This is an optimization exercise on Yosys and OpenROAD, whose aim is small area, a short achievable clock period and few clock cycles per item, not a production implementation.
Where RTL was checked, it was by simulation tests only, not by an equivalence proof against the original.
The series may have gaps, and a smaller design here may also do less where the tests do not look.
For runs 2 to 8, only the layout was checked, not whether the RTL still works.
No activity file was given, so power comes from the tool's default toggle rates.

==> flow/design.v <==
`timescale 1ns / 1ps
module Final_p(quotient, remainder, done, rowk, columnk, equal, clk, rst);
output[15:0] quotient,remainder;
output done;
input equal,clk,rst;
input[3:0] rowk, columnk;
wire[3:0] value;
wire[15:0] dividend, divisor;
wire enable;
keypad keypad_main(value ,enable ,rowk ,columnk ,clk ,rst);
FSM FSM_main(dividend, divisor, enable, value, clk, rst);
divider divider_main(dividend, divisor, quotient,remainder,done, clk, rst, equal);
endmodule
module FSM(out_dividend, out_divisor, keyevent, keyvalue, clk, rst);
output reg [15:0] out_dividend, out_divisor ;
input[3:0]keyvalue;
input keyevent,clk,rst;
reg[3:0]state;
reg[4:0]keycount;
reg[3:0]buffer[7:0];
integer i ;
parameter init 		= 2'd0;
parameter waitkey 	= 2'd1;
parameter checkinput = 2'd2;
parameter out_value	= 2'd3;
always@(posedge clk or posedge rst)begin
	if(rst)begin
		state <= init;
		keycount <= 4'd0;
		for(i = 0;i<8;i = i+1)
			buffer[i]<=4'd0;
	end
	else begin
		case(state)
			init:begin
					state<=waitkey;
				end
			waitkey:begin
				if(keyevent)begin
					buffer[keycount] <= keyvalue;
					keycount <= keycount+1;
					state<=checkinput;
				end
				else
					state <= waitkey;
			end
			checkinput:begin
				if(keycount < 4'd8 && ~keyevent)
					state<=waitkey;
				else if(keycount == 4'd8)begin
					state<=out_value;
					keycount <= 4'd0;
				end
				else
					state<=checkinput;
				end
			out_value:begin
				state<=checkinput;
				end
			default:begin
				keycount <= 4'd0;
			end
		endcase
	end
end
always@(posedge clk)begin
	case(state)
		out_value:begin
			out_dividend <= {buffer[0],buffer[1],buffer[2],buffer[3]};
			out_divisor <= {buffer[4],buffer[5],buffer[6],buffer[7]};
			end
		init, waitkey, checkinput: ;
		default:begin
			out_dividend <= 16'd0;
			out_divisor	<= 16'd0;
		end
	endcase
end
endmodule
module keypad(value ,enable ,rowk ,columnk ,clk ,rst);
output reg[3:0] value;
output reg enable;
input [3:0] rowk,columnk;
input clk,rst;
always@(posedge clk or posedge rst)
begin
	if(rst)begin
		value <= 4'd0;
		enable <= 1'd0;
	end
	else begin
		case(rowk)
		4'd8:begin
			case(columnk)
				4'd8:begin value<=4'd15; enable<=1; end
				4'd4:begin value<=4'd14; enable<=1; end
				4'd2:begin value<=4'd13; enable<=1; end
				4'd1:begin value<=4'd12; enable<=1; end
				default:begin value<=4'd0; enable<=0; end
			endcase
		end
		4'd4:begin
			case(columnk)
				4'd8:begin value<=4'd11; enable<=1; end
				4'd4:begin value<=4'd10; enable<=1; end
				4'd2:begin value<=4'd0; enable<=1; end
				4'd1:begin value<=4'd9; enable<=1; end
				default:begin value<=4'd0; enable<=0; end
			endcase
		end
		4'd2:begin
			case(columnk)
				4'd8:begin value<=4'd8; enable<=1; end
				4'd4:begin value<=4'd7; enable<=1; end
				4'd2:begin value<=4'd6; enable<=1; end
				4'd1:begin value<=4'd5; enable<=1; end
				default:begin value<=4'd0; enable<=0; end
			endcase
		end
		4'd1:begin
			case(columnk)
				4'd8:begin value<=4'd4; enable<=1; end
				4'd4:begin value<=4'd3; enable<=1; end
				4'd2:begin value<=4'd2; enable<=1; end
				4'd1:begin value<=4'd1; enable<=1; end
				default:begin value<=4'd0; enable<=0; end
			endcase
		end
		default:
			begin
				value<=value;
				enable<=0;
			end
		endcase
	end
end
endmodule
module divider(dividend, divisor, quotient,remainder,done, clk, rst, equal);
input clk,rst,equal;
input [15:0] divisor;								 
input [15:0] dividend;								 
output reg[15:0] quotient,remainder;
output done;
reg[32:0] reg_remainder;
reg[3:0] c_state;
reg[3:0] n_state;
reg[4:0] counter_r;
parameter Idle          =4'd0;
parameter Set				=4'd1;
parameter Prepare			=4'd2;
parameter SUB           =4'd3;
parameter Control_R0_S	=4'd4;
parameter ADD           =4'd5;
parameter Control_R0_A	=4'd6;
parameter Finish        =4'd7;
parameter Load        	=4'd8;
assign done = (c_state == Load);
always@(*)begin
		case(c_state)
			Idle:begin	
				if(equal)
					n_state = Set;
				else
					n_state = c_state;
			end
			Set:begin	
				n_state = Prepare;
			end
			Prepare:begin
				n_state = SUB;
			end
			SUB:begin
				if(reg_remainder[32])
					n_state = ADD;
				else
					n_state = Control_R0_S	;
			end	
			Control_R0_S:begin
				if(counter_r == 16)
					n_state = Finish;
				else
					n_state = SUB;
			end
			ADD:begin
				n_state = Control_R0_A;
			end
			Control_R0_A:begin
				if(counter_r == 16)
					n_state = Finish;
				else
					n_state = SUB;
			end
			Finish:begin
					n_state = Load;
			end
			Load:begin
				if(~equal)
					n_state = Idle;
				else
					n_state = c_state;
			end
			default: n_state = Idle;
		endcase
end
always@(posedge clk or posedge rst)begin
	if(rst)begin
		c_state <= Idle;
		reg_remainder <= 33'd0;
		counter_r <= 5'd0;
		remainder <= 16'd0;
		quotient <= 16'd0;
	end
	else begin
	c_state <= n_state;
	if(n_state != c_state)
	case(n_state)
		Idle:begin	
			reg_remainder <= 33'd0;
			counter_r <= 5'd0;
			remainder <= 16'd0;
			quotient <= 16'd0;
		end
		Set:begin	
			reg_remainder <= reg_remainder + {17'd0, dividend};
		end
		Prepare:begin
			reg_remainder <= reg_remainder<<1;
		end
		SUB:begin
			reg_remainder[32:16] <= reg_remainder[32:16] - {1'b0, divisor};
		end
		Control_R0_S:begin
			reg_remainder <= {reg_remainder[31:0] , 1'b1};
			counter_r <= counter_r + 1;
		end
		ADD:begin
			reg_remainder[32:16] <= reg_remainder[32:16] + {1'b0, divisor};
		end
		Control_R0_A:begin
			reg_remainder <= {reg_remainder[31:0] , 1'b0};
			counter_r <= counter_r + 1;
		end
		Finish:begin
			reg_remainder[32:16] <= reg_remainder[32:16]>>1;
		end
		Load:begin
			remainder <= reg_remainder[31:16];
			quotient <= reg_remainder[15:0];
		end
		default:begin
			remainder <= 16'd0;
			quotient <= 16'd0;
		end
	endcase
	end
end
endmodule
==> flow/run.sh <==
#!/bin/bash
# synth_recipe.tcl (not shown) runs the flow's synth.tcl, then flattens the netlist and writes it again
# the make line also repeats each setting of config.mk as NAME=value (left out here)
make -C /OpenROAD-flow-scripts/flow DESIGN_CONFIG=/design/flow/config.mk WORK_HOME=/design/flow/orfs CLKGATE_MAP_FILE= SYNTH_SCRIPT=/design/flow/synth_recipe.tcl finish
==> flow/config.mk <==
export PLATFORM = sky130hd
export DESIGN_NAME = Final_p
export DESIGN_NICKNAME = Final_p
export VERILOG_FILES = /design/flow/design.v
export SDC_FILE = /design/flow/constraint.sdc
export NUM_CORES = 4
export LEC_CHECK = 0
export CAP_MARGIN = 20
export CORE_MARGIN = 2
export CORE_UTILIZATION = 40
export SLEW_MARGIN = 20
==> flow/constraint.sdc <==
create_clock -name core_clock -period 4.0 [get_ports {clk}]
set_input_delay 0.8000 -clock core_clock [delete_from_list [all_inputs] [get_ports {clk}]]
set_output_delay 0.8000 -clock core_clock [all_outputs]
set_load 0.01 [all_outputs]
Fig. 1: run 1, routed metal, one colour a layer
Scale: 3 px per um. Only two layers are drawn.
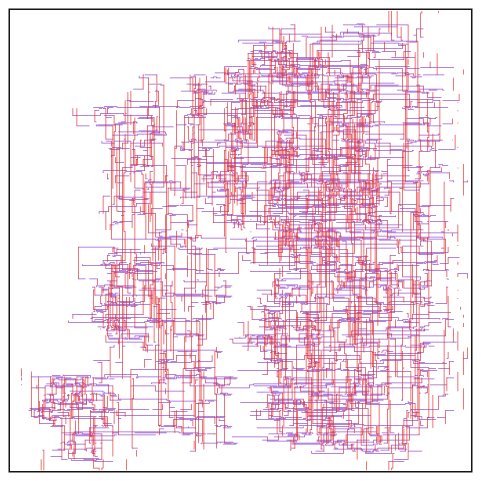
| colour | layer | wire length |
|---|---|---|
| purple | M1 | 10100 um |
| red | M2 | 9300 um |
routed via count: 7122
WL final: 20500 um

Fig. 2: run 1, pin placement
Scale: 3 px per um. Pins as bars across the die edge, other pins in grey.
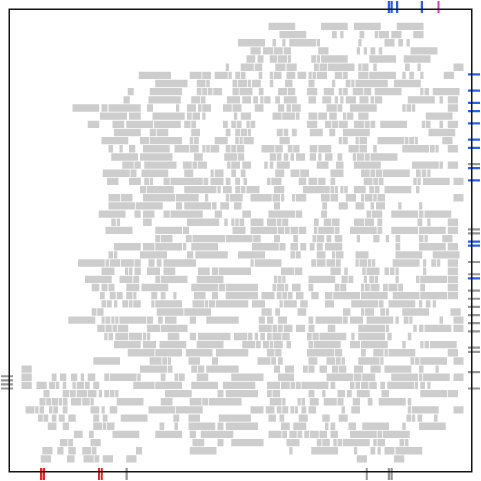
| colour | port | pins | direction | edge |
|---|---|---|---|---|
| blue | remainder | 16 | output | 12 east, 4 north |
| magenta | clk | 1 | input | north |
| red | rowk | 4 | input | south |
Die Y: 153.7 um
# port buffers: 43

Fig. 3: run 1, gate-type map
Scale: 3 px per um.
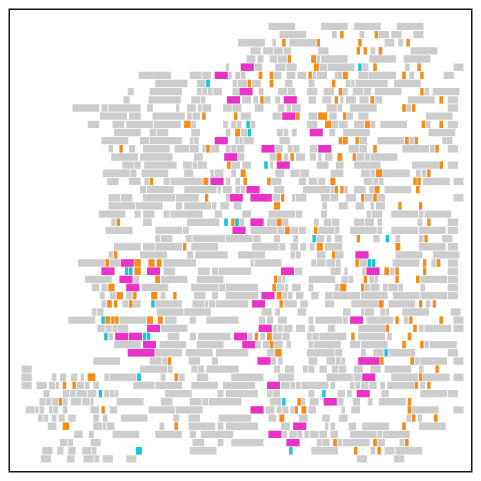
| colour | family | cells |
|---|---|---|
| magenta | fa/ha/maj cells | 47 |
| orange | nand cells | 170 |
| cyan | inv cells | 25 |
commonest non-fill, non-tap cell in the layout: nand2_1
fraction of area in multi-input gates: 0.4651
Post-Layout Cell Count: 1263

==> impl_metrics.csv, run 1 <==
group,metric,value,unit
outcome,status,"timing/DRC/antenna clean",
die,core,21890,sq um
synth,synth_warnings,4,
cells_and_area,multiInputGateArea,4776,sq um
place,placed_area,9666,sq um
timing,maxSlewViolCount,0,
global_route,grt_overflow_total,0,
synth,synth_cell_types,69,
timing,timing.hold.ws,0.4720,ns
timing,finClkSkew,0.009902,ns
cells_and_area,seq_share,0.3811,
die,start_util,0.4095,
die,io_pins,44,
synth,syn-num-nets,1009,
clocking,clockBufferDepth,2,
setup_path,slowest_delay,0.49,ns
timing,max_clock_freq,277.9,MHz
timing,period_needed,3.599,ns
place,placedCellCount,1231,
synth,synthXorXnorAreaFrac,0.04885,
timing,slew_headroom,0.4529,
cells_and_area,n_antenna_cell,0,
timing,setup_viol,0,
cells_and_area,clk_share,0.05763,
timing,setup_slack,0.4014,ns
cells_and_area,post-route-util,0.4691,
die,rows,54,
clocking,cts_buffers,17,
cells_and_area,fillCellCount,2065,
setup_path,worst_ep_required_time,4.31,ns
clocking,cts_hold_buf,0,
setup_path,worstSetupStartpoint,"divider_main.c_state[0]$_DFF_PP0_",
timing,finalCritPeriodShare,0.8997,
global_route,grt_max_degree,66,
synth,synth-main-ff-cell,"dfrtp_1",
timing,rsz0062_at_grt,"no",
cells_and_area,seq_cell_count,150,
clocking,cts_sinks,150,
synth,synth-compound-area-share,0.2020,
synth,synth.cell_area,8965,sq um
setup_path,cp.depth,12,
setup_path,reg2reg_slack,0.40,ns
synth,synth_seq_cells,150,
route,routed_via_density,5.639,
cells_and_area,num-multi-input-gates,720,
synth,yosys.area_share.simple,0.1699,
route,drt_iter0_markers,621,
place,place_congestion,0.8765,
setup_path,crit_end,"divider_main.reg_remainder[29]$_DFFE_PP0P_",
setup_path,reg2reg_depth,12,
clocking,clk_latency,0.43,ns
setup_path,worstSetupPathType,"reg -> reg",
hold_path,whs_path_depth,2,
power,powerDensity,709.0,nW/um^2
setup_path,worst_path_most_repeated_cell,"a21oi_1",
timing,tightest_slew,0.8187,ns
timing,hold_viol_final,0,
setup_path,cp_num_buf_inv,0,
clocking,cts_tree,"built",
die,taps,280,
route,ant_nets,0,
timing,finalSetupTns,0,ns
clocking,h-tree-depth,4,
cells_and_area,largest_cell_class,"multi-input gates",
route,route.detailed.drc,0,
setup_path,path_cells,"nor2b_1 -> and3_1 -> a21oi_1 -> xor2_1 -> ha_1 -> a21oi_1 -> o22ai_1 -> a311o_1 -> a41oi_1 -> or4b_1 -> nand4_1 -> or3_1",
route,first_pass_iters,5,
synth,synth_cells,951,
global_route,antenna_found_initial,0,
setup_path,critical_path.top_delay_family,"simple AND/OR/NAND/NOR gates",
synth,synth_edf_count,32,
hold_path,min_to,"FSM_main.buffer[6][1]$_DFFE_PP0P_",
synth,synthAdderAreaFrac,0.06727,
power,peakVddDrop,0.3877,mV
setup_path,crit_fanout,8,
hold_path,min_from,"FSM_main.buffer[6][1]$_DFFE_PP0P_",
cells_and_area,seqCellArea,3914,sq um
cells_and_area,nClkBuffers,17,
power,leakage,4.265,nW
global_route,grt_pass1_vias,6814,
die,die_width,153.7,um
place,dp_hpwl,14570,um
setup_path,critPathSlowestCell,"dfrtp_1",
clocking,clk_pin_slew,0.06,ns
clocking,postCtsSetupBuffers,0,
cells_and_area,drive_above_1_share,0.08850,
synth,synth_mux_area_frac,0.04145,
clocking,cts-root-buf,"clkbuf_16",
setup_path,critPathCaptureType,"flip-flop",
route,wl_per_cell,16.23,um
setup_path,critPathLaunchType,"flip-flop",
cells_and_area,buf_share,0.05264,
power,power,7.280,mW
setup_path,r2r-start,"divider_main.c_state[0]$_DFF_PP0_",
synth,avgSynthCellArea,9.427,sq um
cells_and_area,design_area,10270,sq um
cells_and_area,n_all_inverters,25,
synth,yosysSeqAreaShare,0.4366,
setup_path,timing.rr.end,"divider_main.reg_remainder[29]$_DFFE_PP0P_",
cells_and_area,mostFrequentLayoutCells,"127 x nand2_1, 118 x dfrtp_1, 93 x o21ai_0",
synth,synth_top_family_by_area,"compound AO/OA/AOI/OAI gates",
cells_and_area,nets,1028,
global_route,grtUsageTotal,0.1821,
hold_path,hp-class,"reg -> reg",
global_route,grt_pass1_wl,35400,um
clocking,cts_resized,0,
setup_path,critPathArrivalTime,3.90,ns
place,dp_slack,0.4356,ns
Testbench counts for the RTL of run 1, summed over its fixed seeds: cycles 86,862, divisions 1,600.
-- run 1: where the power goes --
part           leakage, nW  internal, mW  switching [mW]
combinational         2.09          1.39            1.85
clock                0.294         0.935           0.691
sequential            1.88          1.95           0.464
-- run 1: Yosys cell counts, drive strengths merged (26+ instances only) --
cell    count  area share
clkbuf     51       0.021
a21oi      46       0.026
edfxtp     32        0.11
nand3      26       0.015
xnor2      30       0.029
o21ai      96       0.054
ha         45       0.063
nor2       44       0.018
and2       38       0.027
nand2     127       0.053
dfrtp     118        0.33
-- run 1: per-layer routing --
| layer | wire, um | vias to the layer above | track usage |
|---|---|---|---|
| met5 | 0 | - | 0 |
| met3 | 774 | 24 | 0.02396 |
| met4 | 306 | 0 | 0.05854 |
| met1 | 10120 | 3383 | 0.2639 |
| li1 | - | 3529 | - |
| met2 | 9302 | 186 | 0.2836 |
-- run 1: flip-flops by register name, summed over array words and instances, names as in the netlist, 5 cells and up --
| signal | flops |
|---|---|
| FSM_main.out_divisor | 16 |
| divider_main.counter_r | 5 |
| divider_main.reg_remainder | 33 |
| FSM_main.buffer | 32 |
| divider_main.quotient | 16 |
| divider_main.remainder | 16 |
| FSM_main.out_dividend | 16 |
| FSM_main.keycount | 5 |
--- run 2 (diff from run 1) ---
==> flow/design.v (replaced) <==
`timescale 1ns / 1ps
module Final_p(quotient, remainder, done, rowk, columnk, equal, clk, rst);
output [15:0] quotient, remainder;
output done;
input equal, clk, rst;
input [3:0] rowk, columnk;
wire row_ok = (rowk == 4'd1) | (rowk == 4'd2) | (rowk == 4'd4) | (rowk == 4'd8);
wire col_ok = (columnk == 4'd1) | (columnk == 4'd2) | (columnk == 4'd4) | (columnk == 4'd8);
wire kv = row_ok & col_ok;
wire [1:0] ri = {rowk[3] | rowk[2], rowk[3] | rowk[1]};
wire [1:0] ci = {columnk[3] | columnk[2], columnk[3] | columnk[1]};
reg [3:0] d;
always @(*) begin
	case ({ri, ci})
		4'b1111: d = 4'd15;
		4'b1110: d = 4'd14;
		4'b1101: d = 4'd13;
		4'b1100: d = 4'd12;
		4'b1011: d = 4'd11;
		4'b1010: d = 4'd10;
		4'b1001: d = 4'd0;
		4'b1000: d = 4'd9;
		4'b0111: d = 4'd8;
		4'b0110: d = 4'd7;
		4'b0101: d = 4'd6;
		4'b0100: d = 4'd5;
		4'b0011: d = 4'd4;
		4'b0010: d = 4'd3;
		4'b0001: d = 4'd2;
		default: d = 4'd1;
	endcase
end
reg prev_kv;
wire press = kv & ~prev_kv;
reg [2:0] cnt;		 
reg full;		 
reg [15:0] r;		 
reg [15:0] dv;		 
reg [15:0] q;		 
reg [4:0] p;		 
reg nz;			 
reg [4:0] wa;
integer k;
always @(*) begin
	wa = 5'd0;
	for (k = 0; k < 16; k = k + 1)
		if (r[k]) wa = k + 1;
end
wire [2:0] bl = d[3] ? 3'd4 : d[2] ? 3'd3 : d[1] ? 3'd2 : d[0] ? 3'd1 : 3'd0;
wire [3:0] nd = d[3] ? d : d[2] ? {d[2:0], 1'b0} : d[1] ? {d[1:0], 2'b0} : {d[0], 3'b0};
wire first = (cnt == 3'd4);
wire nzp = nz & ~first;					 
wire [3:0] val = nzp ? d : nd;
wire [4:0] off = nzp ? p : (wa - 5'd4);			 
wire [4:0] ro = nzp ? p : (wa - {2'b0, bl});		 
reg [15:0] placed;
integer i, j;
always @(*) begin
	placed = 16'd0;
	for (i = 0; i < 16; i = i + 1)
		for (j = 0; j < 4; j = j + 1)
			if (off == ((i - j) & 31))
				placed[i] = placed[i] | val[j];
end
wire nz_n = nzp | (d != 4'd0);
wire step = full & nz & ~p[4];
wire [16:0] diff = {1'b0, r} - {1'b0, dv};
wire ge = ~diff[16];
assign done = equal & full & ~(nz & ~p[4]);
assign quotient = q;
assign remainder = r;
always @(posedge clk or posedge rst) begin
	if (rst) begin
		prev_kv <= 1'b0;
		cnt <= 3'd0;
		full <= 1'b0;
	end
	else begin
		prev_kv <= kv;
		if (press) begin
			cnt <= cnt + 3'd1;
			full <= (cnt == 3'd7);
		end
	end
end
always @(posedge clk) begin
	if (press & ~cnt[2])
		r <= {r[11:0], d};
	else if (step & ge)
		r <= diff[15:0];
	if (press & cnt[2]) begin
		dv <= (first ? 16'd0 : dv) | placed;
		nz <= nz_n;
		p <= (cnt == 3'd7) ? ro : ro - 5'd4;
		if (cnt == 3'd7)
			q <= {16{~nz_n}};
	end
	else if (step) begin
		dv <= {1'b0, dv[15:1]};
		p <= p - 5'd1;
		q <= {q[14:0], ge};
	end
end
endmodule
Fig. 4: run 2, gate-type map
Scale: 4 px per um.
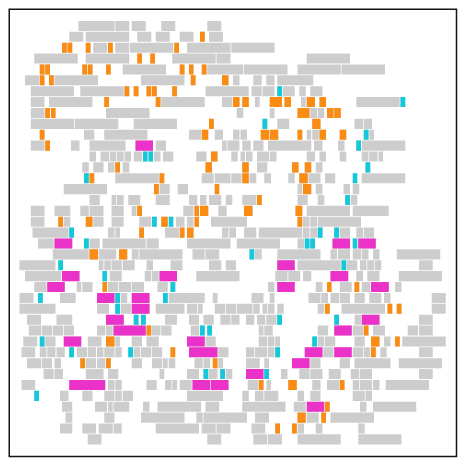
| colour | family | cells |
|---|---|---|
| orange | nand cells | 101 |
| cyan | inv cells | 44 |
| magenta | fa/ha/maj cells | 29 |
Post-Layout Cell Count: 739
fraction of area in multi-input gates: 0.4596

==> impl_metrics.csv, run 2 <==
group,metric,value,unit
clocking,postCtsSetupBuffers,0,
global_route,grtUsageTotal,0.2170,
synth,yosysSeqAreaShare,0.3784,
power,power_leader,"registers",
synth,synthAdderAreaFrac,0.08187,
global_route,antenna_found_initial,0,
cells_and_area,seqCellArea,1747,sq um
die,taps,143,
cells_and_area,clk_share,0.05325,
clocking,clk_pin_slew,0.06,ns
power,p_int,1.556,mW
setup_path,critPathLaunchType,"primary input",
setup_path,critPathCaptureType,"flip-flop",
power,power_frac_comb,0.320,
synth,synth.area.top_cells,"edfxtp_1 35%, ha_1 7.3%, nand2_1 5.3%",
route,first_pass_iters,4,
cells_and_area,final_common_cell,"nand2_1",
clocking,cts_tree,"built",
power,p_switching,0.8208,mW
power,powerDensity,419.7,nW/um^2
power,seqPwrFrac,0.342,
clocking,cts-root-buf,"clkbuf_16",
global_route,met1_usage,0.2956,
route,routed_wl,12760,um
cells_and_area,n_all_inverters,44,
place,dp_slack,-0.2541,ns
synth,syn-num-nets,569,
place,placed_area,5321,sq um
cells_and_area,reg_top3,"dv: 16 flops, q: 16 flops, r: 16 flops",
route,wl_per_cell,17.26,um
clocking,h-tree-depth,3,
outcome,status,"timing/DRC/antenna clean",
route,top_layer_used,"met4",
clocking,cts_buffers,9,
cells_and_area,num-multi-input-gates,404,
route,drt-met1-wl,5903,um
synth,synth-compound-area-share,0.2185,
synth,synthXorXnorAreaFrac,0.04554,
synth,yosysMostFrequentCell,"nand2_1",
clocking,clk_latency,0.35,ns
power,clock_power_share,0.337,
Fig. 5: run 2, pin placement
Scale: 4 px per um. Pins as bars across the die edge, other pins in grey.
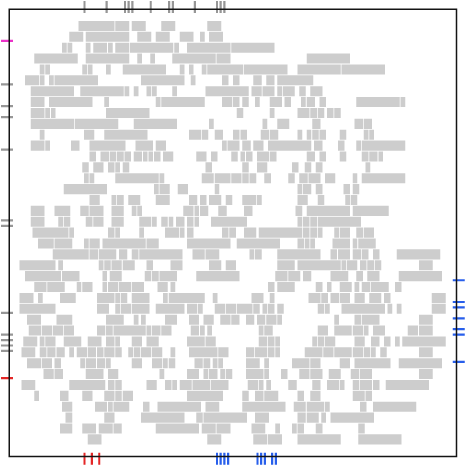
Die Span X: 111.4 um
Die Y: 111.4 um

-- run 2: cell count changes after synthesis, moves of 22 or more --
cell	previous run	this run
and2_1	38	4
clkbuf_1	51	9
edfxtp_1	32	54
nand2_1	127	65
o21ai_0	93	48
dfrtp_1	118	5
-- run 2: critical path: stages --
cell and delay, ns:
clkdlybuf4s50_1 0.44, or2_2 0.33, ha_4 0.29, nor3b_2 0.04, o21bai_1 0.19, nand2_1 0.10, a21oi_1 0.15, nor2_1 0.05
ha_1 0.21, fa_2 0.36, xor2_1 0.15, nand2_1 0.06, o21ai_0 0.11, ha_1 0.30, nor2_1 0.04, a211oi_2 0.20
a21oi_1 0.05
-- run 2: path summary, 6_finish.rpt --
kind	depth (start not counted)	startpoint	to
worst min-delay path	1	cnt[0]$_DFFE_PP0P_	cnt[0]$_DFFE_PP0P_
worst max-delay path	17	columnk[3]	p[3]$_DFFE_PP_
worst min register to register	1	cnt[0]$_DFFE_PP0P_	cnt[0]$_DFFE_PP0P_
max in group asynchronous	2	rst	full$_DFFE_PP0P_
min in group asynchronous	2	rst	prev_kv$_DFF_PP0_
worst max register to register	10	r[9]$_DFFE_PP_	dv[6]$_DFFE_PP_
--- run 3 (diff from run 2) ---
--- a/flow/config.mk
+++ b/flow/config.mk
@@ -8,4 +8,5 @@
 export CAP_MARGIN = 20
 export CORE_MARGIN = 2
 export CORE_UTILIZATION = 40
+export SETUP_SLACK_MARGIN = 1.8
 export SLEW_MARGIN = 20
Fig. 6: run 3, pin placement
Scale: 4 px per um. Pins as bars across the die edge, other pins in grey.
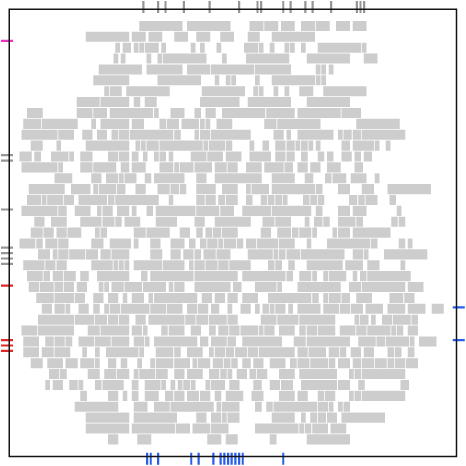

==> impl_metrics.csv, run 3 <==
group,metric,value,unit
die,rows,39,
power,comb_cell_power,1.12,mW
cells_and_area,design_area,7089,sq um
timing,finalSetupTns,0,ns
power,power,2.619,mW
global_route,grt_pass1_vias,4738,
setup_path,reg2reg_depth,14,
setup_path,worstSetupPathType,"in -> reg",
global_route,met2_usage,0.4106,
route,ant_nets,0,
cells_and_area,fillCellCount,922,
route,first_pass_iters,5,
place,placed_area,5384,sq um
clocking,cts-root-buf,"clkbuf_16",
timing,setup_slack,0.6429,ns
synth,synth_top_family_by_area,"compound AO/OA/AOI/OAI gates",
cells_and_area,n_antenna_cell,0,
synth,synth.cell_area,4616,sq um
hold_path,whs_path_depth,1,
hold_path,min_from,"cnt[0]$_DFFE_PP0P_",
clocking,clk_pin_slew,0.05,ns
power,power_leader,"combinational logic",
power,seqPwrFrac,0.312,
setup_path,worst_ep_required_time,4.08,ns
cells_and_area,post-route-util,0.6262,
synth,synth_seq_cells,59,
power,peakVddDrop,0.2319,mV
timing,setup_viol,0,
setup_path,slowest_delay,0.37,ns
place,dp_slack,-0.1047,ns
timing,period_needed,3.357,ns
global_route,busiest_layer,"met2",
power,clock_power_share,0.262,
synth,yosys.area_share.simple,0.1944,
synth,synth_cell_types,66,
hold_path,hp-class,"reg -> reg",
power,power_frac_comb,0.427,
route,drt-met1-wl,6869,um
global_route,met1_usage,0.3407,
outcome,status,"timing/DRC/antenna clean",
clocking,cts_hold_buf,0,
Fig. 7: run 3, gate-type map
Scale: 4 px per um.
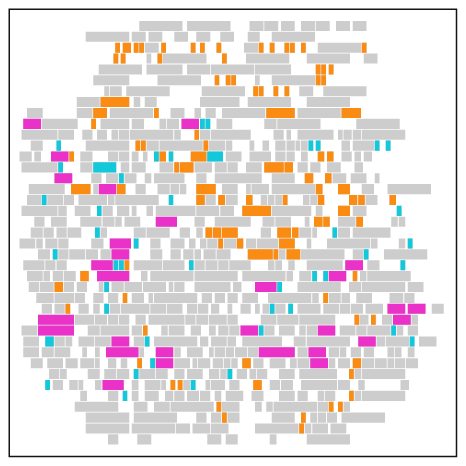
| colour | family | cells |
|---|---|---|
| cyan | inv cells | 45 |
| magenta | fa/ha/maj cells | 29 |
| orange | nand cells | 104 |
Post-Layout Cell Count: 819
fraction of area in multi-input gates: 0.4610
commonest non-fill, non-tap cell in the layout: buf_4

[run 3: cell counts after synthesis]
Identical to the previous run, type by type.
[run 3: worst max-delay path: cells and delay by family]
kind | cells | cell delay [ns]
and+or+nand+nor | 6 | 0.63
buffers and inverters | 1 | 0.10
AOI/OAI and AO/OA | 5 | 0.62
adders and majority gates | 4 | 1.12
xor gates and xnor gates | 1 | 0.16
[run 3: layout make-up]
cell class,count,share of cell area
timing repair buffer,147,0.2040
inverter,44,0.02541
clock buffer,13,0.03389
multi-input combinational,409,0.4610
tap,143,0.02524
timing repair inverter,1,0.001588
sequential,59,0.2464
clock inverter,3,0.002471
[run 3: worst max path at each step]
stage	from	endpoint	slack, ns
after floorplan	columnk[3]	p[3]$_DFFE_PP_	0.58
after global placement	columnk[3]	p[3]$_DFFE_PP_	0.03
after detailed placement	columnk[3]	p[3]$_DFFE_PP_	-0.10
after CTS	columnk[2]	p[3]$_DFFE_PP_	0.65
after global routing	columnk[3]	p[3]$_DFFE_PP_	0.50
final	columnk[3]	p[3]$_DFFE_PP_	0.64
[run 3: repair_timing]
action | CTS | global route
setup buffers | 55 | 23
setup endpoints to repair | 123 | 115
resized for setup | 141 | 65
pin swaps | 52 | 35
gates cloned | 11 | 2
--- run 4 (diff from run 3) ---
--- a/flow/config.mk
+++ b/flow/config.mk
@@ -5,6 +5,7 @@
 export SDC_FILE = /design/flow/constraint.sdc
 export NUM_CORES = 4
 export LEC_CHECK = 0
+export ABC_CLOCK_PERIOD_IN_PS = 2000
 export CAP_MARGIN = 20
 export CORE_MARGIN = 2
 export CORE_UTILIZATION = 40
Fig. 8: run 4, close-up of the layout
Region (18, 18) to (38, 38) um. Cells in grey, sequential cells in the stronger grey; small squares are vias.
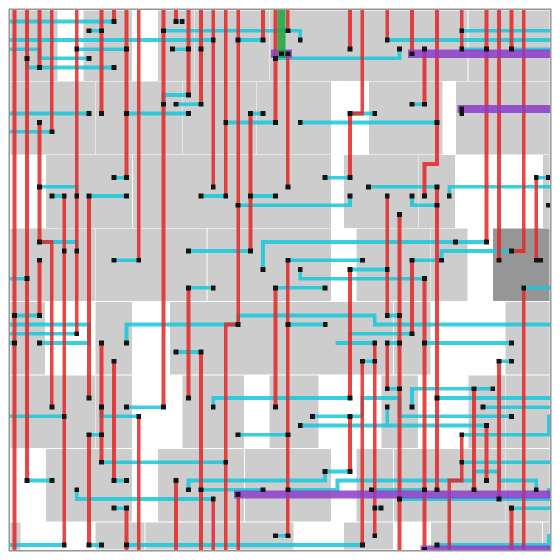
| colour | layer |
|---|---|
| red | M2 |
| cyan | M1 |
| green | M4 |
| purple | M3 |
most frequent: buf_4 (6), inv_1 (4), nor2_1 (4)
sequential cells in the window: 0
cells with their middle in the window: 36

==> impl_metrics.csv, run 4 <==
group,metric,value,unit
place,dp_slack,-0.1047,ns
power,pg_seq,0.816,mW
power,power_leader,"combinational logic",
synth,synth_commonest_cells,"65 x nand2_1, 54 x edfxtp_1, 48 x o21ai_0",
route,vias,4899,
global_route,met2_usage,0.4106,
setup_path,crit_fanout,4,
synth,synth_edf_count,54,
setup_path,r2r-start,"r[1]$_DFFE_PP_",
hold_path,min_to,"cnt[0]$_DFFE_PP0P_",
setup_path,slowest_delay,0.37,ns
timing,hold_viol_final,0,
cells_and_area,mostFrequentLayoutCells,"71 x buf_4, 59 x nand2_1, 54 x edfxtp_1",
place,dp_hpwl,9567,um
setup_path,critPathArrivalTime,3.43,ns
cells_and_area,design_area,7089,sq um
power,p_switching,0.9507,mW
timing,maxSlewViolCount,0,
power,p_sw_frac,0.3630,
timing,setup_viol,0,
setup_path,critPathSlowestCell,"fa_2",
power,p_int,1.669,mW
die,rows,39,
power,comb_cell_power,1.12,mW
setup_path,timing.rr.end,"p[3]$_DFFE_PP_",
clocking,cts_sinks,59,
outcome,status,"timing/DRC/antenna clean",
timing,finalCritPeriodShare,0.8393,
setup_path,critPathCaptureType,"flip-flop",
clocking,clockBufferDepth,2,
clocking,cts_buffers,9,
global_route,grtUsageTotal,0.2526,
setup_path,critical_path.top_delay_family,"adder cells",
hold_path,whs_path_depth,1,
clocking,clk_pin_slew,0.05,ns
clocking,cts-root-buf,"clkbuf_16",
place,placed_area,5384,sq um
clocking,postCtsSetupBuffers,55,
setup_path,critPathLaunchType,"primary input",
power,peakVddDrop,0.2319,mV
setup_path,worst_ep_required_time,4.08,ns
power,leakage,2.950,nW
die,core,11320,sq um
global_route,grt_max_degree,26,
route,top_layer_used,"met4",
Fig. 9: run 4, routing congestion
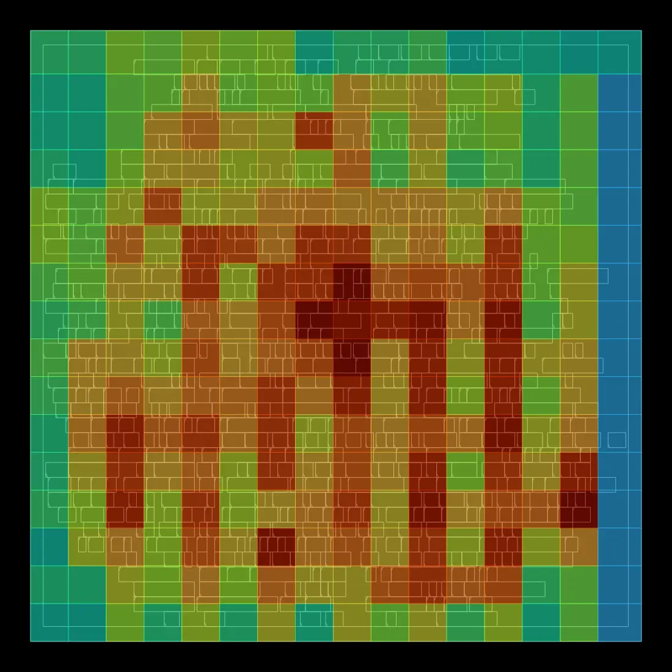
met3 usage: 0.04409
most used routing layer: met2

==> run 4: cell counts after synthesis <==
Identical to the previous run, type by type.
==> run 4: cell type report <==
type	instances	area share
multi-input combinational	409	0.4610
sequential	59	0.2464
inverter	44	0.02541
timing repair inverter	1	0.001588
clock buffer	13	0.03389
timing repair buffer	147	0.2040
clock inverter	3	0.002471
tap	143	0.02524
==> run 4: cells by family (layout without fill, tap and decap cells) <==
kind of cell,count (synthesis),after routing,synth area share
DFF,59,59,0.3784
buffers and inverters,66,208,0.06478
AOI/OAI and AO/OA,158,159,0.2185
muxes,7,7,0.01653
xor gates and xnor gates,24,24,0.04554
adders and majority gates,29,29,0.08186
and+or+nand+nor,186,190,0.1944
==> run 4: how the worst max path moves through the flow <==
stage                     from              to  slack [ns]  depth (start not counted)
floorplan           columnk[3]  p[3]$_DFFE_PP_        0.58                         16
global placement    columnk[3]  p[3]$_DFFE_PP_        0.03                         18
detailed placement  columnk[3]  p[3]$_DFFE_PP_       -0.10                         18
CTS                 columnk[2]  p[3]$_DFFE_PP_        0.65                         17
global route        columnk[3]  p[3]$_DFFE_PP_        0.50                         17
finish              columnk[3]  p[3]$_DFFE_PP_        0.64                         17
--- run 5 (changed files replaced; the others as in run 4) ---
removed: flow/run.sh
==> flow/design.v <==
`timescale 1ns / 1ps
module Final_p(quotient, remainder, done, rowk, columnk, equal, clk, rst);
output [15:0] quotient, remainder;
output done;
input equal, clk, rst;
input [3:0] rowk, columnk;
function [4:0] dec5;			 
	input [4:0] x;
	integer n;
	reg b;
	begin
		b = 1'b1;
		for (n = 0; n < 5; n = n + 1) begin
			dec5[n] = x[n] ^ b;
			b = b & ~x[n];
		end
	end
endfunction
function [2:0] dec3;			 
	input [2:0] x;
	begin
		dec3 = {x[2] ^ ~(x[1] | x[0]), x[1] ^ ~x[0], ~x[0]};
	end
endfunction
function [2:0] inc3;			 
	input [2:0] x;
	begin
		inc3 = {x[2] ^ (x[1] & x[0]), x[1] ^ x[0], ~x[0]};
	end
endfunction
wire row_ok = (rowk == 4'd1) | (rowk == 4'd2) | (rowk == 4'd4) | (rowk == 4'd8);
wire col_ok = (columnk == 4'd1) | (columnk == 4'd2) | (columnk == 4'd4) | (columnk == 4'd8);
wire kv = row_ok & col_ok;
wire [1:0] ri = {rowk[3] | rowk[2], rowk[3] | rowk[1]};
wire [1:0] ci = {columnk[3] | columnk[2], columnk[3] | columnk[1]};
reg [3:0] d;
always @(*) begin
	case ({ri, ci})
		4'b1111: d = 4'd15;
		4'b1110: d = 4'd14;
		4'b1101: d = 4'd13;
		4'b1100: d = 4'd12;
		4'b1011: d = 4'd11;
		4'b1010: d = 4'd10;
		4'b1001: d = 4'd0;
		4'b1000: d = 4'd9;
		4'b0111: d = 4'd8;
		4'b0110: d = 4'd7;
		4'b0101: d = 4'd6;
		4'b0100: d = 4'd5;
		4'b0011: d = 4'd4;
		4'b0010: d = 4'd3;
		4'b0001: d = 4'd2;
		default: d = 4'd1;
	endcase
end
reg prev_kv;
wire press = kv & ~prev_kv;
reg [2:0] cnt;		 
reg full;		 
reg [15:0] r;		 
reg [15:0] dv;		 
reg [15:0] q;		 
reg [4:0] p;		 
reg nz;			 
wire dnz = (d != 4'd0);
wire first = (cnt == 3'd4);
wire last = (cnt == 3'd7);
wire nzp = nz & ~first;					 
wire [3:0] nd = d[3] ? d : d[2] ? {d[2:0], 1'b0} : d[1] ? {d[1:0], 2'b0} : {d[0], 3'b0};
wire [3:0] val = nzp ? d : nd;
wire [4:0] pm4 = {dec3(p[4:2]), p[1:0]};
wire [4:0] pb = last ? p : pm4;
wire [4:0] pb4 = {inc3(pb[4:2]), pb[1:0]};
wire [4:0] pb3 = dec5(pb4);
wire [4:0] pb2 = dec5(pb3);
wire [4:0] pb1 = dec5(pb2);
wire [4:0] pl = d[3] ? pb : d[2] ? pb1 : d[1] ? pb2 : pb3;
reg [4:0] pa;
always @(*) begin
	case ({cnt[1:0], d[3], d[2], d[1]})
		5'b00100, 5'b00101, 5'b00110, 5'b00111: pa = 5'd12;
		5'b00010, 5'b00011: pa = 5'd11;
		5'b00001: pa = 5'd10;
		5'b00000: pa = 5'd9;
		5'b01100, 5'b01101, 5'b01110, 5'b01111: pa = 5'd8;
		5'b01010, 5'b01011: pa = 5'd7;
		5'b01001: pa = 5'd6;
		5'b01000: pa = 5'd5;
		5'b10100, 5'b10101, 5'b10110, 5'b10111: pa = 5'd4;
		5'b10010, 5'b10011: pa = 5'd3;
		5'b10001: pa = 5'd2;
		5'b10000: pa = 5'd1;
		5'b11100, 5'b11101, 5'b11110, 5'b11111: pa = 5'd0;
		5'b11010, 5'b11011: pa = 5'd31;
		5'b11001: pa = 5'd30;
		default: pa = 5'd29;
	endcase
end
reg [15:0] placed;
integer i, j;
always @(*) begin
	placed = 16'd0;
	for (i = 0; i < 16; i = i + 1)
		for (j = 0; j < 4; j = j + 1)
			if (p == ((i - j) & 31))
				placed[i] = placed[i] | val[j];
end
wire run = nz & ~p[4];
wire step = full & run;
wire [16:0] diff = {1'b0, r} - {1'b0, dv};
wire ge = ~diff[16];
assign done = equal & full & ~run;
assign quotient = q;
assign remainder = r;
always @(posedge clk or posedge rst) begin
	if (rst) begin
		prev_kv <= 1'b0;
		cnt <= 3'd0;
		full <= 1'b0;
	end
	else begin
		prev_kv <= kv;
		if (press) begin
			cnt <= {cnt[2] ^ (cnt[1] & cnt[0]), cnt[1] ^ cnt[0], ~cnt[0]};
			full <= last;
		end
	end
end
always @(posedge clk) begin
	if (press & ~cnt[2])
		r <= {r[11:0], d};
	else if (step & ge)
		r <= diff[15:0];
	if (press) begin
		if (~cnt[2]) begin
			if (cnt[1:0] == 2'd0)
				p <= dnz ? pa : 5'b11100;
			else if (~nz & dnz)
				p <= pa;
			nz <= (nz & (cnt[1:0] != 2'd0)) | dnz;
		end
		else begin
			dv <= (first ? 16'd0 : dv) | placed;
			nz <= nzp | dnz;
			if (nzp)
				p <= pb;
			else if (dnz)
				p <= pl;
			if (last)
				q <= {16{~(nzp | dnz)}};
		end
	end
	else if (step) begin
		dv <= {1'b0, dv[15:1]};
		p <= dec5(p);
		q <= {q[14:0], ge};
	end
end
endmodule
==> flow/flow/run.sh <==
#!/bin/bash
# Standard ORFS layout, with plain buffers on the ports and the resizer free to
# swap any cell for another of the same function.
set -u
bash standard.sh finish \
  'BUFFER_PORTS_ARGS=-buffer_cell sky130_fd_sc_hd__buf_2' \
  MATCH_CELL_FOOTPRINT=0 > standard.log 2>&1
==> flow/standard.sh <==
#!/bin/bash
# synth_recipe.tcl (not shown) runs the flow's synth.tcl, then flattens the netlist and writes it again
# the make line also repeats each setting of config.mk as NAME=value (left out here)
make -C /OpenROAD-flow-scripts/flow DESIGN_CONFIG=/design/flow/config.mk WORK_HOME=/design/flow/orfs CLKGATE_MAP_FILE= SYNTH_SCRIPT=/design/flow/synth_recipe.tcl "${@:-finish}"
==> flow/config.mk <==
export PLATFORM = sky130hd
export DESIGN_NAME = Final_p
export DESIGN_NICKNAME = Final_p
export VERILOG_FILES = /design/flow/design.v
export SDC_FILE = /design/flow/constraint.sdc
export NUM_CORES = 4
export LEC_CHECK = 0
export CAP_MARGIN = 20
export CORE_MARGIN = 2
export CORE_UTILIZATION = 40
export SLEW_MARGIN = 20
Fig. 10: run 5, routing congestion
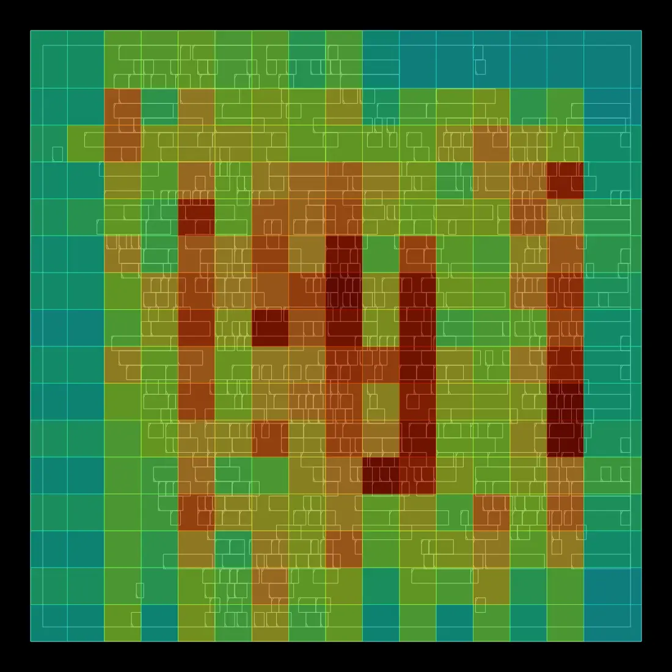
Final Util: 0.4573
GRT met1 Usage: 0.2493
met3 usage: 0.04553
gr usage total: 0.1997

==> impl_metrics.csv, run 5 <==
group,metric,value,unit
setup_path,r2r-start,"cnt[2]$_DFFE_PP0N_",
setup_path,crit_fanout,14,
place,place_congestion,0.9722,
synth,synth_cells,526,
place,dp_hpwl,9302,um
die,rows,40,
clocking,h-tree-depth,3,
synth,avgSynthCellArea,9.248,sq um
die,die_width,114.3,um
synth,yosysMostFrequentCell,"edfxtp_1",
timing,rsz0062_at_grt,"no",
cells_and_area,mostFrequentLayoutCells,"54 x edfxtp_1, 52 x nand2_1, 44 x ha_1",
die,io_pins,44,
global_route,grt_pass1_vias,4191,
clocking,cts_hold_buf,0,
route,top_layer_used,"met4",
timing,hold_viol_final,0,
synth,synth-main-ff-cell,"edfxtp_1",
power,seqPwrFrac,0.361,
power,clock_power_share,0.305,
place,placed_area,5201,sq um
route,first_pass_iters,4,
route,wl_met3,597,um
cells_and_area,reg_top3,"dv: 16 flops, q: 16 flops, r: 16 flops",
timing,period_needed,3.695,ns
clocking,clockBufferDepth,2,
setup_path,worstSetupPathType,"reg -> reg",
synth,synth_edf_count,54,
cells_and_area,drive_above_1_share,0.1391,
setup_path,timing.rr.end,"p[4]$_DFFE_PP_",
setup_path,worst_ep_required_time,4.07,ns
timing,finClkSkew,0.003359,ns
die,start_util,0.4067,
power,pg_seq,0.843,mW
setup_path,reg2reg_slack,0.31,ns
setup_path,critPathLaunchType,"flip-flop",
clocking,cts_buffers,9,
place,placedCellCount,699,
place,dp_slack,0.3615,ns
cells_and_area,fillCellCount,1155,
route,drt_iter0_markers,298,
timing,finalCritPeriodShare,0.9237,
die,core,11960,sq um
outcome,status,"timing/DRC/antenna clean",
clocking,cts_resized,0,
route,route.detailed.drc,0,
synth,yosysSeqAreaShare,0.3591,
global_route,grt_pass1_wl,20510,um
synth,synth_warnings,1,
synth,syn-num-nets,582,
Fig. 11: run 5, routed metal, one colour a layer
Scale: 4 px per um. Only two layers are drawn.
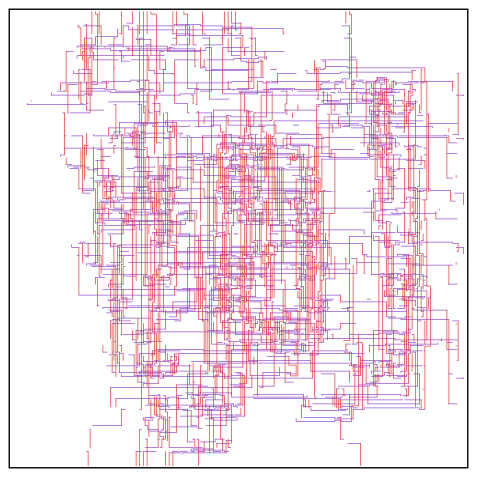
| colour | layer | wire length |
|---|---|---|
| purple | M1 | 5640 um |
| red | M2 | 6100 um |
WL final: 12640 um
Routed wire per std cell: 17.68 um
routed via count: 4341

-- run 5: logic make-up (layout without fill, tap and decap cells) --
| group | after synthesis | after routing | synth area share |
|---|---|---|---|
| compound gates | 178 | 178 | 0.2621 |
| simple gates | 159 | 159 | 0.1626 |
| buf+inv | 60 | 102 | 0.05221 |
| flops | 59 | 59 | 0.3591 |
| fa+ha+maj | 45 | 45 | 0.1173 |
| xor+xnor | 20 | 20 | 0.03601 |
| mux | 5 | 5 | 0.01080 |
-- run 5: area by class of cell --
type	instances	area (sq um)	area share
Tap cell	147	183.9	0.03362
Inverter	35	131.4	0.02402
Multi-Input combinational cell	407	2864	0.5236
Sequential cell	59	1747	0.3193
Clock inverter	7	43.79	0.008005
Clock buffer	9	225.2	0.04117
Timing Repair Buffer	51	275.3	0.05032
-- run 5: worst max-delay path, cell delays in order, from the launching register on --
cell,delay (ns)
dfrtp_1,0.62
ha_1,0.40
o21ai_0,0.19
ha_1,0.31
inv_1,0.04
ha_1,0.31
ha_1,0.33
ha_1,0.21
xor2_1,0.16
and2_1,0.14
o21ai_0,0.08
a31oi_1,0.33
xnor2_1,0.17
o221ai_1,0.14
--- run 6 (diff from run 5) ---
--- a/flow/config.mk
+++ b/flow/config.mk
@@ -8,4 +8,5 @@
 export CAP_MARGIN = 20
 export CORE_MARGIN = 2
 export CORE_UTILIZATION = 40
+export SETUP_SLACK_MARGIN = 2.0
 export SLEW_MARGIN = 20
Fig. 12: run 6, routed metal, one colour a layer
Scale: 4 px per um. Only two layers are drawn.
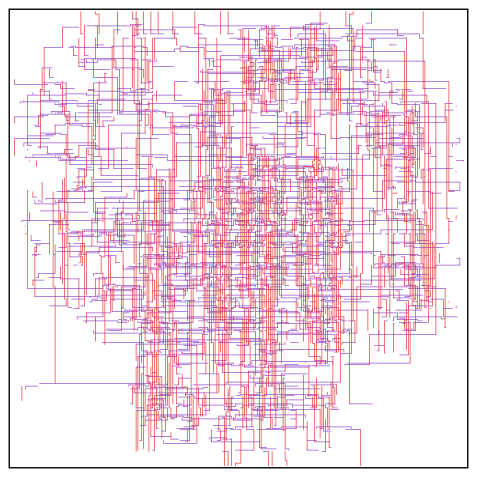
| colour | layer | wire length |
|---|---|---|
| red | M2 | 7920 um |
| purple | M1 | 6740 um |
WL final: 16460 um
Routed wire per std cell: 20.78 um
gr usage total: 0.2502

==> impl_metrics.csv, run 6 <==
group,metric,value,unit
outcome,status,"timing/DRC/antenna clean",
clocking,clk_latency,0.33,ns
synth,synth_cell_types,71,
setup_path,reg2reg_slack,0.94,ns
timing,finalCritPeriodShare,0.7652,
power,p_sw_frac,0.3382,
route,route.detailed.drc,0,
cells_and_area,buf_share,0.1396,
cells_and_area,nClkBuffers,9,
cells_and_area,multi_input_area_share,0.5221,
setup_path,crit_end,"p[4]$_DFFE_PP_",
setup_path,worst_path_most_repeated_cell,"ha_4",
timing,tightest_slew,0.6683,ns
route,vias,4893,
synth,yosysSeqAreaShare,0.3591,
setup_path,worstSetupStartpoint,"cnt[0]$_DFFE_PP0N_",
cells_and_area,num-multi-input-gates,414,
setup_path,slowest_delay,0.42,ns
clocking,cts-root-buf,"clkbuf_16",
timing,setup_viol,0,
cells_and_area,seq_cell_count,59,
die,rows,40,
setup_path,critPathArrivalTime,3.12,ns
timing,slew_headroom,0.5518,
synth,synth-main-ff-cell,"edfxtp_1",
clocking,clk_pin_slew,0.06,ns
clocking,cts_buffers,9,
timing,max_clock_freq,326.7,MHz
synth,synthXorXnorAreaFrac,0.03601,
place,place_congestion,0.9189,
setup_path,critical_path.top_delay_family,"adder cells",
synth,yosysTopAreaCell,"edfxtp_1",
global_route,grt_pass1_wl,25340,um
clocking,h-tree-depth,3,
synth,synth_cells,526,
cells_and_area,seqCellArea,1749,sq um
cells_and_area,final_common_cell,"edfxtp_1",
timing,period_needed,3.061,ns
synth,synth_mux_area_frac,0.01080,
power,p_int,2.047,mW
setup_path,critPathLaunchType,"flip-flop",
route,first_pass_iters,6,
global_route,antenna_found_initial,0,
synth,syn-num-nets,582,
timing,hold_viol_final,0,
clocking,cts_sinks,59,
clocking,cts_resized,102,
synth,synth_edf_count,54,
synth,synth-compound-area-share,0.2621,
setup_path,critPathSlowestCell,"dfrtp_2",
route,routed_via_density,6.178,
power,clock_power_share,0.304,
synth,synth.area.top_cells,"edfxtp_1 33%, ha_1 11%, nand2_1 4.0%",
clocking,clockBufferDepth,2,
cells_and_area,mostFrequentLayoutCells,"54 x edfxtp_1, 49 x buf_4, 38 x nand2_1",
synth,synth_top_family_by_area,"compound AO/OA/AOI/OAI gates",
timing,finClkSkew,0.007930,ns
setup_path,path_cells,"ha_4 -> ha_4 -> xnor2_4 -> ha_1 -> inv_2 -> ha_4 -> ha_4 -> ha_4 -> xor2_1 -> and2_1 -> o21ai_2 -> a31oi_2 -> xnor2_1 -> o221ai_1",
setup_path,cp.depth,14,
place,port_buffers,43,
setup_path,worstSetupPathType,"reg -> reg",
cells_and_area,seq_share,0.2391,
power,powerDensity,422.7,nW/um^2
timing,rsz0062_at_grt,"yes",
synth,synthDominantCellAreaShare,0.3333,
setup_path,critPathCaptureType,"flip-flop",
synth,synth_commonest_cells,"54 x edfxtp_1, 52 x nand2_1, 44 x ha_1",
clocking,cts_tree,"built",
power,seqPwrFrac,0.269,
setup_path,timing.rr.end,"p[4]$_DFFE_PP_",
setup_path,crit_fanout,4,
global_route,grt_pass1_vias,4835,
route,drt_iter0_markers,454,
clocking,postCtsSetupBuffers,53,
place,dp_hpwl,9753,um
synth,avgSynthCellArea,9.248,sq um
die,io_pins,44,
timing,maxSlewViolCount,0,
cells_and_area,multiInputGateArea,3820,sq um
cells_and_area,post-route-util,0.6116,
cells_and_area,n_all_inverters,37,
power,power_frac_comb,0.427,
setup_path,cp_num_buf_inv,1,
cells_and_area,clk_share,0.04840,
hold_path,hp-class,"in -> async",
setup_path,r2r-start,"cnt[0]$_DFFE_PP0N_",
clocking,cts_hold_buf,0,
cells_and_area,signal_buffers,120,
die,taps,147,
route,ant_nets,0,
global_route,grt_max_degree,24,
synth,synth.cell_area,4865,sq um
synth,synthAdderAreaFrac,0.1173,
Fig. 13: run 6, pin placement
Scale: 4 px per um. Pins as bars across the die edge, other pins in grey.
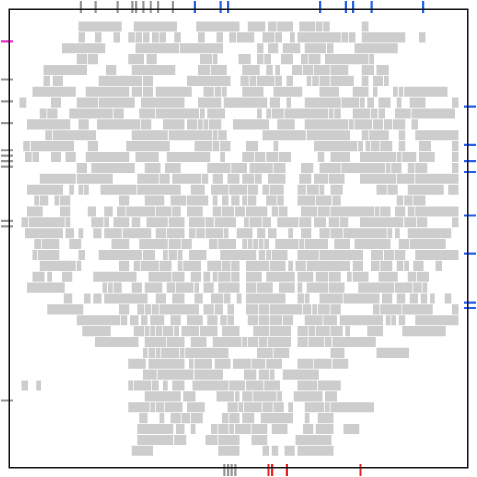
Die Y: 114.3 um
Die Span X: 114.3 um

## run 6: power by group through the flow
stage / Clock, mW / Combinational (mW) / Sequential [mW]
after floorplan: 0 / 0.715 / 0.854
after global placement: 0 / 0.898 / 0.853
after detailed placement: 0 / 0.918 / 0.855
after CTS: 0.953 / 1.20 / 0.829
after global routing: 0.971 / 1.43 / 0.839
final: 0.941 / 1.32 / 0.831
## run 6: kinds of logic after synthesis
| family | count (synthesis) |
|---|---|
| simple gates | 159 |
| flops | 59 |
| fa+ha+maj | 45 |
| mux | 5 |
| buf+inv | 60 |
| xor+xnor | 20 |
| compound gates | 178 |
## run 6: layer usage
metal | vias up | GRT usage | wire length, um
met5 | - | 0 | 0
met4 | 0 | 0.1130 | 605
met3 | 62 | 0.05188 | 1193
met2 | 245 | 0.4095 | 7917
met1 | 2341 | 0.3187 | 6740
li1 | 2245 | - | -
## run 6: per-stage QoR
step	std cells	cell area (sq um)	setup slack, ns	power, mW
after floorplan	526	5328	1.111	1.569
final	792	7316	0.9391	3.093
after detailed placement	698	5568	0.7237	1.773
after global placement	698	5568	0.8034	1.751
after global routing	792	7316	0.8472	3.240
after CTS	776	6908	0.8844	2.982
--- run 7 (diff from run 6) ---
--- a/flow/config.mk
+++ b/flow/config.mk
@@ -8,5 +8,5 @@
 export CAP_MARGIN = 20
 export CORE_MARGIN = 2
 export CORE_UTILIZATION = 40
-export SETUP_SLACK_MARGIN = 2.0
+export SETUP_SLACK_MARGIN = 1.5
 export SLEW_MARGIN = 20
Fig. 14: run 7, close-up of the layout
Region (19, 19) to (39, 39) um. Cells in grey, sequential cells in the stronger grey; small squares are vias.
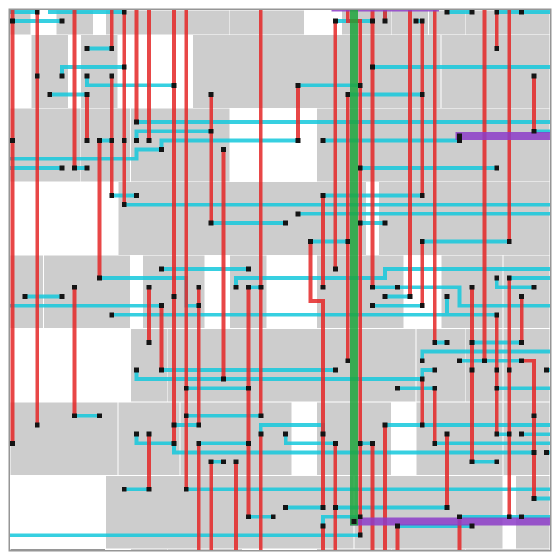
| colour | layer |
|---|---|
| red | M2 |
| purple | M3 |
| cyan | M1 |
| green | M4 |
sequential cells in the window: 0
cells with their middle in the window: 27
most frequent: ha_4 (4), nor2_1 (3)

==> impl_metrics.csv, run 7 <==
group,metric,value,unit
timing,finalCritPeriodShare,0.7569,
route,top_layer_used,"met4",
route,first_pass_iters,5,
route,wl_met3,846,um
timing,setup_viol,0,
power,power_frac_comb,0.417,
power,power_leader,"combinational logic",
power,powerDensity,412.4,nW/um^2
power,p_switching,0.9983,mW
setup_path,r2r-start,"cnt[1]$_DFFE_PP0N_",
die,start_util,0.4067,
setup_path,crit_end,"p[4]$_DFFE_PP_",
route,wl_met2,7503,um
cells_and_area,drive_above_1_share,0.3719,
timing,max_clock_freq,330.3,MHz
power,comb_cell_power,1.19,mW
route,route.detailed.drc,0,
place,dp_hpwl,10050,um
route,drt-met1-wl,6573,um
global_route,grt_max_degree,21,
synth,yosysMostFrequentCell,"edfxtp_1",
cells_and_area,post-route-util,0.5802,
setup_path,critPathArrivalTime,3.11,ns
setup_path,worst_path_most_repeated_cell,"ha_4",
power,clock_power_share,0.292,
setup_path,cp_num_buf_inv,1,
synth,synth.cell_area,4865,sq um
cells_and_area,reg_top3,"dv: 16 flops, q: 16 flops, r: 16 flops",
timing,setup_slack,0.9724,ns
synth,synthAdderAreaFrac,0.1173,
synth,synth_warnings,1,
timing,slew_headroom,0.6363,
setup_path,critPathLaunchType,"flip-flop",
power,peakVddDrop,0.3052,mV
setup_path,worstSetupPathType,"reg -> reg",
timing,hold_viol_final,0,
synth,synth_cell_types,71,
global_route,met1_usage,0.2904,
cells_and_area,final_common_cell,"edfxtp_1",
synth,synth-main-ff-cell,"edfxtp_1",
global_route,grt_pass1_vias,4520,
synth,synth_commonest_cells,"54 x edfxtp_1, 52 x nand2_1, 44 x ha_1",
global_route,grt_overflow_total,0,
clocking,h-tree-depth,3,
timing,finalSetupTns,0,ns
global_route,grt_util_met3,0.05506,
place,placed_area,5509,sq um
cells_and_area,fillCellCount,997,
power,seqPwrFrac,0.291,
synth,synthXorXnorAreaFrac,0.03601,
route,routed_via_density,6.037,
setup_path,timing.rr.end,"p[4]$_DFFE_PP_",
outcome,status,"timing/DRC/antenna clean",
place,dp_slack,0.6724,ns
timing,timing.hold.ws,0.3568,ns
place,port_buffers,43,
place,place_congestion,0.9114,
Fig. 15: run 7, routed metal, one colour a layer
Scale: 4 px per um. Only two layers are drawn.
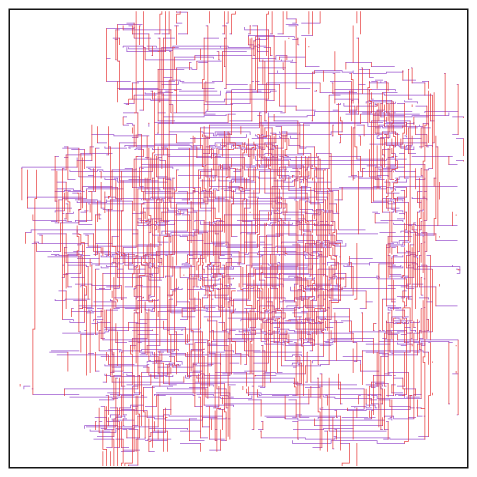
| colour | layer | wire length |
|---|---|---|
| purple | M1 | 6570 um |
| red | M2 | 7500 um |
gr usage total: 0.2374
routed via count: 4751
Routed wire per std cell: 19.54 um
WL final: 15380 um

==> run 7: cell types whose count changed in the layout (fill, tap and decap cells not counted), moves of 4 or more <==
cell and delta:
ha_1 +4, buf_8 -4, a21oi_1 +5, a21oi_2 -5, nand2b_4 -4, nor2_4 -5, nand2_4 -4, o22ai_1 +5
nand2_1 +6, o22ai_2 -7
==> run 7: cell type report <==
class / instances / area, sq um / area share
multi-input cells: 411 / 3578 / 0.5156
flip-flops and latches: 59 / 1749 / 0.2520
repair buffers: 119 / 977.2 / 0.1408
clock buffers: 11 / 232.7 / 0.03353
well taps: 147 / 183.9 / 0.02650
inverters: 35 / 141.4 / 0.02037
clock inverters: 5 / 77.57 / 0.01118
==> run 7: metrics by stage <==
step,total power [mW],instances
2_1_floorplan,1.536,526
3_3_place_gp,1.739,699
3_5_place_dp,1.758,699
4_1_cts,2.739,756
5_1_grt,3.025,787
6_report,2.862,787
==> run 7: what timing repair did <==
| action | 4_1_cts | 5_1_grt |
|---|---|---|
| cloned | 4 | 2 |
| resized for setup | 54 | 56 |
| buffers inserted | 37 | 29 |
| pin swaps | 23 | 47 |
| hold buffers | 0 | 0 |
| endpoints found under the setup margin | 78 | 81 |
--- run 8 (diff from run 7) ---
==> flow/run.sh (new file) <==
#!/bin/bash
# synth_recipe.tcl (not shown) runs the flow's synth.tcl, then flattens the netlist and writes it again
# the make line also repeats each setting of config.mk as NAME=value (left out here)
make -C /OpenROAD-flow-scripts/flow DESIGN_CONFIG=/design/flow/config.mk WORK_HOME=/design/flow/orfs CLKGATE_MAP_FILE= SYNTH_SCRIPT=/design/flow/synth_recipe.tcl finish
--- a/flow/config.mk
+++ b/flow/config.mk
@@ -8,5 +8,4 @@
 export CAP_MARGIN = 20
 export CORE_MARGIN = 2
 export CORE_UTILIZATION = 40
-export SETUP_SLACK_MARGIN = 1.5
 export SLEW_MARGIN = 20
removed: flow/flow/run.sh
removed: flow/standard.sh
Fig. 16: run 8, gate-type map
Scale: 4 px per um.
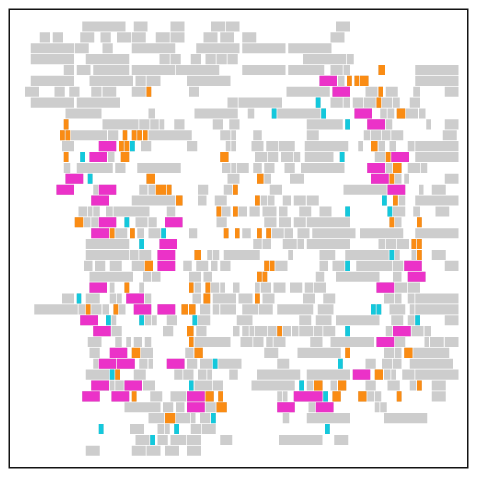
| colour | family | cells |
|---|---|---|
| magenta | fa/ha/maj cells | 45 |
| cyan | inv cells | 35 |
| orange | nand cells | 81 |
fraction of area in multi-input gates: 0.4907
commonest non-fill, non-tap cell in the layout: edfxtp_1
Post-Layout Cell Count: 726

==> impl_metrics.csv, run 8 <==
group,metric,value,unit
timing,maxSlewViolCount,0,
route,wl_met3,737,um
cells_and_area,nets,630,
route,wl_met2,6423,um
route,routed_via_density,6.080,
setup_path,path_cells,"ha_1 -> ha_1 -> o21ai_0 -> ha_1 -> inv_1 -> ha_1 -> ha_1 -> ha_1 -> xor2_1 -> and2_1 -> o21ai_0 -> a31oi_1 -> xnor2_1 -> o221ai_1",
timing,rsz0062_at_grt,"no",
global_route,met2_usage,0.3548,
power,seqPwrFrac,0.325,
timing,finalSetupTns,0,ns
clocking,cts_resized,0,
place,place_congestion,0.9452,
global_route,grt_util_met3,0.04817,
cells_and_area,multiInputGateArea,2864,sq um
clocking,cts-root-buf,"clkbuf_16",
synth,synthXorXnorAreaFrac,0.03601,
timing,finClkSkew,0.006977,ns
route,routed_wl,13660,um
power,p_sw_frac,0.3385,
place,port_buffers,43,
synth,synth_commonest_cells,"54 x edfxtp_1, 52 x nand2_1, 44 x ha_1",
synth,synth-main-ff-cell,"edfxtp_1",
route,top_layer_used,"met4",
setup_path,critical_path.top_delay_family,"adder cells",
outcome,status,"timing/DRC/antenna clean",
synth,synth_cells,526,
setup_path,worst_ep_required_time,4.07,ns
setup_path,cp.depth,14,
timing,timing.hold.ws,0.5101,ns
clocking,cts_tree,"built",
synth,synth_seq_cells,59,
power,peakVddDrop,0.2205,mV
cells_and_area,buf_share,0.1003,
clocking,clk_latency,0.35,ns
global_route,grt_max_degree,28,
synth,synth_edf_count,54,
synth,synth_warnings,1,
cells_and_area,seq_share,0.2993,
setup_path,critPathSlowestCell,"dfrtp_1",
power,powerDensity,437.4,nW/um^2
global_route,grt_pass1_wl,22020,um
cells_and_area,clk_share,0.05573,
timing,max_clock_freq,277.1,MHz
cells_and_area,n_antenna_cell,0,
setup_path,critPathArrivalTime,3.68,ns
power,comb_cell_power,0.864,mW
clocking,cts_buffers,9,
cells_and_area,largest_cell_class,"multi-input gates",
setup_path,critPathLaunchType,"flip-flop",
global_route,antenna_found_initial,0,
cells_and_area,num-multi-input-gates,407,
cells_and_area,drive_above_1_share,0.08463,
cells_and_area,signal_buffers,62,
cells_and_area,nClkBuffers,9,
setup_path,critPathCaptureType,"flip-flop",
synth,synth-compound-area-share,0.2621,
clocking,cts_sinks,59,
setup_path,slowest_delay,0.42,ns
setup_path,crit_fanout,6,
route,vias,4414,
die,io_pins,44,
setup_path,worst_path_most_repeated_cell,"ha_1",
global_route,grtUsageTotal,0.2165,
setup_path,cp_num_buf_inv,1,
synth,synthAdderAreaFrac,0.1173,
clocking,clockBufferDepth,2,
synth,synth.cell_area,4865,sq um
route,route.detailed.drc,0,
clocking,h-tree-depth,3,
die,fp.dieH,114.3,um
timing,hold_viol_final,0,
hold_path,hp-class,"reg -> reg",
timing,slew_headroom,0.6372,
synth,avgSynthCellArea,9.248,sq um
setup_path,worstSetupPathType,"reg -> reg",
timing,finalCritPeriodShare,0.9022,
power,clock_power_share,0.337,
synth,synth.area.top_cells,"edfxtp_1 33%, ha_1 11%, nand2_1 4.0%",
power,pg_seq,0.829,mW
die,taps,147,
global_route,busiest_layer,"met2",
cells_and_area,fillCellCount,1112,
cells_and_area,mostFrequentLayoutCells,"54 x edfxtp_1, 52 x nand2_1, 44 x ha_1",
clocking,cts_hold_buf,0,
synth,syn-num-nets,582,
synth,synth_top_family_by_area,"compound AO/OA/AOI/OAI gates",
cells_and_area,seq_cell_count,59,
power,leakage,2.348,nW
timing,setup_viol,0,
place,dp_hpwl,10190,um
die,die_width,114.3,um
die,rows,40,
cells_and_area,n_all_inverters,35,
cells_and_area,area_delta_synth_final,19.98,%
clocking,postCtsSetupBuffers,0,
synth,synth_cell_types,71,
die,start_util,0.4067,
route,ant_nets,0,
power,powerClk,0.860,mW
global_route,grt_overflow_total,0,
global_route,met1_usage,0.2653,
synth,yosysMostFrequentCell,"edfxtp_1",
route,drt-met1-wl,5955,um
setup_path,reg2reg_depth,14,
power,power_frac_comb,0.339,
power,p_int,1.689,mW
Fig. 17: run 8, close-up of the layout
Region (19, 19) to (39, 39) um. Cells in grey, sequential cells in the stronger grey; small squares are vias.
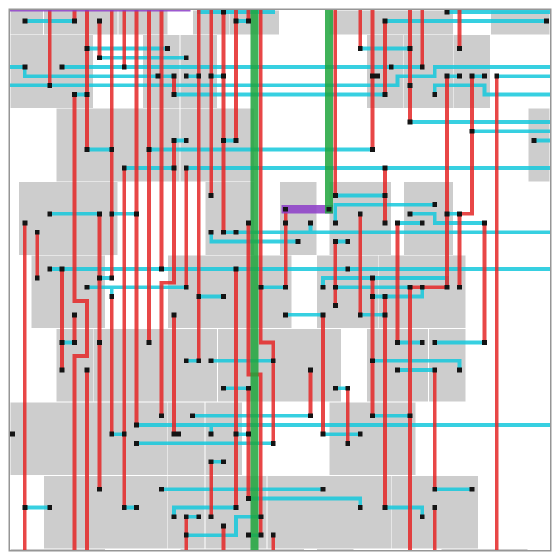
| colour | layer |
|---|---|
| cyan | M1 |
| red | M2 |
| green | M4 |
| purple | M3 |
sequential cells in the window: 0
cells with their middle in the window: 31
most frequent: ha_1 (7), nor2_1 (6), inv_1 (3)

[run 8: metrics by stage]
step | worst slack (ns) | area [sq um] | std cells | power, mW
final | 0.3912 | 5837 | 726 | 2.553
after detailed placement | 0.3292 | 5512 | 710 | 1.696
after CTS | 0.3913 | 5837 | 726 | 2.564
after global placement | 0.3799 | 5512 | 710 | 1.675
after global routing | 0.1890 | 5837 | 726 | 2.707
after floorplan | 0.7279 | 4865 | 526 | 1.432
[run 8: worst paths after layout]
| check | slack [ns] | start | to |
|---|---|---|---|
| max | 0.39 | cnt[0]$_DFFE_PP0N_ | p[4]$_DFFE_PP_ |
| min | 0.51 | full$_DFFE_PP0N_ | full$_DFFE_PP0N_ |
| max reg2reg | 0.39 | cnt[0]$_DFFE_PP0N_ | p[4]$_DFFE_PP_ |
| min reg2reg | 0.51 | full$_DFFE_PP0N_ | full$_DFFE_PP0N_ |
| max in group asynchronous | 3.11 | rst | full$_DFFE_PP0N_ |
| min in group asynchronous | 0.68 | rst | prev_kv$_DFF_PP0_ |
[run 8: worst min-delay path, stage by stage, from the launching register on]
cell and delay, ns:
dfrtp_1 0.36, nand2_1 0.06, nand2_1 0.06
## Run 9: files that changed since run 8, shown whole
removed: flow/run.sh
==> flow/design.v <==
`timescale 1ns / 1ps
module Final_p(quotient, remainder, done, rowk, columnk, equal, clk, rst);
output [15:0] quotient, remainder;
output done;
input equal, clk, rst;
input [3:0] rowk, columnk;
function [4:0] add5;
	input [4:0] x;
	input [4:0] k;
	integer v;
	begin
		add5 = 5'd0;
		for (v = 0; v < 32; v = v + 1)
			if (x == v)
				add5 = v + k;
	end
endfunction
wire row_ok = (rowk == 4'd1) | (rowk == 4'd2) | (rowk == 4'd4) | (rowk == 4'd8);
wire col_ok = (columnk == 4'd1) | (columnk == 4'd2) | (columnk == 4'd4) | (columnk == 4'd8);
wire kv = row_ok & col_ok;
wire [3:0] d;
assign d[3] = rowk[3] | (rowk[2] & ~columnk[1]) | (rowk[1] & columnk[3]);
assign d[2] = rowk[3] | (rowk[1] & ~columnk[3]) | (rowk[0] & columnk[3]);
assign d[1] = ((rowk[3] | rowk[2]) & (columnk[3] | columnk[2])) |
              ((rowk[1] | rowk[0]) & (columnk[2] | columnk[1]));
assign d[0] = (rowk[3] & (columnk[3] | columnk[1])) | (rowk[2] & (columnk[3] | columnk[0])) |
              ((rowk[1] | rowk[0]) & (columnk[2] | columnk[0]));
reg prev_kv;
wire press = kv & ~prev_kv;
reg [2:0] cnt;		 
reg full;		 
reg [15:0] r;		 
reg [15:0] dv;		 
reg [15:0] q;		 
reg [4:0] p;		 
reg nz;			 
wire dnz = (d != 4'd0);
wire first = (cnt == 3'd4);
wire last = (cnt == 3'd7);
wire nzp = nz & ~first;					 
wire [3:0] nd = d[3] ? d : d[2] ? {d[2:0], 1'b0} : d[1] ? {d[1:0], 2'b0} : {d[0], 3'b0};
wire [4:0] pm1 = add5(p, 5'd31);
wire [4:0] pm2 = add5(p, 5'd30);
wire [4:0] pm3 = add5(p, 5'd29);
wire [4:0] pm4 = add5(p, 5'd28);
wire [4:0] pp1 = add5(p, 5'd1);
wire [4:0] pp2 = add5(p, 5'd2);
wire [4:0] pp3 = add5(p, 5'd3);
wire [4:0] pl = last ? (d[3] ? p : d[2] ? pp1 : d[1] ? pp2 : pp3)
                     : (d[3] ? pm4 : d[2] ? pm3 : d[1] ? pm2 : pm1);
reg [4:0] pa;
always @(*) begin
	case ({cnt[1:0], d[3], d[2], d[1]})
		5'b00100, 5'b00101, 5'b00110, 5'b00111: pa = 5'd12;
		5'b00010, 5'b00011: pa = 5'd11;
		5'b00001: pa = 5'd10;
		5'b00000: pa = 5'd9;
		5'b01100, 5'b01101, 5'b01110, 5'b01111: pa = 5'd8;
		5'b01010, 5'b01011: pa = 5'd7;
		5'b01001: pa = 5'd6;
		5'b01000: pa = 5'd5;
		5'b10100, 5'b10101, 5'b10110, 5'b10111: pa = 5'd4;
		5'b10010, 5'b10011: pa = 5'd3;
		5'b10001: pa = 5'd2;
		5'b10000: pa = 5'd1;
		5'b11100, 5'b11101, 5'b11110, 5'b11111: pa = 5'd0;
		5'b11010, 5'b11011: pa = 5'd31;
		5'b11001: pa = 5'd30;
		default: pa = 5'd29;
	endcase
end
reg [15:0] placed;
integer i, j;
always @(*) begin
	placed = 16'd0;
	for (i = 0; i < 16; i = i + 1)
		for (j = 0; j < 4; j = j + 1)
			if (p == ((i - j) & 31))
				placed[i] = placed[i] | (nzp ? d[j] : nd[j]);
end
wire run = nz & ~p[4];
wire step = full & run;
wire [16:0] diff = {1'b0, r} - {1'b0, dv};
wire ge = ~diff[16];
assign done = equal & full & ~run;
assign quotient = q;
assign remainder = r;
always @(posedge clk or posedge rst) begin
	if (rst) begin
		prev_kv <= 1'b0;
		cnt <= 3'd0;
		full <= 1'b0;
	end
	else begin
		prev_kv <= kv;
		if (press) begin
			cnt <= {cnt[2] ^ (cnt[1] & cnt[0]), cnt[1] ^ cnt[0], ~cnt[0]};
			full <= last;
		end
	end
end
always @(posedge clk) begin
	if (press & ~cnt[2])
		r <= {r[11:0], d};
	else if (step & ge)
		r <= diff[15:0];
	if ((press & cnt[2]) | step)
		dv <= cnt[2] ? ((first ? 16'd0 : dv) | placed) : {1'b0, dv[15:1]};
	if ((press & last) | step)
		q <= cnt[2] ? {16{~(nzp | dnz)}} : {q[14:0], ge};
	if (press) begin
		if (~cnt[2]) begin
			if (cnt[1:0] == 2'd0)
				p <= dnz ? pa : 5'b11100;
			else if (~nz & dnz)
				p <= pa;
			nz <= (nz & (cnt[1:0] != 2'd0)) | dnz;
		end
		else begin
			nz <= nzp | dnz;
			if (nzp)
				p <= last ? p : pm4;
			else if (dnz)
				p <= pl;
		end
	end
	else if (step)
		p <= pm1;
end
endmodule
==> flow/flow/run.sh <==
#!/bin/bash
# Standard ORFS layout, with plain buffers on the ports and the resizer free to
# swap any cell for another of the same function.
set -u
bash standard.sh finish \
  'BUFFER_PORTS_ARGS=-buffer_cell sky130_fd_sc_hd__buf_2' \
  MATCH_CELL_FOOTPRINT=0 > standard.log 2>&1
==> flow/standard.sh <==
#!/bin/bash
# synth_recipe.tcl (not shown) runs the flow's synth.tcl, then flattens the netlist and writes it again
# the make line also repeats each setting of config.mk as NAME=value (left out here)
make -C /OpenROAD-flow-scripts/flow DESIGN_CONFIG=/design/flow/config.mk WORK_HOME=/design/flow/orfs CLKGATE_MAP_FILE= SYNTH_SCRIPT=/design/flow/synth_recipe.tcl "${@:-finish}"
==> flow/config.mk <==
export PLATFORM = sky130hd
export DESIGN_NAME = Final_p
export DESIGN_NICKNAME = Final_p
export VERILOG_FILES = /design/flow/design.v
export SDC_FILE = /design/flow/constraint.sdc
export NUM_CORES = 4
export LEC_CHECK = 0
export CAP_MARGIN = 20
export CORE_MARGIN = 2
export CORE_UTILIZATION = 40
export SETUP_SLACK_MARGIN = 1.0
export SLEW_MARGIN = 20
Fig. 18: run 9, pin placement
Scale: 4 px per um. Pins as bars across the die edge, other pins in grey.
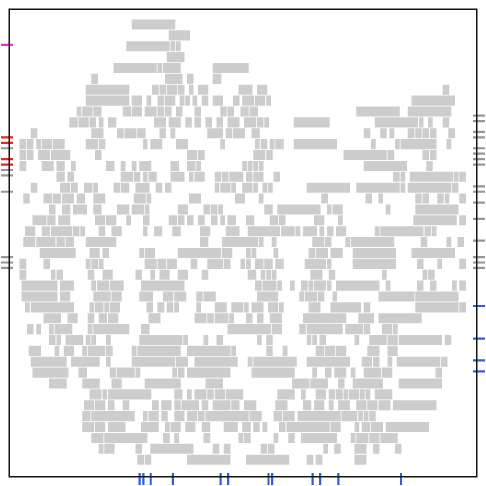
| colour | port | pins | direction | edge |
|---|---|---|---|---|
| red | rowk | 4 | input | west |
| blue | remainder | 16 | output | 12 south, 4 east |
| magenta | clk | 1 | input | west |
Die Span X: 116.5 um
Die Y: 116.5 um

==> impl_metrics.csv, run 9 <==
group,metric,value,unit
cells_and_area,post-route-util,0.4561,
route,drt-met1-wl,6709,um
power,clock_power_share,0.263,
synth,synth_edf_count,54,
route,routed_wl,14590,um
place,placed_area,5338,sq um
global_route,met1_usage,0.3071,
setup_path,reg2reg_slack,1.18,ns
setup_path,worstSetupPathType,"in -> reg",
power,pg_seq,0.954,mW
outcome,status,"timing/DRC/antenna clean",
power,powerClk,0.820,mW
timing,setup_viol,0,
route,ant_nets,0,
setup_path,worst_ep_required_time,4.09,ns
timing,hold_viol_final,0,
global_route,grt_overflow_total,0,
setup_path,worstSetupStartpoint,"columnk[3]",
global_route,grt_util_met3,0.04722,
route,first_pass_iters,8,
setup_path,timing.rr.end,"dv[15]$_SDFFCE_PN0P_",
synth,yosysSeqAreaShare,0.3450,
global_route,grt_max_degree,46,
synth,synth_commonest_cells,"59 x nand2_1, 57 x o21ai_0, 54 x edfxtp_1",
cells_and_area,n_antenna_cell,0,
route,top_layer_used,"met4",
power,comb_cell_power,1.35,mW
power,leakage,2.167,nW
place,port_buffers,43,
timing,setup_slack,1.156,ns
global_route,antenna_found_initial,0,
place,dp_hpwl,10320,um
clocking,h-tree-depth,3,
hold_path,hp-class,"in -> async",
setup_path,r2r-start,"cnt[0]$_DFFE_PP0P_",
timing,timing.hold.ws,0.3547,ns
global_route,met2_usage,0.3395,
power,power_leader,"combinational logic",
power,power,3.122,mW
route,drt_iter0_markers,491,
timing,rsz0062_at_grt,"no",
setup_path,reg2reg_depth,8,
timing,max_clock_freq,351.6,MHz
cells_and_area,final_common_cell,"nand2_1",
route,wl_met3,1026,um
timing,tightest_slew,1.001,ns
setup_path,critical_path.top_delay_family,"multiplexers",
power,power_frac_comb,0.432,
Testbench counts for the RTL of run 9, summed over its fixed seeds: cycles 9,363, divisions 1,600.
Fig. 19: run 9, routed metal, one colour a layer
Scale: 4 px per um. Only two layers are drawn.
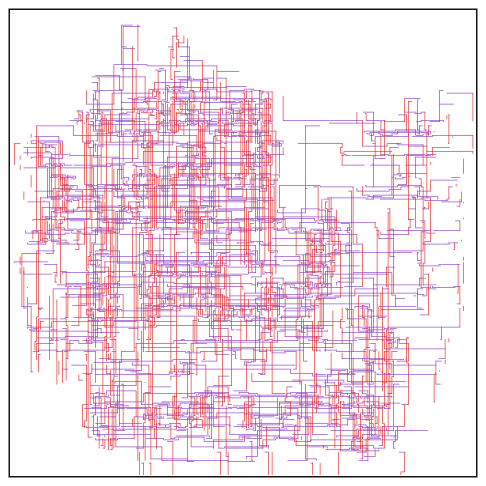
| colour | layer | wire length |
|---|---|---|
| purple | M1 | 6710 um |
| red | M2 | 6500 um |
gr usage total: 0.2218
Routed wire per std cell: 18.56 um

==> run 9: changes by cell type in the layout (fill, tap and decap cells not counted), sizes merged, moves of 7 or more <==
cell,delta
nand2,+7
inv,+16
nor2,-9
buf,+34
a221oi,+10
clkdlybuf4s50,-43
ha,-18
a21o,-13
o21ai,+32
nor3,+7
==> run 9: logic make-up (layout without fill, tap and decap cells) <==
group | Yosys count | count (layout) | share of synthesized area
compound gates | 221 | 222 | 0.3005
xor+xnor | 12 | 12 | 0.02076
fa+ha+maj | 27 | 27 | 0.06822
buf+inv | 95 | 121 | 0.08428
flops | 59 | 59 | 0.3450
mux | 4 | 4 | 0.01112
simple gates | 169 | 169 | 0.1700
==> run 9: timing repair <==
action / CTS / global route
gates cloned: 0 / 1
gates resized for setup: 1 / 7
pin swaps: 0 / 1
setup buffers: 0 / 0
setup endpoints to repair: 16 / 24
==> run 9: final cells by class <==
type | count | area (sq um)
repair buffers | 53 | 290.3
fillers | 1257 | 6780
clock buffers | 9 | 225.2
inverters | 52 | 195.2
multi-input cells | 434 | 2930
flip-flops and latches | 59 | 1747
clock inverters | 7 | 82.58
well taps | 172 | 215.2
--- run 10 (diff from run 9) ---
--- a/flow/config.mk
+++ b/flow/config.mk
@@ -8,5 +8,5 @@
 export CAP_MARGIN = 20
 export CORE_MARGIN = 2
 export CORE_UTILIZATION = 40
-export SETUP_SLACK_MARGIN = 1.0
+export SETUP_SLACK_MARGIN = 1.5
 export SLEW_MARGIN = 20
Fig. 20: run 10, close-up of the layout
Region (19, 19) to (39, 39) um. Cells in grey, sequential cells in the stronger grey; small squares are vias.
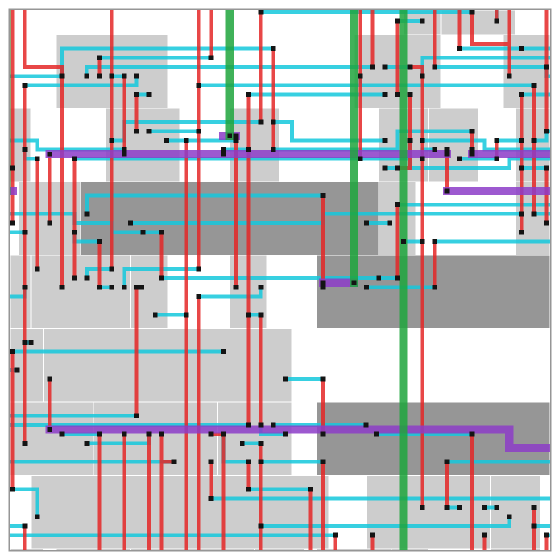
| colour | layer |
|---|---|
| cyan | M1 |
| green | M4 |
| red | M2 |
| purple | M3 |
sequential cells in the window: 3
netlist names of flops here include: dv (2), r (1)
most frequent: inv_1 (3), o21ai_0 (3), edfxtp_1 (3)
cells with their middle in the window: 24

==> impl_metrics.csv, run 10 <==
group,metric,value,unit
timing,setup_viol,0,
cells_and_area,post-route-util,0.5241,
route,vias,5004,
cells_and_area,final_common_cell,"edfxtp_1",
synth,avgSynthCellArea,8.624,sq um
power,peakVddDrop,0.2714,mV
synth,yosysTopAreaCell,"edfxtp_1",
timing,finalCritPeriodShare,0.6274,
route,route.detailed.drc,0,
setup_path,crit_end,"r[3]$_DFFE_PP_",
synth,synth_cells,587,
timing,timing.hold.ws,0.4109,ns
route,ant_nets,0,
synth,synth_edf_count,54,
power,power,3.441,mW
cells_and_area,reg_top3,"dv: 16 flops, q: 16 flops, r: 16 flops",
die,rows,41,
setup_path,worstSetupPathType,"reg -> reg",
hold_path,hp-class,"in -> async",
timing,setup_slack,1.490,ns
cells_and_area,mostFrequentLayoutCells,"54 x edfxtp_1, 53 x o21ai_0, 52 x nand2_1",
synth,syn-num-nets,625,
synth,synth_top_family_by_area,"compound AO/OA/AOI/OAI gates",
setup_path,timing.rr.end,"r[3]$_DFFE_PP_",
timing,tightest_slew,0.5388,ns
timing,maxSlewViolCount,0,
synth,yosysSeqAreaShare,0.3450,
synth,synthDominantCellAreaShare,0.3203,
setup_path,r2r-start,"r[9]$_DFFE_PP_",
setup_path,reg2reg_depth,7,
global_route,grtUsageTotal,0.2426,
global_route,grt_max_degree,28,
cells_and_area,multiInputGateArea,3374,sq um
cells_and_area,design_area,6534,sq um
clocking,clockBufferDepth,2,
synth,synth.cell_area,5062,sq um
place,port_buffers,43,
setup_path,worst_path_most_repeated_cell,"a21o_1",
cells_and_area,drive_above_1_share,0.2912,
setup_path,critPathCaptureType,"flip-flop",
timing,finClkSkew,0.007647,ns
synth,yosysMostFrequentCell,"nand2_1",
synth,synth-compound-area-share,0.3005,
clocking,clk_latency,0.35,ns
synth,synth.area.top_cells,"edfxtp_1 32%, ha_1 6.4%, o21ai_0 5.6%",
global_route,grt_util_met3,0.05345,
route,drt_iter0_markers,523,
cells_and_area,fillCellCount,1156,
route,routed_wl,16280,um
global_route,met2_usage,0.3632,
global_route,grt_overflow_total,0,
setup_path,slowest_delay,0.52,ns
synth,synth_warnings,1,
route,routed_via_density,6.043,
die,die_width,116.5,um
clocking,cts-root-buf,"clkbuf_16",
timing,hold_viol_final,0,
die,start_util,0.4061,
synth,synthXorXnorAreaFrac,0.02076,
cells_and_area,seqCellArea,1749,sq um
setup_path,path_cells,"ha_4 -> a21o_1 -> a21o_1 -> a221oi_2 -> a21oi_2 -> o21a_2 -> o41a_4",
clocking,h-tree-depth,3,
synth,synth_seq_cells,59,
setup_path,critical_path.top_delay_family,"compound AO/OA/AOI/OAI gates",
cells_and_area,n_antenna_cell,0,
place,placedCellCount,776,
synth,synth_commonest_cells,"59 x nand2_1, 57 x o21ai_0, 54 x edfxtp_1",
place,dp_hpwl,10930,um
clocking,cts_hold_buf,0,
die,fp.dieH,116.5,um
global_route,met1_usage,0.3409,
setup_path,critPathLaunchType,"flip-flop",
outcome,status,"timing/DRC/antenna clean",
synth,yosys.area_share.simple,0.1700,
place,placed_area,5458,sq um
cells_and_area,area_delta_synth_final,29.07,%
power,powerDensity,526.7,nW/um^2
timing,slew_headroom,0.6370,
route,first_pass_iters,5,
synth,synth_mux_area_frac,0.01112,
cells_and_area,final_cells,828,
clocking,cts_buffers,9,
Fig. 21: run 10, pin placement
Scale: 4 px per um. Pins as bars across the die edge, other pins in grey.
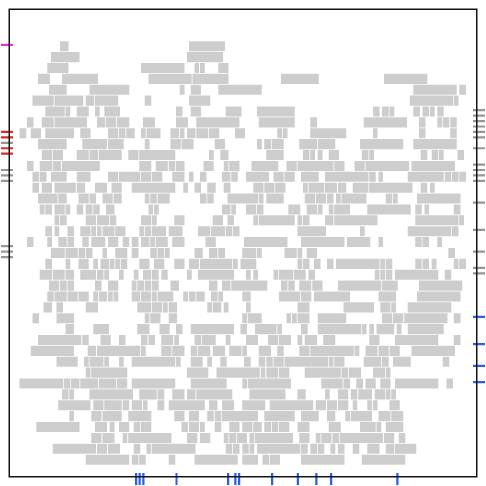
| colour | port | pins | direction | edge |
|---|---|---|---|---|
| magenta | clk | 1 | input | west |
| blue | remainder | 16 | output | 12 south, 4 east |
| red | rowk | 4 | input | west |
all pins by edge: 20 east, 12 west, 12 south

-- run 10: cells by family after synthesis --
| logic type | after synthesis |
|---|---|
| adder cells (fa/ha/maj) | 27 |
| buffers and inverters | 95 |
| XOR/XNOR | 12 |
| AO/OA/AOI/OAI | 221 |
| AND/OR/NAND/NOR | 169 |
| multiplexers | 4 |
| flip-flops | 59 |
-- run 10: where the power goes --
| group | internal, mW | total [mW] | switching (mW) |
|---|---|---|---|
| clock | 0.549 | 0.870 | 0.321 |
| combinational | 0.662 | 1.61 | 0.953 |
| sequential | 0.869 | 0.956 | 0.0867 |
-- run 10: metal layers --
metal,share of wire,wire length [um]
met1,0.44,7234
met2,0.44,7192
met3,0.083,1353
met4,0.031,500
met5,0,0
-- run 10: what timing repair did --
item | CTS | global route
pin swaps | 12 | 22
gates resized for setup | 57 | 49
gates cloned | 1 | 1
endpoints found under the setup margin | 104 | 98
buffers inserted | 19 | 15
-- run 10: cell type report --
cell class,count,share of cell area
Sequential cell,59,0.2677
Clock inverter,7,0.01532
Tap cell,172,0.03294
Multi-Input combinational cell,434,0.5165
Inverter,52,0.02987
Clock buffer,9,0.03447
Timing Repair Buffer,95,0.1032
--- run 11 (diff from run 10) ---
--- a/flow/config.mk
+++ b/flow/config.mk
@@ -8,5 +8,4 @@
 export CAP_MARGIN = 20
 export CORE_MARGIN = 2
 export CORE_UTILIZATION = 40
-export SETUP_SLACK_MARGIN = 1.5
 export SLEW_MARGIN = 20
Fig. 22: run 11, routing congestion
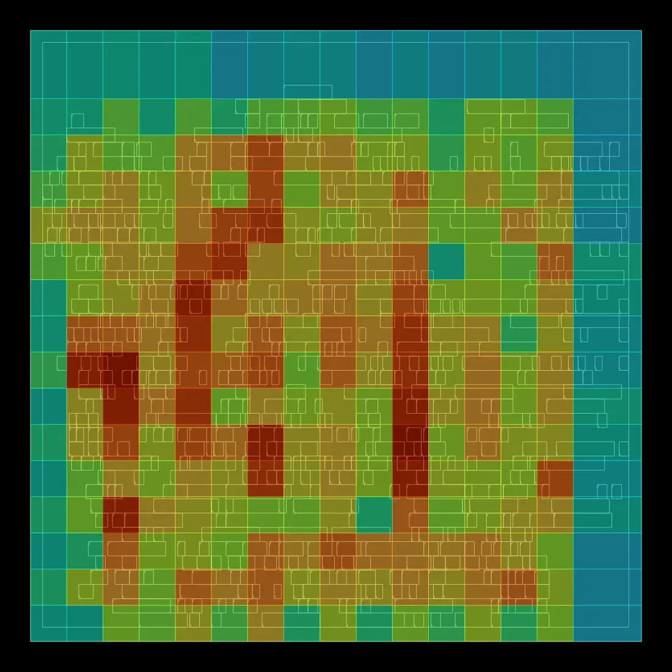
met2 GRT Util: 0.3465
met3 usage: 0.05449
Final Util: 0.4572
Routed wire per std cell: 19.12 um

==> impl_metrics.csv, run 11 <==
group,metric,value,unit
outcome,status,"timing/DRC/antenna clean",
setup_path,worstSetupStartpoint,"r[0]$_DFFE_PP_",
synth,synth.cell_area,5062,sq um
setup_path,crit_end,"r[1]$_DFFE_PP_",
clocking,cts-root-buf,"clkbuf_16",
setup_path,timing.rr.end,"r[1]$_DFFE_PP_",
synth,synth_warnings,1,
timing,rsz0062_at_grt,"no",
synth,synth_cell_types,76,
clocking,clk_latency,0.34,ns
die,die_width,116.5,um
setup_path,worst_ep_required_time,4.02,ns
setup_path,critical_path.top_delay_family,"compound AO/OA/AOI/OAI gates",
power,seqPwrFrac,0.297,
power,power_frac_comb,0.425,
place,placedCellCount,773,
route,vias,4733,
timing,slew_headroom,0.4018,
route,drt_iter0_markers,468,
timing,finalSetupTns,0,ns
place,placed_area,5366,sq um
synth,yosysMostFrequentCell,"nand2_1",
cells_and_area,design_area,5699,sq um
die,start_util,0.4061,
timing,period_needed,3.050,ns
setup_path,critPathSlowestCell,"a2111o_1",
power,comb_cell_power,1.36,mW
die,fp.dieH,116.5,um
synth,synth_edf_count,54,
clocking,cts_sinks,59,
route,routed_wl,15080,um
cells_and_area,drive_above_1_share,0.1394,
clocking,cts_resized,0,
cells_and_area,final_cells,789,
setup_path,crit_fanout,16,
synth,avgSynthCellArea,8.624,sq um
global_route,grt_pass1_wl,24340,um
power,powerDensity,559.5,nW/um^2
place,dp_slack,0.7780,ns
synth,synthDominantCellAreaShare,0.3203,
die,core,12470,sq um
cells_and_area,mostFrequentLayoutCells,"59 x nand2_1, 57 x o21ai_0, 54 x edfxtp_1",
power,power_leader,"combinational logic",
global_route,grtUsageTotal,0.2348,
place,port_buffers,43,
global_route,grt_overflow_total,0,
die,rows,41,
power,p_sw_frac,0.3775,
power,peakVddDrop,0.1978,mV
synth,syn-num-nets,625,
setup_path,critPathCaptureType,"flip-flop",
global_route,met1_usage,0.3409,
timing,max_clock_freq,327.9,MHz
synth,yosysTopAreaCell,"edfxtp_1",
timing,finClkSkew,0.006332,ns
global_route,antenna_found_initial,0,
cells_and_area,final_common_cell,"nand2_1",
synth,synth_commonest_cells,"59 x nand2_1, 57 x o21ai_0, 54 x edfxtp_1",
clocking,clockBufferDepth,2,
route,route.detailed.drc,0,
clocking,cts_hold_buf,0,
setup_path,critPathArrivalTime,3.07,ns
route,ant_nets,0,
cells_and_area,n_antenna_cell,0,
synth,synth_cells,587,
clocking,cts_tree,"built",
route,wl_met2,6548,um
timing,setup_slack,0.9501,ns
hold_path,hp-class,"in -> async",
setup_path,r2r-start,"r[0]$_DFFE_PP_",
route,first_pass_iters,5,
clocking,cts_buffers,9,
place,place_congestion,0.9411,
clocking,clk_pin_slew,0.05,ns
setup_path,cp_num_buf_inv,2,
clocking,postCtsSetupBuffers,0,
setup_path,path_cells,"inv_1 -> ha_1 -> fa_1 -> nor2b_1 -> o21ai_0 -> a2111o_1 -> a21oi_1 -> o21a_1 -> o41a_1 -> buf_4",
die,io_pins,44,
synth,synth_seq_cells,59,
cells_and_area,reg_top3,"dv: 16 flops, q: 16 flops, r: 16 flops",
power,p_int,1.985,mW
power,leakage,2.196,nW
global_route,grt_pass1_vias,4466,
setup_path,slowest_delay,0.44,ns
power,clock_power_share,0.278,
timing,setup_viol,0,
timing,tightest_slew,0.8973,ns
route,drt-met1-wl,7337,um
Fig. 23: run 11, pin placement
Scale: 4 px per um. Pins as bars across the die edge, other pins in grey.
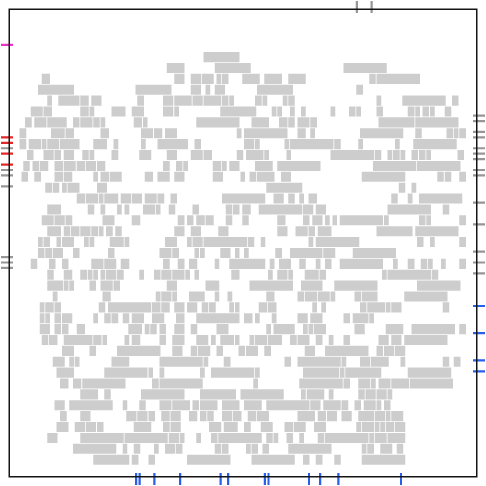

-- run 11: cell types whose count changed in the layout (fill, tap and decap cells not counted), moves of 4 or more --
cell,previous run,this run
ha_2,4,0
ha_4,8,0
buf_6,5,0
ha_1,14,26
o21ai_0,53,57
o22ai_1,2,6
o22ai_4,4,0
buf_4,47,14
nand2_1,52,59
nand2_2,4,0
and2_1,5,9
-- run 11: layout make-up --
cell class	instances	area, sq um
fill	1279	6766
multi-input combinational	433	2889
sequential	59	1747
timing repair buffer	57	320.3
clock buffer	10	229.0
tap	172	215.2
inverter	52	195.2
clock inverter	6	103.9
-- run 11: cells by family after synthesis --
group	count (synthesis)	share of synthesized area
DFF	59	0.3450
xor gates and xnor gates	12	0.02076
AOI/OAI and AO/OA	221	0.3005
adders and majority gates	27	0.06822
muxes	4	0.01112
and+or+nand+nor	169	0.1700
buffers and inverters	95	0.08428
-- run 11: stage by stage --
stage | hold slack, ns | total power [mW]
after global routing | 0.3850 | 3.400
after floorplan | 0.5257 | 1.934
after detailed placement | 0.5645 | 2.295
after global placement | 0.5532 | 2.275
final | 0.3876 | 3.189
after CTS | 0.3792 | 3.197
--- run 12 (diff from run 11) ---
==> flow/flow/run.sh (replaced) <==
#!/bin/bash
# Standard ORFS layout, with plain buffers on the ports and the resizer free to
# swap any cell for another of the same function.
set -u
bash standard.sh finish \
  'BUFFER_PORTS_ARGS=-buffer_cell sky130_fd_sc_hd__buf_1' \
  MATCH_CELL_FOOTPRINT=0 > standard.log 2>&1
--- a/flow/config.mk
+++ b/flow/config.mk
@@ -8,4 +8,7 @@
 export CAP_MARGIN = 20
 export CORE_MARGIN = 2
 export CORE_UTILIZATION = 40
+export CTS_BUF_LIST = sky130_fd_sc_hd__clkbuf_4
+export CTS_CLUSTER_DIAMETER = 200
+export CTS_CLUSTER_SIZE = 40
 export SLEW_MARGIN = 20
Fig. 24: run 12, routing congestion
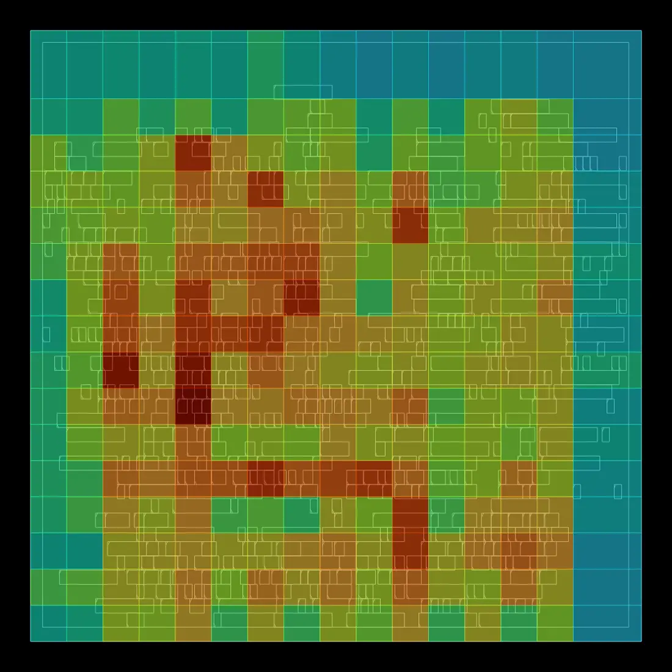
Routed wire per std cell: 18.75 um
Final Util: 0.4358
met3 usage: 0.05345

==> impl_metrics.csv, run 12 <==
group,metric,value,unit
power,pg_seq,0.950,mW
cells_and_area,n_antenna_cell,0,
cells_and_area,area_delta_synth_final,7.316,%
route,drt_iter0_markers,629,
timing,tightest_slew,0.9132,ns
die,fp.dieH,116.5,um
synth,yosysSeqAreaShare,0.3450,
synth,synth_cells,587,
clocking,cts-root-buf,"clkbuf_4",
setup_path,reg2reg_depth,8,
power,p_switching,1.181,mW
die,core,12470,sq um
synth,synthXorXnorAreaFrac,0.02076,
power,power_frac_comb,0.499,
timing,timing.hold.ws,0.2517,ns
synth,synth-compound-area-share,0.3005,
cells_and_area,fillCellCount,1268,
clocking,cts_hold_buf,0,
synth,yosys.area_share.simple,0.1700,
timing,slew_headroom,0.3899,
setup_path,timing.rr.end,"dv[15]$_SDFFCE_PN0P_",
setup_path,critPathSlowestCell,"a21boi_0",
synth,synth.area.top_cells,"edfxtp_1 32%, ha_1 6.4%, o21ai_0 5.6%",
setup_path,worstSetupStartpoint,"cnt[0]$_DFFE_PP0P_",
synth,synthAdderAreaFrac,0.06822,
power,clock_power_share,0.145,
setup_path,critPathArrivalTime,3.41,ns
setup_path,critPathLaunchType,"flip-flop",
power,p_int,1.492,mW
global_route,grtUsageTotal,0.2240,
cells_and_area,nets,651,
cells_and_area,drive_above_1_share,0.07443,
clocking,cts_resized,0,
clocking,postCtsSetupBuffers,0,
place,placed_area,5320,sq um
route,drt-met1-wl,6959,um
die,rows,41,
power,power_leader,"combinational logic",
timing,hold_viol_final,0,
clocking,clockBufferDepth,2,
setup_path,crit_fanout,12,
setup_path,critical_path.top_delay_family,"compound AO/OA/AOI/OAI gates",
route,ant_nets,0,
synth,yosysMostFrequentCell,"nand2_1",
setup_path,slowest_delay,0.64,ns
cells_and_area,mostFrequentLayoutCells,"59 x nand2_1, 57 x o21ai_0, 54 x edfxtp_1",
place,dp_hpwl,10560,um
hold_path,hp-class,"in -> async",
route,wl_met3,1261,um
setup_path,r2r-start,"cnt[0]$_DFFE_PP0P_",
route,top_layer_used,"met4",
die,io_pins,44,
place,port_buffers,43,
clocking,cts_sinks,59,
outcome,status,"timing/DRC/antenna clean",
synth,synthDominantCellAreaShare,0.3203,
synth,synth_edf_count,54,
route,route.detailed.drc,0,
Fig. 25: run 12, close-up of the layout
Region (19, 19) to (39, 39) um. Cells in grey, sequential cells in the stronger grey; small squares are vias.
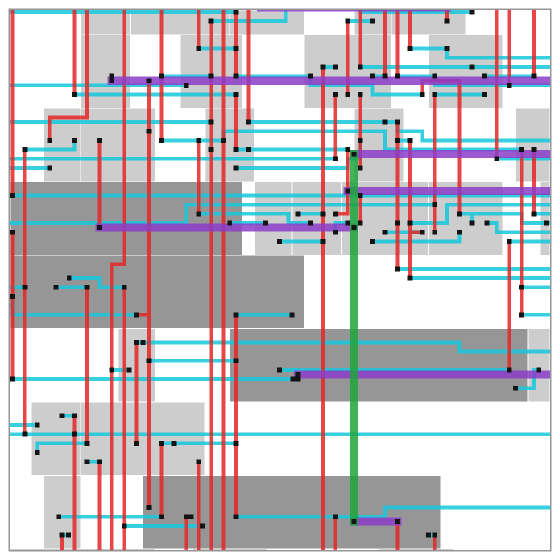
| colour | layer |
|---|---|
| green | M4 |
| red | M2 |
| cyan | M1 |
| purple | M3 |
sequential cells in the window: 4
netlist names of flops here include: dv (2), r (2)
cells with their middle in the window: 22
most frequent: inv_1 (4), edfxtp_1 (4), o21ai_0 (3)

run 12: cell counts after synthesis:
Identical to the previous run, type by type.
run 12: stage by stage:
step | utilization | worst slack, ns | std cells
after floorplan | - | 0.9877 | 587
after global placement | 0.4268 | 0.6402 | 774
after detailed placement | 0.4268 | 0.6134 | 774
after CTS | 0.4358 | 0.8369 | 790
after global routing | 0.4358 | 0.6753 | 790
final | 0.4358 | 0.8158 | 790
run 12: area by class of cell:
cell class / instances / area [sq um] / area share
multi-input combinational: 433 / 2889 / 0.5318
sequential: 59 / 1747 / 0.3215
timing repair buffer: 58 / 274.0 / 0.05044
tap: 172 / 215.2 / 0.03961
inverter: 52 / 195.2 / 0.03593
clock buffer: 9 / 67.56 / 0.01244
clock inverter: 7 / 45.04 / 0.008291
run 12: cells by family (layout without fill, tap and decap cells):
group                    count (synthesis)  after routing
XOR/XNOR                                12             12
buffers and inverters                   95            126
AND/OR/NAND/NOR                        169            169
flip-flops                              59             59
adder cells (fa/ha/maj)                 27             27
multiplexers                             4              4
AO/OA/AOI/OAI                          221            221
--- run 13 (diff from run 12) ---
--- a/flow/config.mk
+++ b/flow/config.mk
@@ -8,7 +8,8 @@
 export CAP_MARGIN = 20
 export CORE_MARGIN = 2
 export CORE_UTILIZATION = 40
-export CTS_BUF_LIST = sky130_fd_sc_hd__clkbuf_4
+export CTS_BUF_LIST = sky130_fd_sc_hd__clkbuf_8
 export CTS_CLUSTER_DIAMETER = 200
 export CTS_CLUSTER_SIZE = 40
+export SETUP_SLACK_MARGIN = 1.5
 export SLEW_MARGIN = 20
Fig. 26: run 13, pin placement
Scale: 4 px per um. Pins as bars across the die edge, other pins in grey.
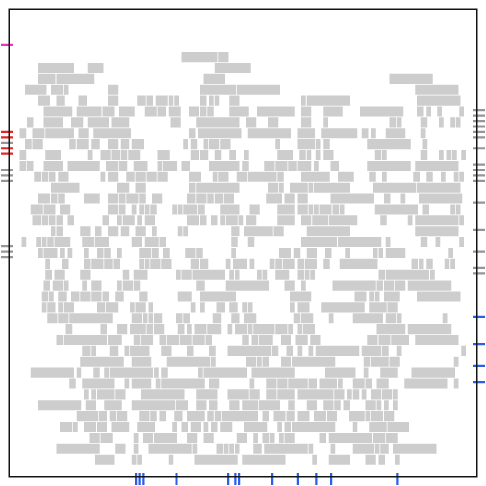
| colour | port | pins | direction | edge |
|---|---|---|---|---|
| blue | remainder | 16 | output | 12 south, 4 east |
| magenta | clk | 1 | input | west |
| red | rowk | 4 | input | west |
all pins by edge: 20 east, 12 west, 12 south

==> impl_metrics.csv, run 13 <==
group,metric,value,unit
synth,synth-compound-area-share,0.3005,
clocking,clk_latency,0.35,ns
clocking,cts_buffers,9,
clocking,h-tree-depth,3,
setup_path,crit_fanout,16,
setup_path,critical_path.top_delay_family,"multiplexers",
route,routed_wl,16250,um
synth,synthXorXnorAreaFrac,0.02076,
place,port_buffers,43,
cells_and_area,reg_top3,"dv: 16 flops, q: 16 flops, r: 16 flops",
power,p_sw_frac,0.4129,
synth,synth_top_family_by_area,"compound AO/OA/AOI/OAI gates",
cells_and_area,post-route-util,0.5031,
timing,maxSlewViolCount,0,
setup_path,critPathSlowestCell,"mux4_2",
global_route,grtUsageTotal,0.2413,
setup_path,r2r-start,"cnt[1]$_DFFE_PP0P_",
global_route,grt_pass1_vias,4650,
setup_path,cp.depth,8,
hold_path,hp-class,"in -> async",
global_route,grt_util_met3,0.04359,
synth,synth.area.top_cells,"edfxtp_1 32%, ha_1 6.4%, o21ai_0 5.6%",
synth,avgSynthCellArea,8.624,sq um
clocking,cts_tree,"built",
outcome,status,"timing/DRC/antenna clean",
timing,setup_viol,0,
clocking,postCtsSetupBuffers,15,
setup_path,crit_end,"dv[15]$_SDFFCE_PN0P_",
synth,synthAdderAreaFrac,0.06822,
die,core,12470,sq um
route,wl_met3,1379,um
clocking,cts_hold_buf,0,
setup_path,reg2reg_depth,9,
synth,synth_commonest_cells,"59 x nand2_1, 57 x o21ai_0, 54 x edfxtp_1",
route,drt_iter0_markers,517,
die,fp.dieH,116.5,um
power,p_int,1.819,mW
synth,synthDominantCellAreaShare,0.3203,
cells_and_area,mostFrequentLayoutCells,"54 x nand2_1, 54 x edfxtp_1, 52 x o21ai_0",
global_route,grt_overflow_total,0,
timing,rsz0062_at_grt,"yes",
synth,synth_mux_area_frac,0.01112,
global_route,busiest_layer,"met2",
die,io_pins,44,
setup_path,critPathArrivalTime,2.68,ns
power,powerDensity,494.2,nW/um^2
timing,tightest_slew,0.6093,ns
synth,synth.cell_area,5062,sq um
synth,synth_seq_cells,59,
cells_and_area,nets,690,
synth,synth_edf_count,54,
power,comb_cell_power,1.59,mW
power,clock_power_share,0.177,
clocking,cts_resized,51,
global_route,met1_usage,0.3502,
die,rows,41,
cells_and_area,area_delta_synth_final,23.88,%
setup_path,critPathLaunchType,"primary input",
route,drt-met1-wl,7359,um
synth,yosysMostFrequentCell,"nand2_1",
die,die_width,116.5,um
setup_path,slowest_delay,0.46,ns
route,route.detailed.drc,0,
setup_path,worst_path_most_repeated_cell,"buf_4",
synth,synth_warnings,1,
global_route,met2_usage,0.3643,
power,leakage,2.290,nW
clocking,clk_pin_slew,0.07,ns
timing,hold_viol_final,0,
setup_path,path_cells,"buf_4 -> mux2i_4 -> nand2_4 -> nor3_1 -> o21ai_1 -> buf_4 -> mux4_2 -> a32o_1",
cells_and_area,n_antenna_cell,0,
setup_path,worst_ep_required_time,4.11,ns
synth,yosys.area_share.simple,0.1700,
setup_path,reg2reg_slack,1.45,ns
route,vias,5040,
synth,synth-main-ff-cell,"edfxtp_1",
setup_path,worstSetupPathType,"in -> reg",
power,peakVddDrop,0.1936,mV
setup_path,critPathCaptureType,"flip-flop",
timing,period_needed,2.572,ns
global_route,antenna_found_initial,0,
timing,slew_headroom,0.5895,
power,p_switching,1.280,mW
global_route,grt_pass1_wl,25310,um
route,wl_met2,7229,um
place,dp_slack,0.6595,ns
synth,yosysSeqAreaShare,0.3450,
clocking,clockBufferDepth,2,
route,ant_nets,0,
global_route,grt_max_degree,38,
power,pg_seq,0.960,mW
power,power_leader,"combinational logic",
synth,yosysTopAreaCell,"edfxtp_1",
Fig. 27: run 13, gate-type map
Scale: 4 px per um.
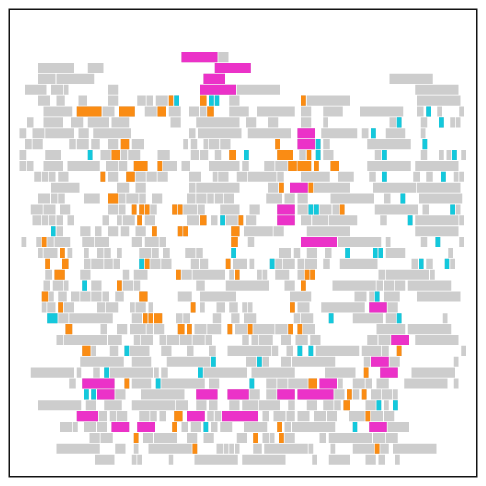
| colour | family | cells |
|---|---|---|
| orange | nand cells | 83 |
| magenta | fa/ha/maj cells | 27 |
| cyan | inv cells | 52 |
fraction of area in multi-input gates: 0.5209
Post-Layout Cell Count: 829

-- run 13: cell counts after synthesis --
No cell type changed its count.
-- run 13: through the flow --
| stage | cell area, sq um | hold WS, ns | instances | total power [mW] |
|---|---|---|---|---|
| after global placement | 5389 | 0.5581 | 774 | 2.259 |
| final | 6271 | 0.3809 | 829 | 3.099 |
| after floorplan | 5152 | 0.5254 | 587 | 1.952 |
| after CTS | 5899 | 0.3608 | 807 | 2.977 |
| after global routing | 6271 | 0.3722 | 829 | 3.308 |
| after detailed placement | 5389 | 0.5673 | 774 | 2.285 |
-- run 13: cell type report --
cell class                      count  area (sq um)
Fill cell                        1170          6195
Multi-Input combinational cell    434          3267
Sequential cell                    59          1749
Timing Repair Buffer               96         648.1
Tap cell                          172         215.2
Inverter                           52         198.9
Clock buffer                       10         137.6
Clock inverter                      6         55.05
-- run 13: logic make-up (layout without fill, tap and decap cells) --
| kind of cell | count (synthesis) | in the layout |
|---|---|---|
| compound gates | 221 | 222 |
| xor+xnor | 12 | 12 |
| fa+ha+maj | 27 | 27 |
| buf+inv | 95 | 164 |
| flops | 59 | 59 |
| mux | 4 | 4 |
| simple gates | 169 | 169 |
--- run 14 (diff from run 13) ---
--- a/flow/design.v
+++ b/flow/design.v
@@ -43,11 +43,7 @@
 wire [4:0] pm2 = add5(p, 5'd30);
 wire [4:0] pm3 = add5(p, 5'd29);
 wire [4:0] pm4 = add5(p, 5'd28);
-wire [4:0] pp1 = add5(p, 5'd1);
-wire [4:0] pp2 = add5(p, 5'd2);
-wire [4:0] pp3 = add5(p, 5'd3);
-wire [4:0] pl = last ? (d[3] ? p : d[2] ? pp1 : d[1] ? pp2 : pp3)
-                     : (d[3] ? pm4 : d[2] ? pm3 : d[1] ? pm2 : pm1);
+wire [4:0] pl = d[3] ? pm4 : d[2] ? pm3 : d[1] ? pm2 : pm1;
 reg [4:0] pa;
 always @(*) begin
 	case ({cnt[1:0], d[3], d[2], d[1]})
@@ -78,7 +74,7 @@
 			if (p == ((i - j) & 31))
 				placed[i] = placed[i] | (nzp ? d[j] : nd[j]);
 end
-wire run = nz & ~p[4];
+wire run = nz & ~((p[4:2] == 3'b011) | (p[4:2] == 3'b100) | (p[4:2] == 3'b101) | (p[4:2] == 3'b110));
 wire step = full & run;
 wire [16:0] diff = {1'b0, r} - {1'b0, dv};
 wire ge = ~diff[16];
@@ -119,7 +115,7 @@
 		else begin
 			nz <= nzp | dnz;
 			if (nzp)
-				p <= last ? p : pm4;
+				p <= pm4;
 			else if (dnz)
 				p <= pl;
 		end
--- a/flow/config.mk
+++ b/flow/config.mk
@@ -11,5 +11,5 @@
 export CTS_BUF_LIST = sky130_fd_sc_hd__clkbuf_8
 export CTS_CLUSTER_DIAMETER = 200
 export CTS_CLUSTER_SIZE = 40
-export SETUP_SLACK_MARGIN = 1.5
+export SETUP_SLACK_MARGIN = 1.2
 export SLEW_MARGIN = 20
Fig. 28: run 14, pin placement
Scale: 4 px per um. Pins as bars across the die edge, other pins in grey.
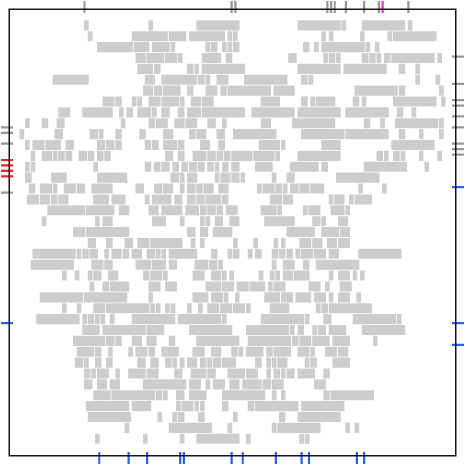
| colour | port | pins | direction | edge |
|---|---|---|---|---|
| magenta | clk | 1 | input | north |
| red | rowk | 4 | input | west |
| blue | remainder | 16 | output | 12 south, 3 east, 1 west |
Die Y: 111.3 um
Die Span X: 111.3 um

==> impl_metrics.csv, run 14 <==
group,metric,value,unit
clocking,clk_pin_slew,0.07,ns
route,routed_wl,12250,um
clocking,cts_hold_buf,0,
die,taps,143,
timing,finalSetupTns,0,ns
cells_and_area,seqCellArea,1747,sq um
power,powerClk,0.735,mW
power,peakVddDrop,0.2560,mV
timing,setup_slack,1.225,ns
setup_path,critPathArrivalTime,2.79,ns
power,powerDensity,516.0,nW/um^2
synth,synthXorXnorAreaFrac,0.03044,
cells_and_area,drive_above_1_share,0.1398,
timing,maxSlewViolCount,0,
clocking,h-tree-depth,3,
power,power_frac_comb,0.403,
die,rows,39,
synth,yosysSeqAreaShare,0.3795,
global_route,grt_overflow_total,0,
clocking,cts-root-buf,"clkbuf_8",
synth,synth-compound-area-share,0.2539,
timing,slew_headroom,0.3974,
setup_path,critPathSlowestCell,"or4_4",
route,first_pass_iters,5,
cells_and_area,seq_share,0.3256,
cells_and_area,clk_share,0.04922,
setup_path,slowest_delay,0.56,ns
timing,finalCritPeriodShare,0.6937,
synth,synth.area.top_cells,"edfxtp_1 35%, ha_1 6.8%, o21ai_0 4.6%",
place,port_buffers,43,
die,io_pins,44,
synth,synth_top_family_by_area,"compound AO/OA/AOI/OAI gates",
setup_path,worst_path_most_repeated_cell,"buf_4",
power,leakage,2.052,nW
outcome,status,"timing/DRC/antenna clean",
place,dp_slack,0.5729,ns
synth,synth_cell_types,71,
route,wl_per_cell,17.31,um
synth,synth_seq_cells,59,
clocking,cts_tree,"built",
synth,synthDominantCellAreaShare,0.3523,
die,core,11320,sq um
cells_and_area,final_cells,708,
setup_path,crit_fanout,16,
die,start_util,0.4066,
global_route,grt_max_degree,63,
clocking,cts_sinks,59,
synth,synth_mux_area_frac,0.02772,
timing,rsz0062_at_grt,"yes",
route,ant_nets,0,
route,routed_via_density,5.847,
cells_and_area,area_delta_synth_final,16.53,%
setup_path,critical_path.top_delay_family,"simple AND/OR/NAND/NOR gates",
cells_and_area,nClkBuffers,9,
synth,synth_cells,516,
cells_and_area,buf_share,0.07231,
setup_path,path_cells,"buf_1 -> inv_1 -> or4_4 -> a221oi_4 -> buf_6 -> buf_4 -> buf_4 -> nand2_1 -> nand2_2",
setup_path,cp_num_buf_inv,5,
timing,setup_viol,0,
synth,syn-num-nets,553,
cells_and_area,signal_buffers,66,
cells_and_area,mostFrequentLayoutCells,"54 x edfxtp_1, 51 x nor2_1, 46 x inv_1",
power,power_leader,"combinational logic",
clocking,clockBufferDepth,2,
cells_and_area,multi_input_area_share,0.4873,
cells_and_area,multiInputGateArea,2614,sq um
cells_and_area,reg_top3,"dv: 16 flops, q: 16 flops, r: 16 flops",
clocking,clk_latency,0.36,ns
timing,finClkSkew,0.01064,ns
timing,timing.hold.ws,0.2991,ns
clocking,cts_buffers,9,
synth,avgSynthCellArea,8.921,sq um
synth,yosys.area_share.simple,0.1653,
power,p_switching,0.9888,mW
power,pg_seq,0.917,mW
cells_and_area,seq_cell_count,59,
place,place_congestion,0.8722,
clocking,postCtsSetupBuffers,7,
global_route,grt_pass1_wl,20090,um
cells_and_area,largest_cell_class,"multi-input gates",
synth,synth_warnings,1,
cells_and_area,num-multi-input-gates,378,
route,vias,4140,
synth,synth_commonest_cells,"54 x edfxtp_1, 51 x nor2_1, 46 x inv_1",
timing,period_needed,2.775,ns
place,placed_area,4875,sq um
cells_and_area,fillCellCount,1119,
power,clock_power_share,0.265,
Testbench counts for the RTL of run 14, summed over its fixed seeds: cycles 9,363, divisions 1,600.
Fig. 29: run 14, close-up of the layout
Region (18, 18) to (38, 38) um. Cells in grey, sequential cells in the stronger grey; small squares are vias.
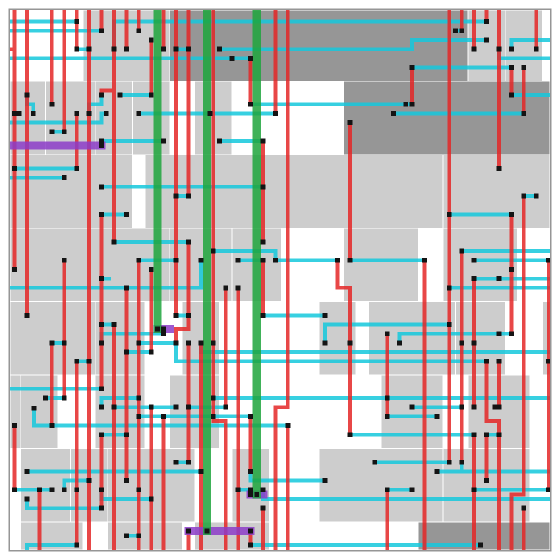
| colour | layer |
|---|---|
| red | M2 |
| cyan | M1 |
| green | M4 |
| purple | M3 |
sequential cells in the window: 2
cells with their middle in the window: 35
netlist names of flops here include: dv (2)
most frequent: nor2_1 (5)

[run 14: changes by cell type in the layout (fill, tap and decap cells not counted), sizes merged, moves of 9 or more]
| cell | previous run | this run |
|---|---|---|
| o221ai | 3 | 15 |
| nor2 | 28 | 52 |
| buf | 90 | 64 |
| nor3 | 17 | 8 |
| nand2 | 59 | 40 |
| o21ai | 59 | 50 |
| a221oi | 13 | 2 |
[run 14: path summary, 6_finish.rpt]
kind | cells past startpoint | startpoint | to | slack (ns)
worst max register to register | 11 | r[0]$_DFFE_PP_ | r[6]$_DFFE_PP_ | 1.37
worst min register to register | 2 | full$_DFFE_PP0P_ | full$_DFFE_PP0P_ | 0.57
worst max-delay path | 9 | columnk[0] | q[1]$_DFFE_PP_ | 1.23
worst min-delay path | 2 | rst | prev_kv$_DFF_PP0_ | 0.30
min in group core_clock | 2 | full$_DFFE_PP0P_ | full$_DFFE_PP0P_ | 0.57
max in group asynchronous | 2 | rst | full$_DFFE_PP0P_ | 3.53
[run 14: routing by layer]
metal / vias up / share of wire / GRT usage
li1: 1992 / - / -
met1: 1978 / 0.46 / 0.2700
met2: 146 / 0.47 / 0.3211
met3: 24 / 0.052 / 0.03882
met4: 0 / 0.025 / 0.07819
met5: - / 0 / 0
--- run 15 (diff from run 14) ---
==> flow/flow/run.sh (replaced) <==
#!/bin/bash
# Standard ORFS layout, with plain buffers on the ports and the resizer free to
# swap any cell for another of the same function.
set -u
bash standard.sh finish \
  'BUFFER_PORTS_ARGS=-buffer_cell sky130_fd_sc_hd__buf_2' \
  MATCH_CELL_FOOTPRINT=0 > standard.log 2>&1
--- a/flow/config.mk
+++ b/flow/config.mk
@@ -8,8 +8,5 @@
 export CAP_MARGIN = 20
 export CORE_MARGIN = 2
 export CORE_UTILIZATION = 40
-export CTS_BUF_LIST = sky130_fd_sc_hd__clkbuf_8
-export CTS_CLUSTER_DIAMETER = 200
-export CTS_CLUSTER_SIZE = 40
-export SETUP_SLACK_MARGIN = 1.2
+export SETUP_SLACK_MARGIN = 1.0
 export SLEW_MARGIN = 20
Fig. 30: run 15, routed metal, one colour a layer
Scale: 4 px per um. Only two layers are drawn.
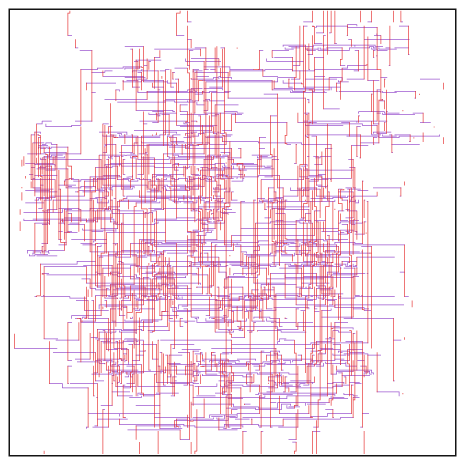
routed via count: 4048
WL final: 11770 um

==> impl_metrics.csv, run 15 <==
group,metric,value,unit
hold_path,hp-class,"in -> async",
synth,synthDominantCellAreaShare,0.3523,
clocking,clockBufferDepth,2,
synth,synth_seq_cells,59,
global_route,grt_pass1_vias,3856,
synth,synth_commonest_cells,"54 x edfxtp_1, 51 x nor2_1, 46 x inv_1",
power,powerDensity,553.3,nW/um^2
clocking,cts_resized,0,
die,start_util,0.4066,
die,core,11320,sq um
cells_and_area,post-route-util,0.4735,
setup_path,critPathArrivalTime,2.98,ns
global_route,grt_pass1_wl,19490,um
global_route,busiest_layer,"met2",
power,p_switching,1.002,mW
synth,synth_cells,516,
route,first_pass_iters,5,
global_route,met2_usage,0.2923,
setup_path,worst_path_most_repeated_cell,"buf_6",
setup_path,timing.rr.end,"r[8]$_DFFE_PP_",
timing,timing.hold.ws,0.3589,ns
clocking,cts_sinks,59,
timing,maxSlewViolCount,0,
place,placed_area,4926,sq um
setup_path,crit_fanout,25,
die,die_width,111.3,um
timing,finalCritPeriodShare,0.7237,
synth,avgSynthCellArea,8.921,sq um
synth,yosysSeqAreaShare,0.3795,
power,power_leader,"combinational logic",
place,dp_hpwl,8310,um
power,leakage,2.122,nW
setup_path,critPathSlowestCell,"or4_1",
route,routed_via_density,5.799,
global_route,grt_overflow_total,0,
timing,period_needed,2.895,ns
setup_path,cp.depth,10,
timing,tightest_slew,0.9340,ns
timing,hold_viol_final,0,
synth,synth_warnings,1,
synth,synth.cell_area,4603,sq um
cells_and_area,nets,587,
synth,synth.area.top_cells,"edfxtp_1 35%, ha_1 6.8%, o21ai_0 4.6%",
synth,synth-main-ff-cell,"edfxtp_1",
clocking,cts_tree,"built",
power,pg_seq,0.917,mW
global_route,antenna_found_initial,0,
power,comb_cell_power,1.09,mW
clocking,cts-root-buf,"clkbuf_16",
global_route,met1_usage,0.2757,
setup_path,slowest_delay,0.57,ns
clocking,clk_latency,0.33,ns
setup_path,critPathCaptureType,"flip-flop",
timing,setup_slack,1.105,ns
cells_and_area,area_delta_synth_final,16.44,%
cells_and_area,final_cells,698,
power,p_int,1.964,mW
timing,max_clock_freq,345.5,MHz
power,p_sw_frac,0.3379,
power,powerClk,0.957,mW
timing,setup_viol,0,
clocking,clk_pin_slew,0.05,ns
cells_and_area,final_common_cell,"edfxtp_1",
setup_path,worstSetupStartpoint,"columnk[0]",
cells_and_area,design_area,5360,sq um
outcome,status,"timing/DRC/antenna clean",
timing,rsz0062_at_grt,"no",
setup_path,cp_num_buf_inv,4,
global_route,grt_util_met3,0.03773,
route,ant_nets,0,
cells_and_area,n_antenna_cell,0,
Fig. 31: run 15, routing congestion
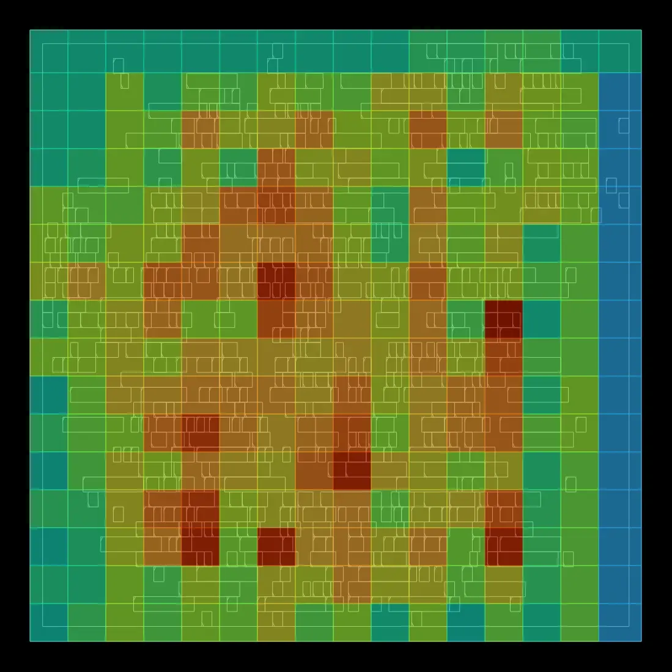
Routed wire per std cell: 16.86 um
gr usage total: 0.1941

run 15: changes by cell type in the layout (fill, tap and decap cells not counted), sizes merged:
cell    change
clkbuf      -2
buf         -8
run 15: area by class of cell:
class	count	area (sq um)	area share
Tap cell	143	178.9	0.03338
Timing Repair Buffer	56	336.6	0.06279
Clock buffer	9	225.2	0.04202
Multi-Input combinational cell	378	2560	0.4776
Sequential cell	59	1747	0.3259
Clock inverter	7	140.1	0.02614
Inverter	46	172.7	0.03221
run 15: logic make-up (layout without fill, tap and decap cells):
| family | count (synthesis) | count (layout) | synth area share |
|---|---|---|---|
| AO/OA/AOI/OAI | 171 | 171 | 0.2539 |
| AND/OR/NAND/NOR | 154 | 154 | 0.1653 |
| buffers and inverters | 79 | 118 | 0.07094 |
| flip-flops | 59 | 59 | 0.3795 |
| adder cells (fa/ha/maj) | 26 | 26 | 0.07230 |
| XOR/XNOR | 16 | 16 | 0.03044 |
| multiplexers | 11 | 11 | 0.02772 |
run 15: metal layers:
metal | wire length, um | vias up
met2 | 5398 | 140
met5 | 0 | -
li1 | - | 1977
met3 | 686 | 21
met4 | 265 | 0
met1 | 5421 | 1910
--- run 16 (diff from run 15) ---
--- a/flow/design.v
+++ b/flow/design.v
@@ -43,7 +43,11 @@
 wire [4:0] pm2 = add5(p, 5'd30);
 wire [4:0] pm3 = add5(p, 5'd29);
 wire [4:0] pm4 = add5(p, 5'd28);
-wire [4:0] pl = d[3] ? pm4 : d[2] ? pm3 : d[1] ? pm2 : pm1;
+wire [4:0] pp1 = add5(p, 5'd1);
+wire [4:0] pp2 = add5(p, 5'd2);
+wire [4:0] pp3 = add5(p, 5'd3);
+wire [4:0] pl = last ? (d[3] ? p : d[2] ? pp1 : d[1] ? pp2 : pp3)
+                     : (d[3] ? pm4 : d[2] ? pm3 : d[1] ? pm2 : pm1);
 reg [4:0] pa;
 always @(*) begin
 	case ({cnt[1:0], d[3], d[2], d[1]})
@@ -74,7 +78,7 @@
 			if (p == ((i - j) & 31))
 				placed[i] = placed[i] | (nzp ? d[j] : nd[j]);
 end
-wire run = nz & ~((p[4:2] == 3'b011) | (p[4:2] == 3'b100) | (p[4:2] == 3'b101) | (p[4:2] == 3'b110));
+wire run = nz & ~p[4];
 wire step = full & run;
 wire [16:0] diff = {1'b0, r} - {1'b0, dv};
 wire ge = ~diff[16];
@@ -115,7 +119,7 @@
 		else begin
 			nz <= nzp | dnz;
 			if (nzp)
-				p <= pm4;
+				p <= last ? p : pm4;
 			else if (dnz)
 				p <= pl;
 		end
==> flow/flow/run.sh (replaced) <==
#!/bin/bash
# ORFS layout with standard.sh.  Differences from the standard layout:
#  - synthesis maps the logic with flow/abc_map.script (ABC's delay-oriented
#    mapping without its buffering and upsizing passes; sizing is left to the
#    resizer later in the flow).  Registers are mapped exactly as before.
#  - plain buffers on the ports, and the resizer may swap any cell for
#    another of the same function.
set -u
here=$(pwd)
rm -rf "$here/scripts"
cp -r "$FLOW_HOME/scripts" "$here/scripts"
cp "$here/flow/abc_map.script" "$here/scripts/abc_speed.script"
bash standard.sh finish \
  SCRIPTS_DIR="$here/scripts" \
  'BUFFER_PORTS_ARGS=-buffer_cell sky130_fd_sc_hd__buf_2' \
  MATCH_CELL_FOOTPRINT=0 > standard.log 2>&1
==> flow/flow/abc_map.script (new file) <==
&get -n
&st
&dch
&nf
&st
&syn2
&if -g -K 6
&synch2
&nf
&st
&syn2
&if -g -K 6
&synch2
&nf
&st
&syn2
&if -g -K 6
&synch2
&nf
&st
&syn2
&if -g -K 6
&synch2
&nf
&st
&syn2
&if -g -K 6
&synch2
&nf
&put
topo
stime -c
dnsize -c
Fig. 32: run 16, routed metal, one colour a layer
Scale: 4 px per um. Only two layers are drawn.
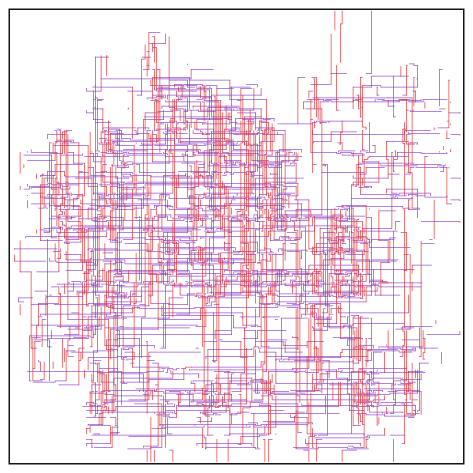
| colour | layer | wire length |
|---|---|---|
| red | M2 | 6130 um |
| purple | M1 | 6660 um |
WL final: 14230 um
Routed wire per std cell: 18.77 um
routed via count: 4763
gr usage total: 0.2266

==> impl_metrics.csv, run 16 <==
group,metric,value,unit
global_route,grt_pass1_wl,23040,um
setup_path,cp.depth,8,
synth,yosysSeqAreaShare,0.3657,
timing,setup_viol,0,
setup_path,r2r-start,"r[0]$_DFFE_PP_",
timing,period_needed,2.876,ns
clocking,cts_buffers,9,
clocking,cts_sinks,59,
cells_and_area,nets,649,
cells_and_area,seqCellArea,1747,sq um
synth,yosysTopAreaCell,"edfxtp_1",
outcome,status,"timing/DRC/antenna clean",
route,top_layer_used,"met4",
setup_path,critPathCaptureType,"flip-flop",
cells_and_area,drive_above_1_share,0.1350,
power,leakage,1.974,nW
clocking,h-tree-depth,3,
place,place_congestion,0.9431,
synth,syn-num-nets,582,
timing,slew_headroom,0.3525,
timing,hold_viol_final,0,
cells_and_area,reg_top3,"dv: 16 flops, q: 16 flops, r: 16 flops",
global_route,grt_overflow_total,0,
setup_path,critical_path.top_delay_family,"compound AO/OA/AOI/OAI gates",
setup_path,slowest_delay,0.45,ns
setup_path,worstSetupStartpoint,"rowk[3]",
cells_and_area,n_antenna_cell,0,
clocking,clk_pin_slew,0.06,ns
cells_and_area,area_delta_synth_final,18.00,%
synth,synth_cell_types,60,
timing,rsz0062_at_grt,"no",
global_route,met1_usage,0.3295,
global_route,busiest_layer,"met1",
route,routed_via_density,6.284,
route,route.detailed.drc,0,
setup_path,critPathArrivalTime,2.97,ns
global_route,grt_max_degree,48,
timing,finalSetupTns,0,ns
die,start_util,0.4147,
place,port_buffers,43,
synth,synth.area.top_cells,"edfxtp_1 34%, ha_1 6.8%, o21ai_0 6.2%",
die,fp.dieH,113.3,um
synth,synth_seq_cells,59,
power,powerDensity,539.5,nW/um^2
timing,max_clock_freq,347.7,MHz
clocking,cts-root-buf,"clkbuf_16",
synth,synth_commonest_cells,"59 x nand2_1, 59 x o21ai_0, 54 x edfxtp_1",
die,core,11520,sq um
global_route,grt_pass1_vias,4371,
route,drt_iter0_markers,564,
setup_path,timing.rr.end,"r[9]$_DFFE_PP_",
timing,finClkSkew,0.009325,ns
die,die_width,113.3,um
place,dp_hpwl,10240,um
hold_path,hp-class,"in -> async",
die,rows,39,
synth,avgSynthCellArea,8.779,sq um
clocking,cts_resized,1,
route,first_pass_iters,16,
clocking,postCtsSetupBuffers,2,
setup_path,worstSetupPathType,"in -> reg",
clocking,cts_hold_buf,0,
route,wl_met3,1078,um
timing,maxSlewViolCount,0,
global_route,antenna_found_initial,0,
route,drt-met1-wl,6664,um
setup_path,cp_num_buf_inv,2,
setup_path,critPathSlowestCell,"mux4_2",
timing,tightest_slew,0.9623,ns
Testbench counts for the RTL of run 16, summed over its fixed seeds: cycles 9,363, divisions 1,600.
Fig. 33: run 16, routing congestion
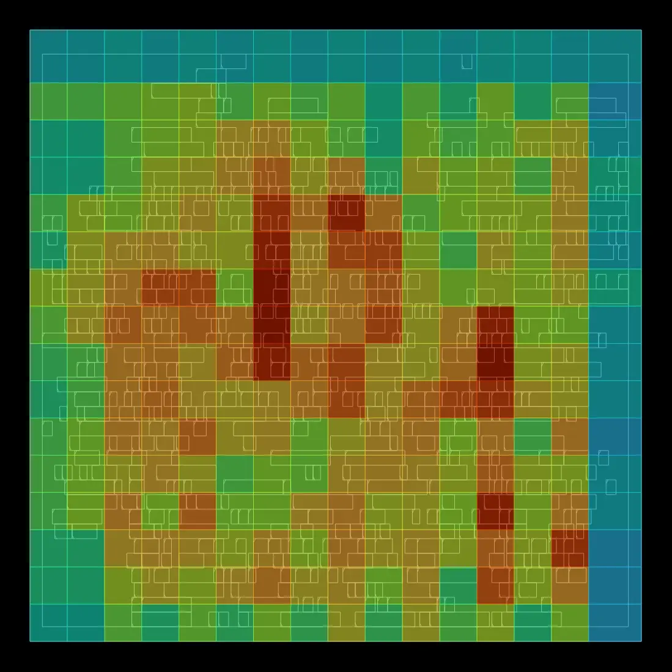
met2 GRT Util: 0.3238
Final Util: 0.4894
met3 usage: 0.05410

## run 16: power breakdown
group          total, mW  leakage (nW)  internal [mW]  switching (mW)
Combinational       1.36          1.28          0.513           0.842
Clock              0.741         0.134          0.472           0.269
Sequential         0.944         0.559          0.870          0.0738
Total               3.04          1.97           1.86            1.19
## run 16: cell families after synthesis
| logic type | share of synthesized area |
|---|---|
| compound gates | 0.3139 |
| buf+inv | 0.04087 |
| fa+ha+maj | 0.07231 |
| flops | 0.3657 |
| simple gates | 0.1742 |
| xor+xnor | 0.02201 |
| mux | 0.01100 |
## run 16: layout make-up
type | count | share of cell area
clock buffer | 11 | 0.04130
timing repair buffer | 55 | 0.05639
clock inverter | 4 | 0.007549
inverter | 52 | 0.03464
sequential | 59 | 0.3099
multi-input combinational | 434 | 0.5184
tap | 143 | 0.03175
## run 16: per-stage QoR
stage	hold slack (ns)	instance area, sq um	std cells	total power [mW]	setup slack (ns)
global placement	0.5608	5285	740	2.247	0.7175
detailed placement	0.5666	5285	740	2.263	0.6328
CTS	0.3126	5589	757	3.024	0.9987
floorplan	0.5260	4816	544	1.881	1.005
global route	0.3252	5635	758	3.249	1.012
finish	0.3191	5635	758	3.041	1.124

[afterwards: timing with drivers on the ports]
The flow's constraints put no driver on any port. The routed layouts listed below were extracted and timed again, unchanged, in two steps.
Step 1, drivers: a clkbuf_16 drives clk and a buf_2 each remaining input, both assumed.
Step 2, shift: input delay + t, output delay - t, t = (earliest + latest rising clock arrival at the registers) / 2. This alone moves slack from input paths to output paths.
Three values: ideal, step 1, step 2; two values: the first two.
| run | t (ns) | setup slack, ns | hold WS [ns] | worst data-port slew with drivers (ns) | pins driven straight from the clock port |
|---|---|---|---|---|---|
| run 1 | 0.471 | 0.401 / 0.401 / 0.401 | 0.472 / 0.472 / 0.472 | 0.03 | 1 |
| run 2 | 0.380 | 0.195 / 0.213 / -0.167 | 0.503 / 0.503 / 0.503 | 0.03 | 1 |
| run 3 | 0.368 | 0.643 / 0.646 / 0.278 | 0.515 / 0.515 / 0.515 | 0.05 | 1 |
| run 4 | 0.368 | 0.643 / 0.646 / 0.278 | 0.515 / 0.515 / 0.515 | 0.05 | 1 |
| run 5 | 0.374 | 0.305 / 0.305 / 0.305 | 0.388 / 0.364 / 0.502 | 0.04 | 1 |
| run 6 | 0.368 | 0.939 / 0.939 / 0.841 | 0.383 / 0.360 / 0.521 | 0.05 | 1 |
| run 7 | 0.379 | 0.972 / 0.972 / 0.867 | 0.357 / 0.337 / 0.495 | 0.06 | 1 |
| run 8 | 0.385 | 0.391 / 0.391 / 0.294 | 0.510 / 0.510 / 0.510 | 0.04 | 1 |
| run 9 | 0.378 | 1.156 / 1.171 / 0.793 | 0.355 / 0.336 / 0.588 | 0.03 | 1 |
| run 10 | 0.385 | 1.490 / 1.490 / 1.133 | 0.411 / 0.388 / 0.585 | 0.06 | 1 |
| run 11 | 0.376 | 0.950 / 0.950 / 0.752 | 0.388 / 0.371 / 0.577 | 0.03 | 1 |
| run 12 | 0.479 | 0.816 / 0.816 / 0.584 | 0.252 / 0.241 / 0.589 | 0.03 | 1 |
| run 13 | 0.384 | 1.428 / 1.435 / 1.052 | 0.381 / 0.367 / 0.591 | 0.03 | 1 |
| run 14 | 0.388 | 1.225 / 1.238 / 0.850 | 0.299 / 0.284 / 0.568 | 0.03 | 1 |
| run 15 | 0.366 | 1.105 / 1.120 / 0.754 | 0.359 / 0.344 / 0.566 | 0.03 | 1 |
| run 16 | 0.376 | 1.124 / 1.144 / 0.768 | 0.319 / 0.300 / 0.578 | 0.03 | 1 |
Met with ideal ports but missed after step 2: setup timing in run 2. The setup slack of run 13, which loses most, moves by +0.007 ns with the drivers and by -0.376 ns with both steps.
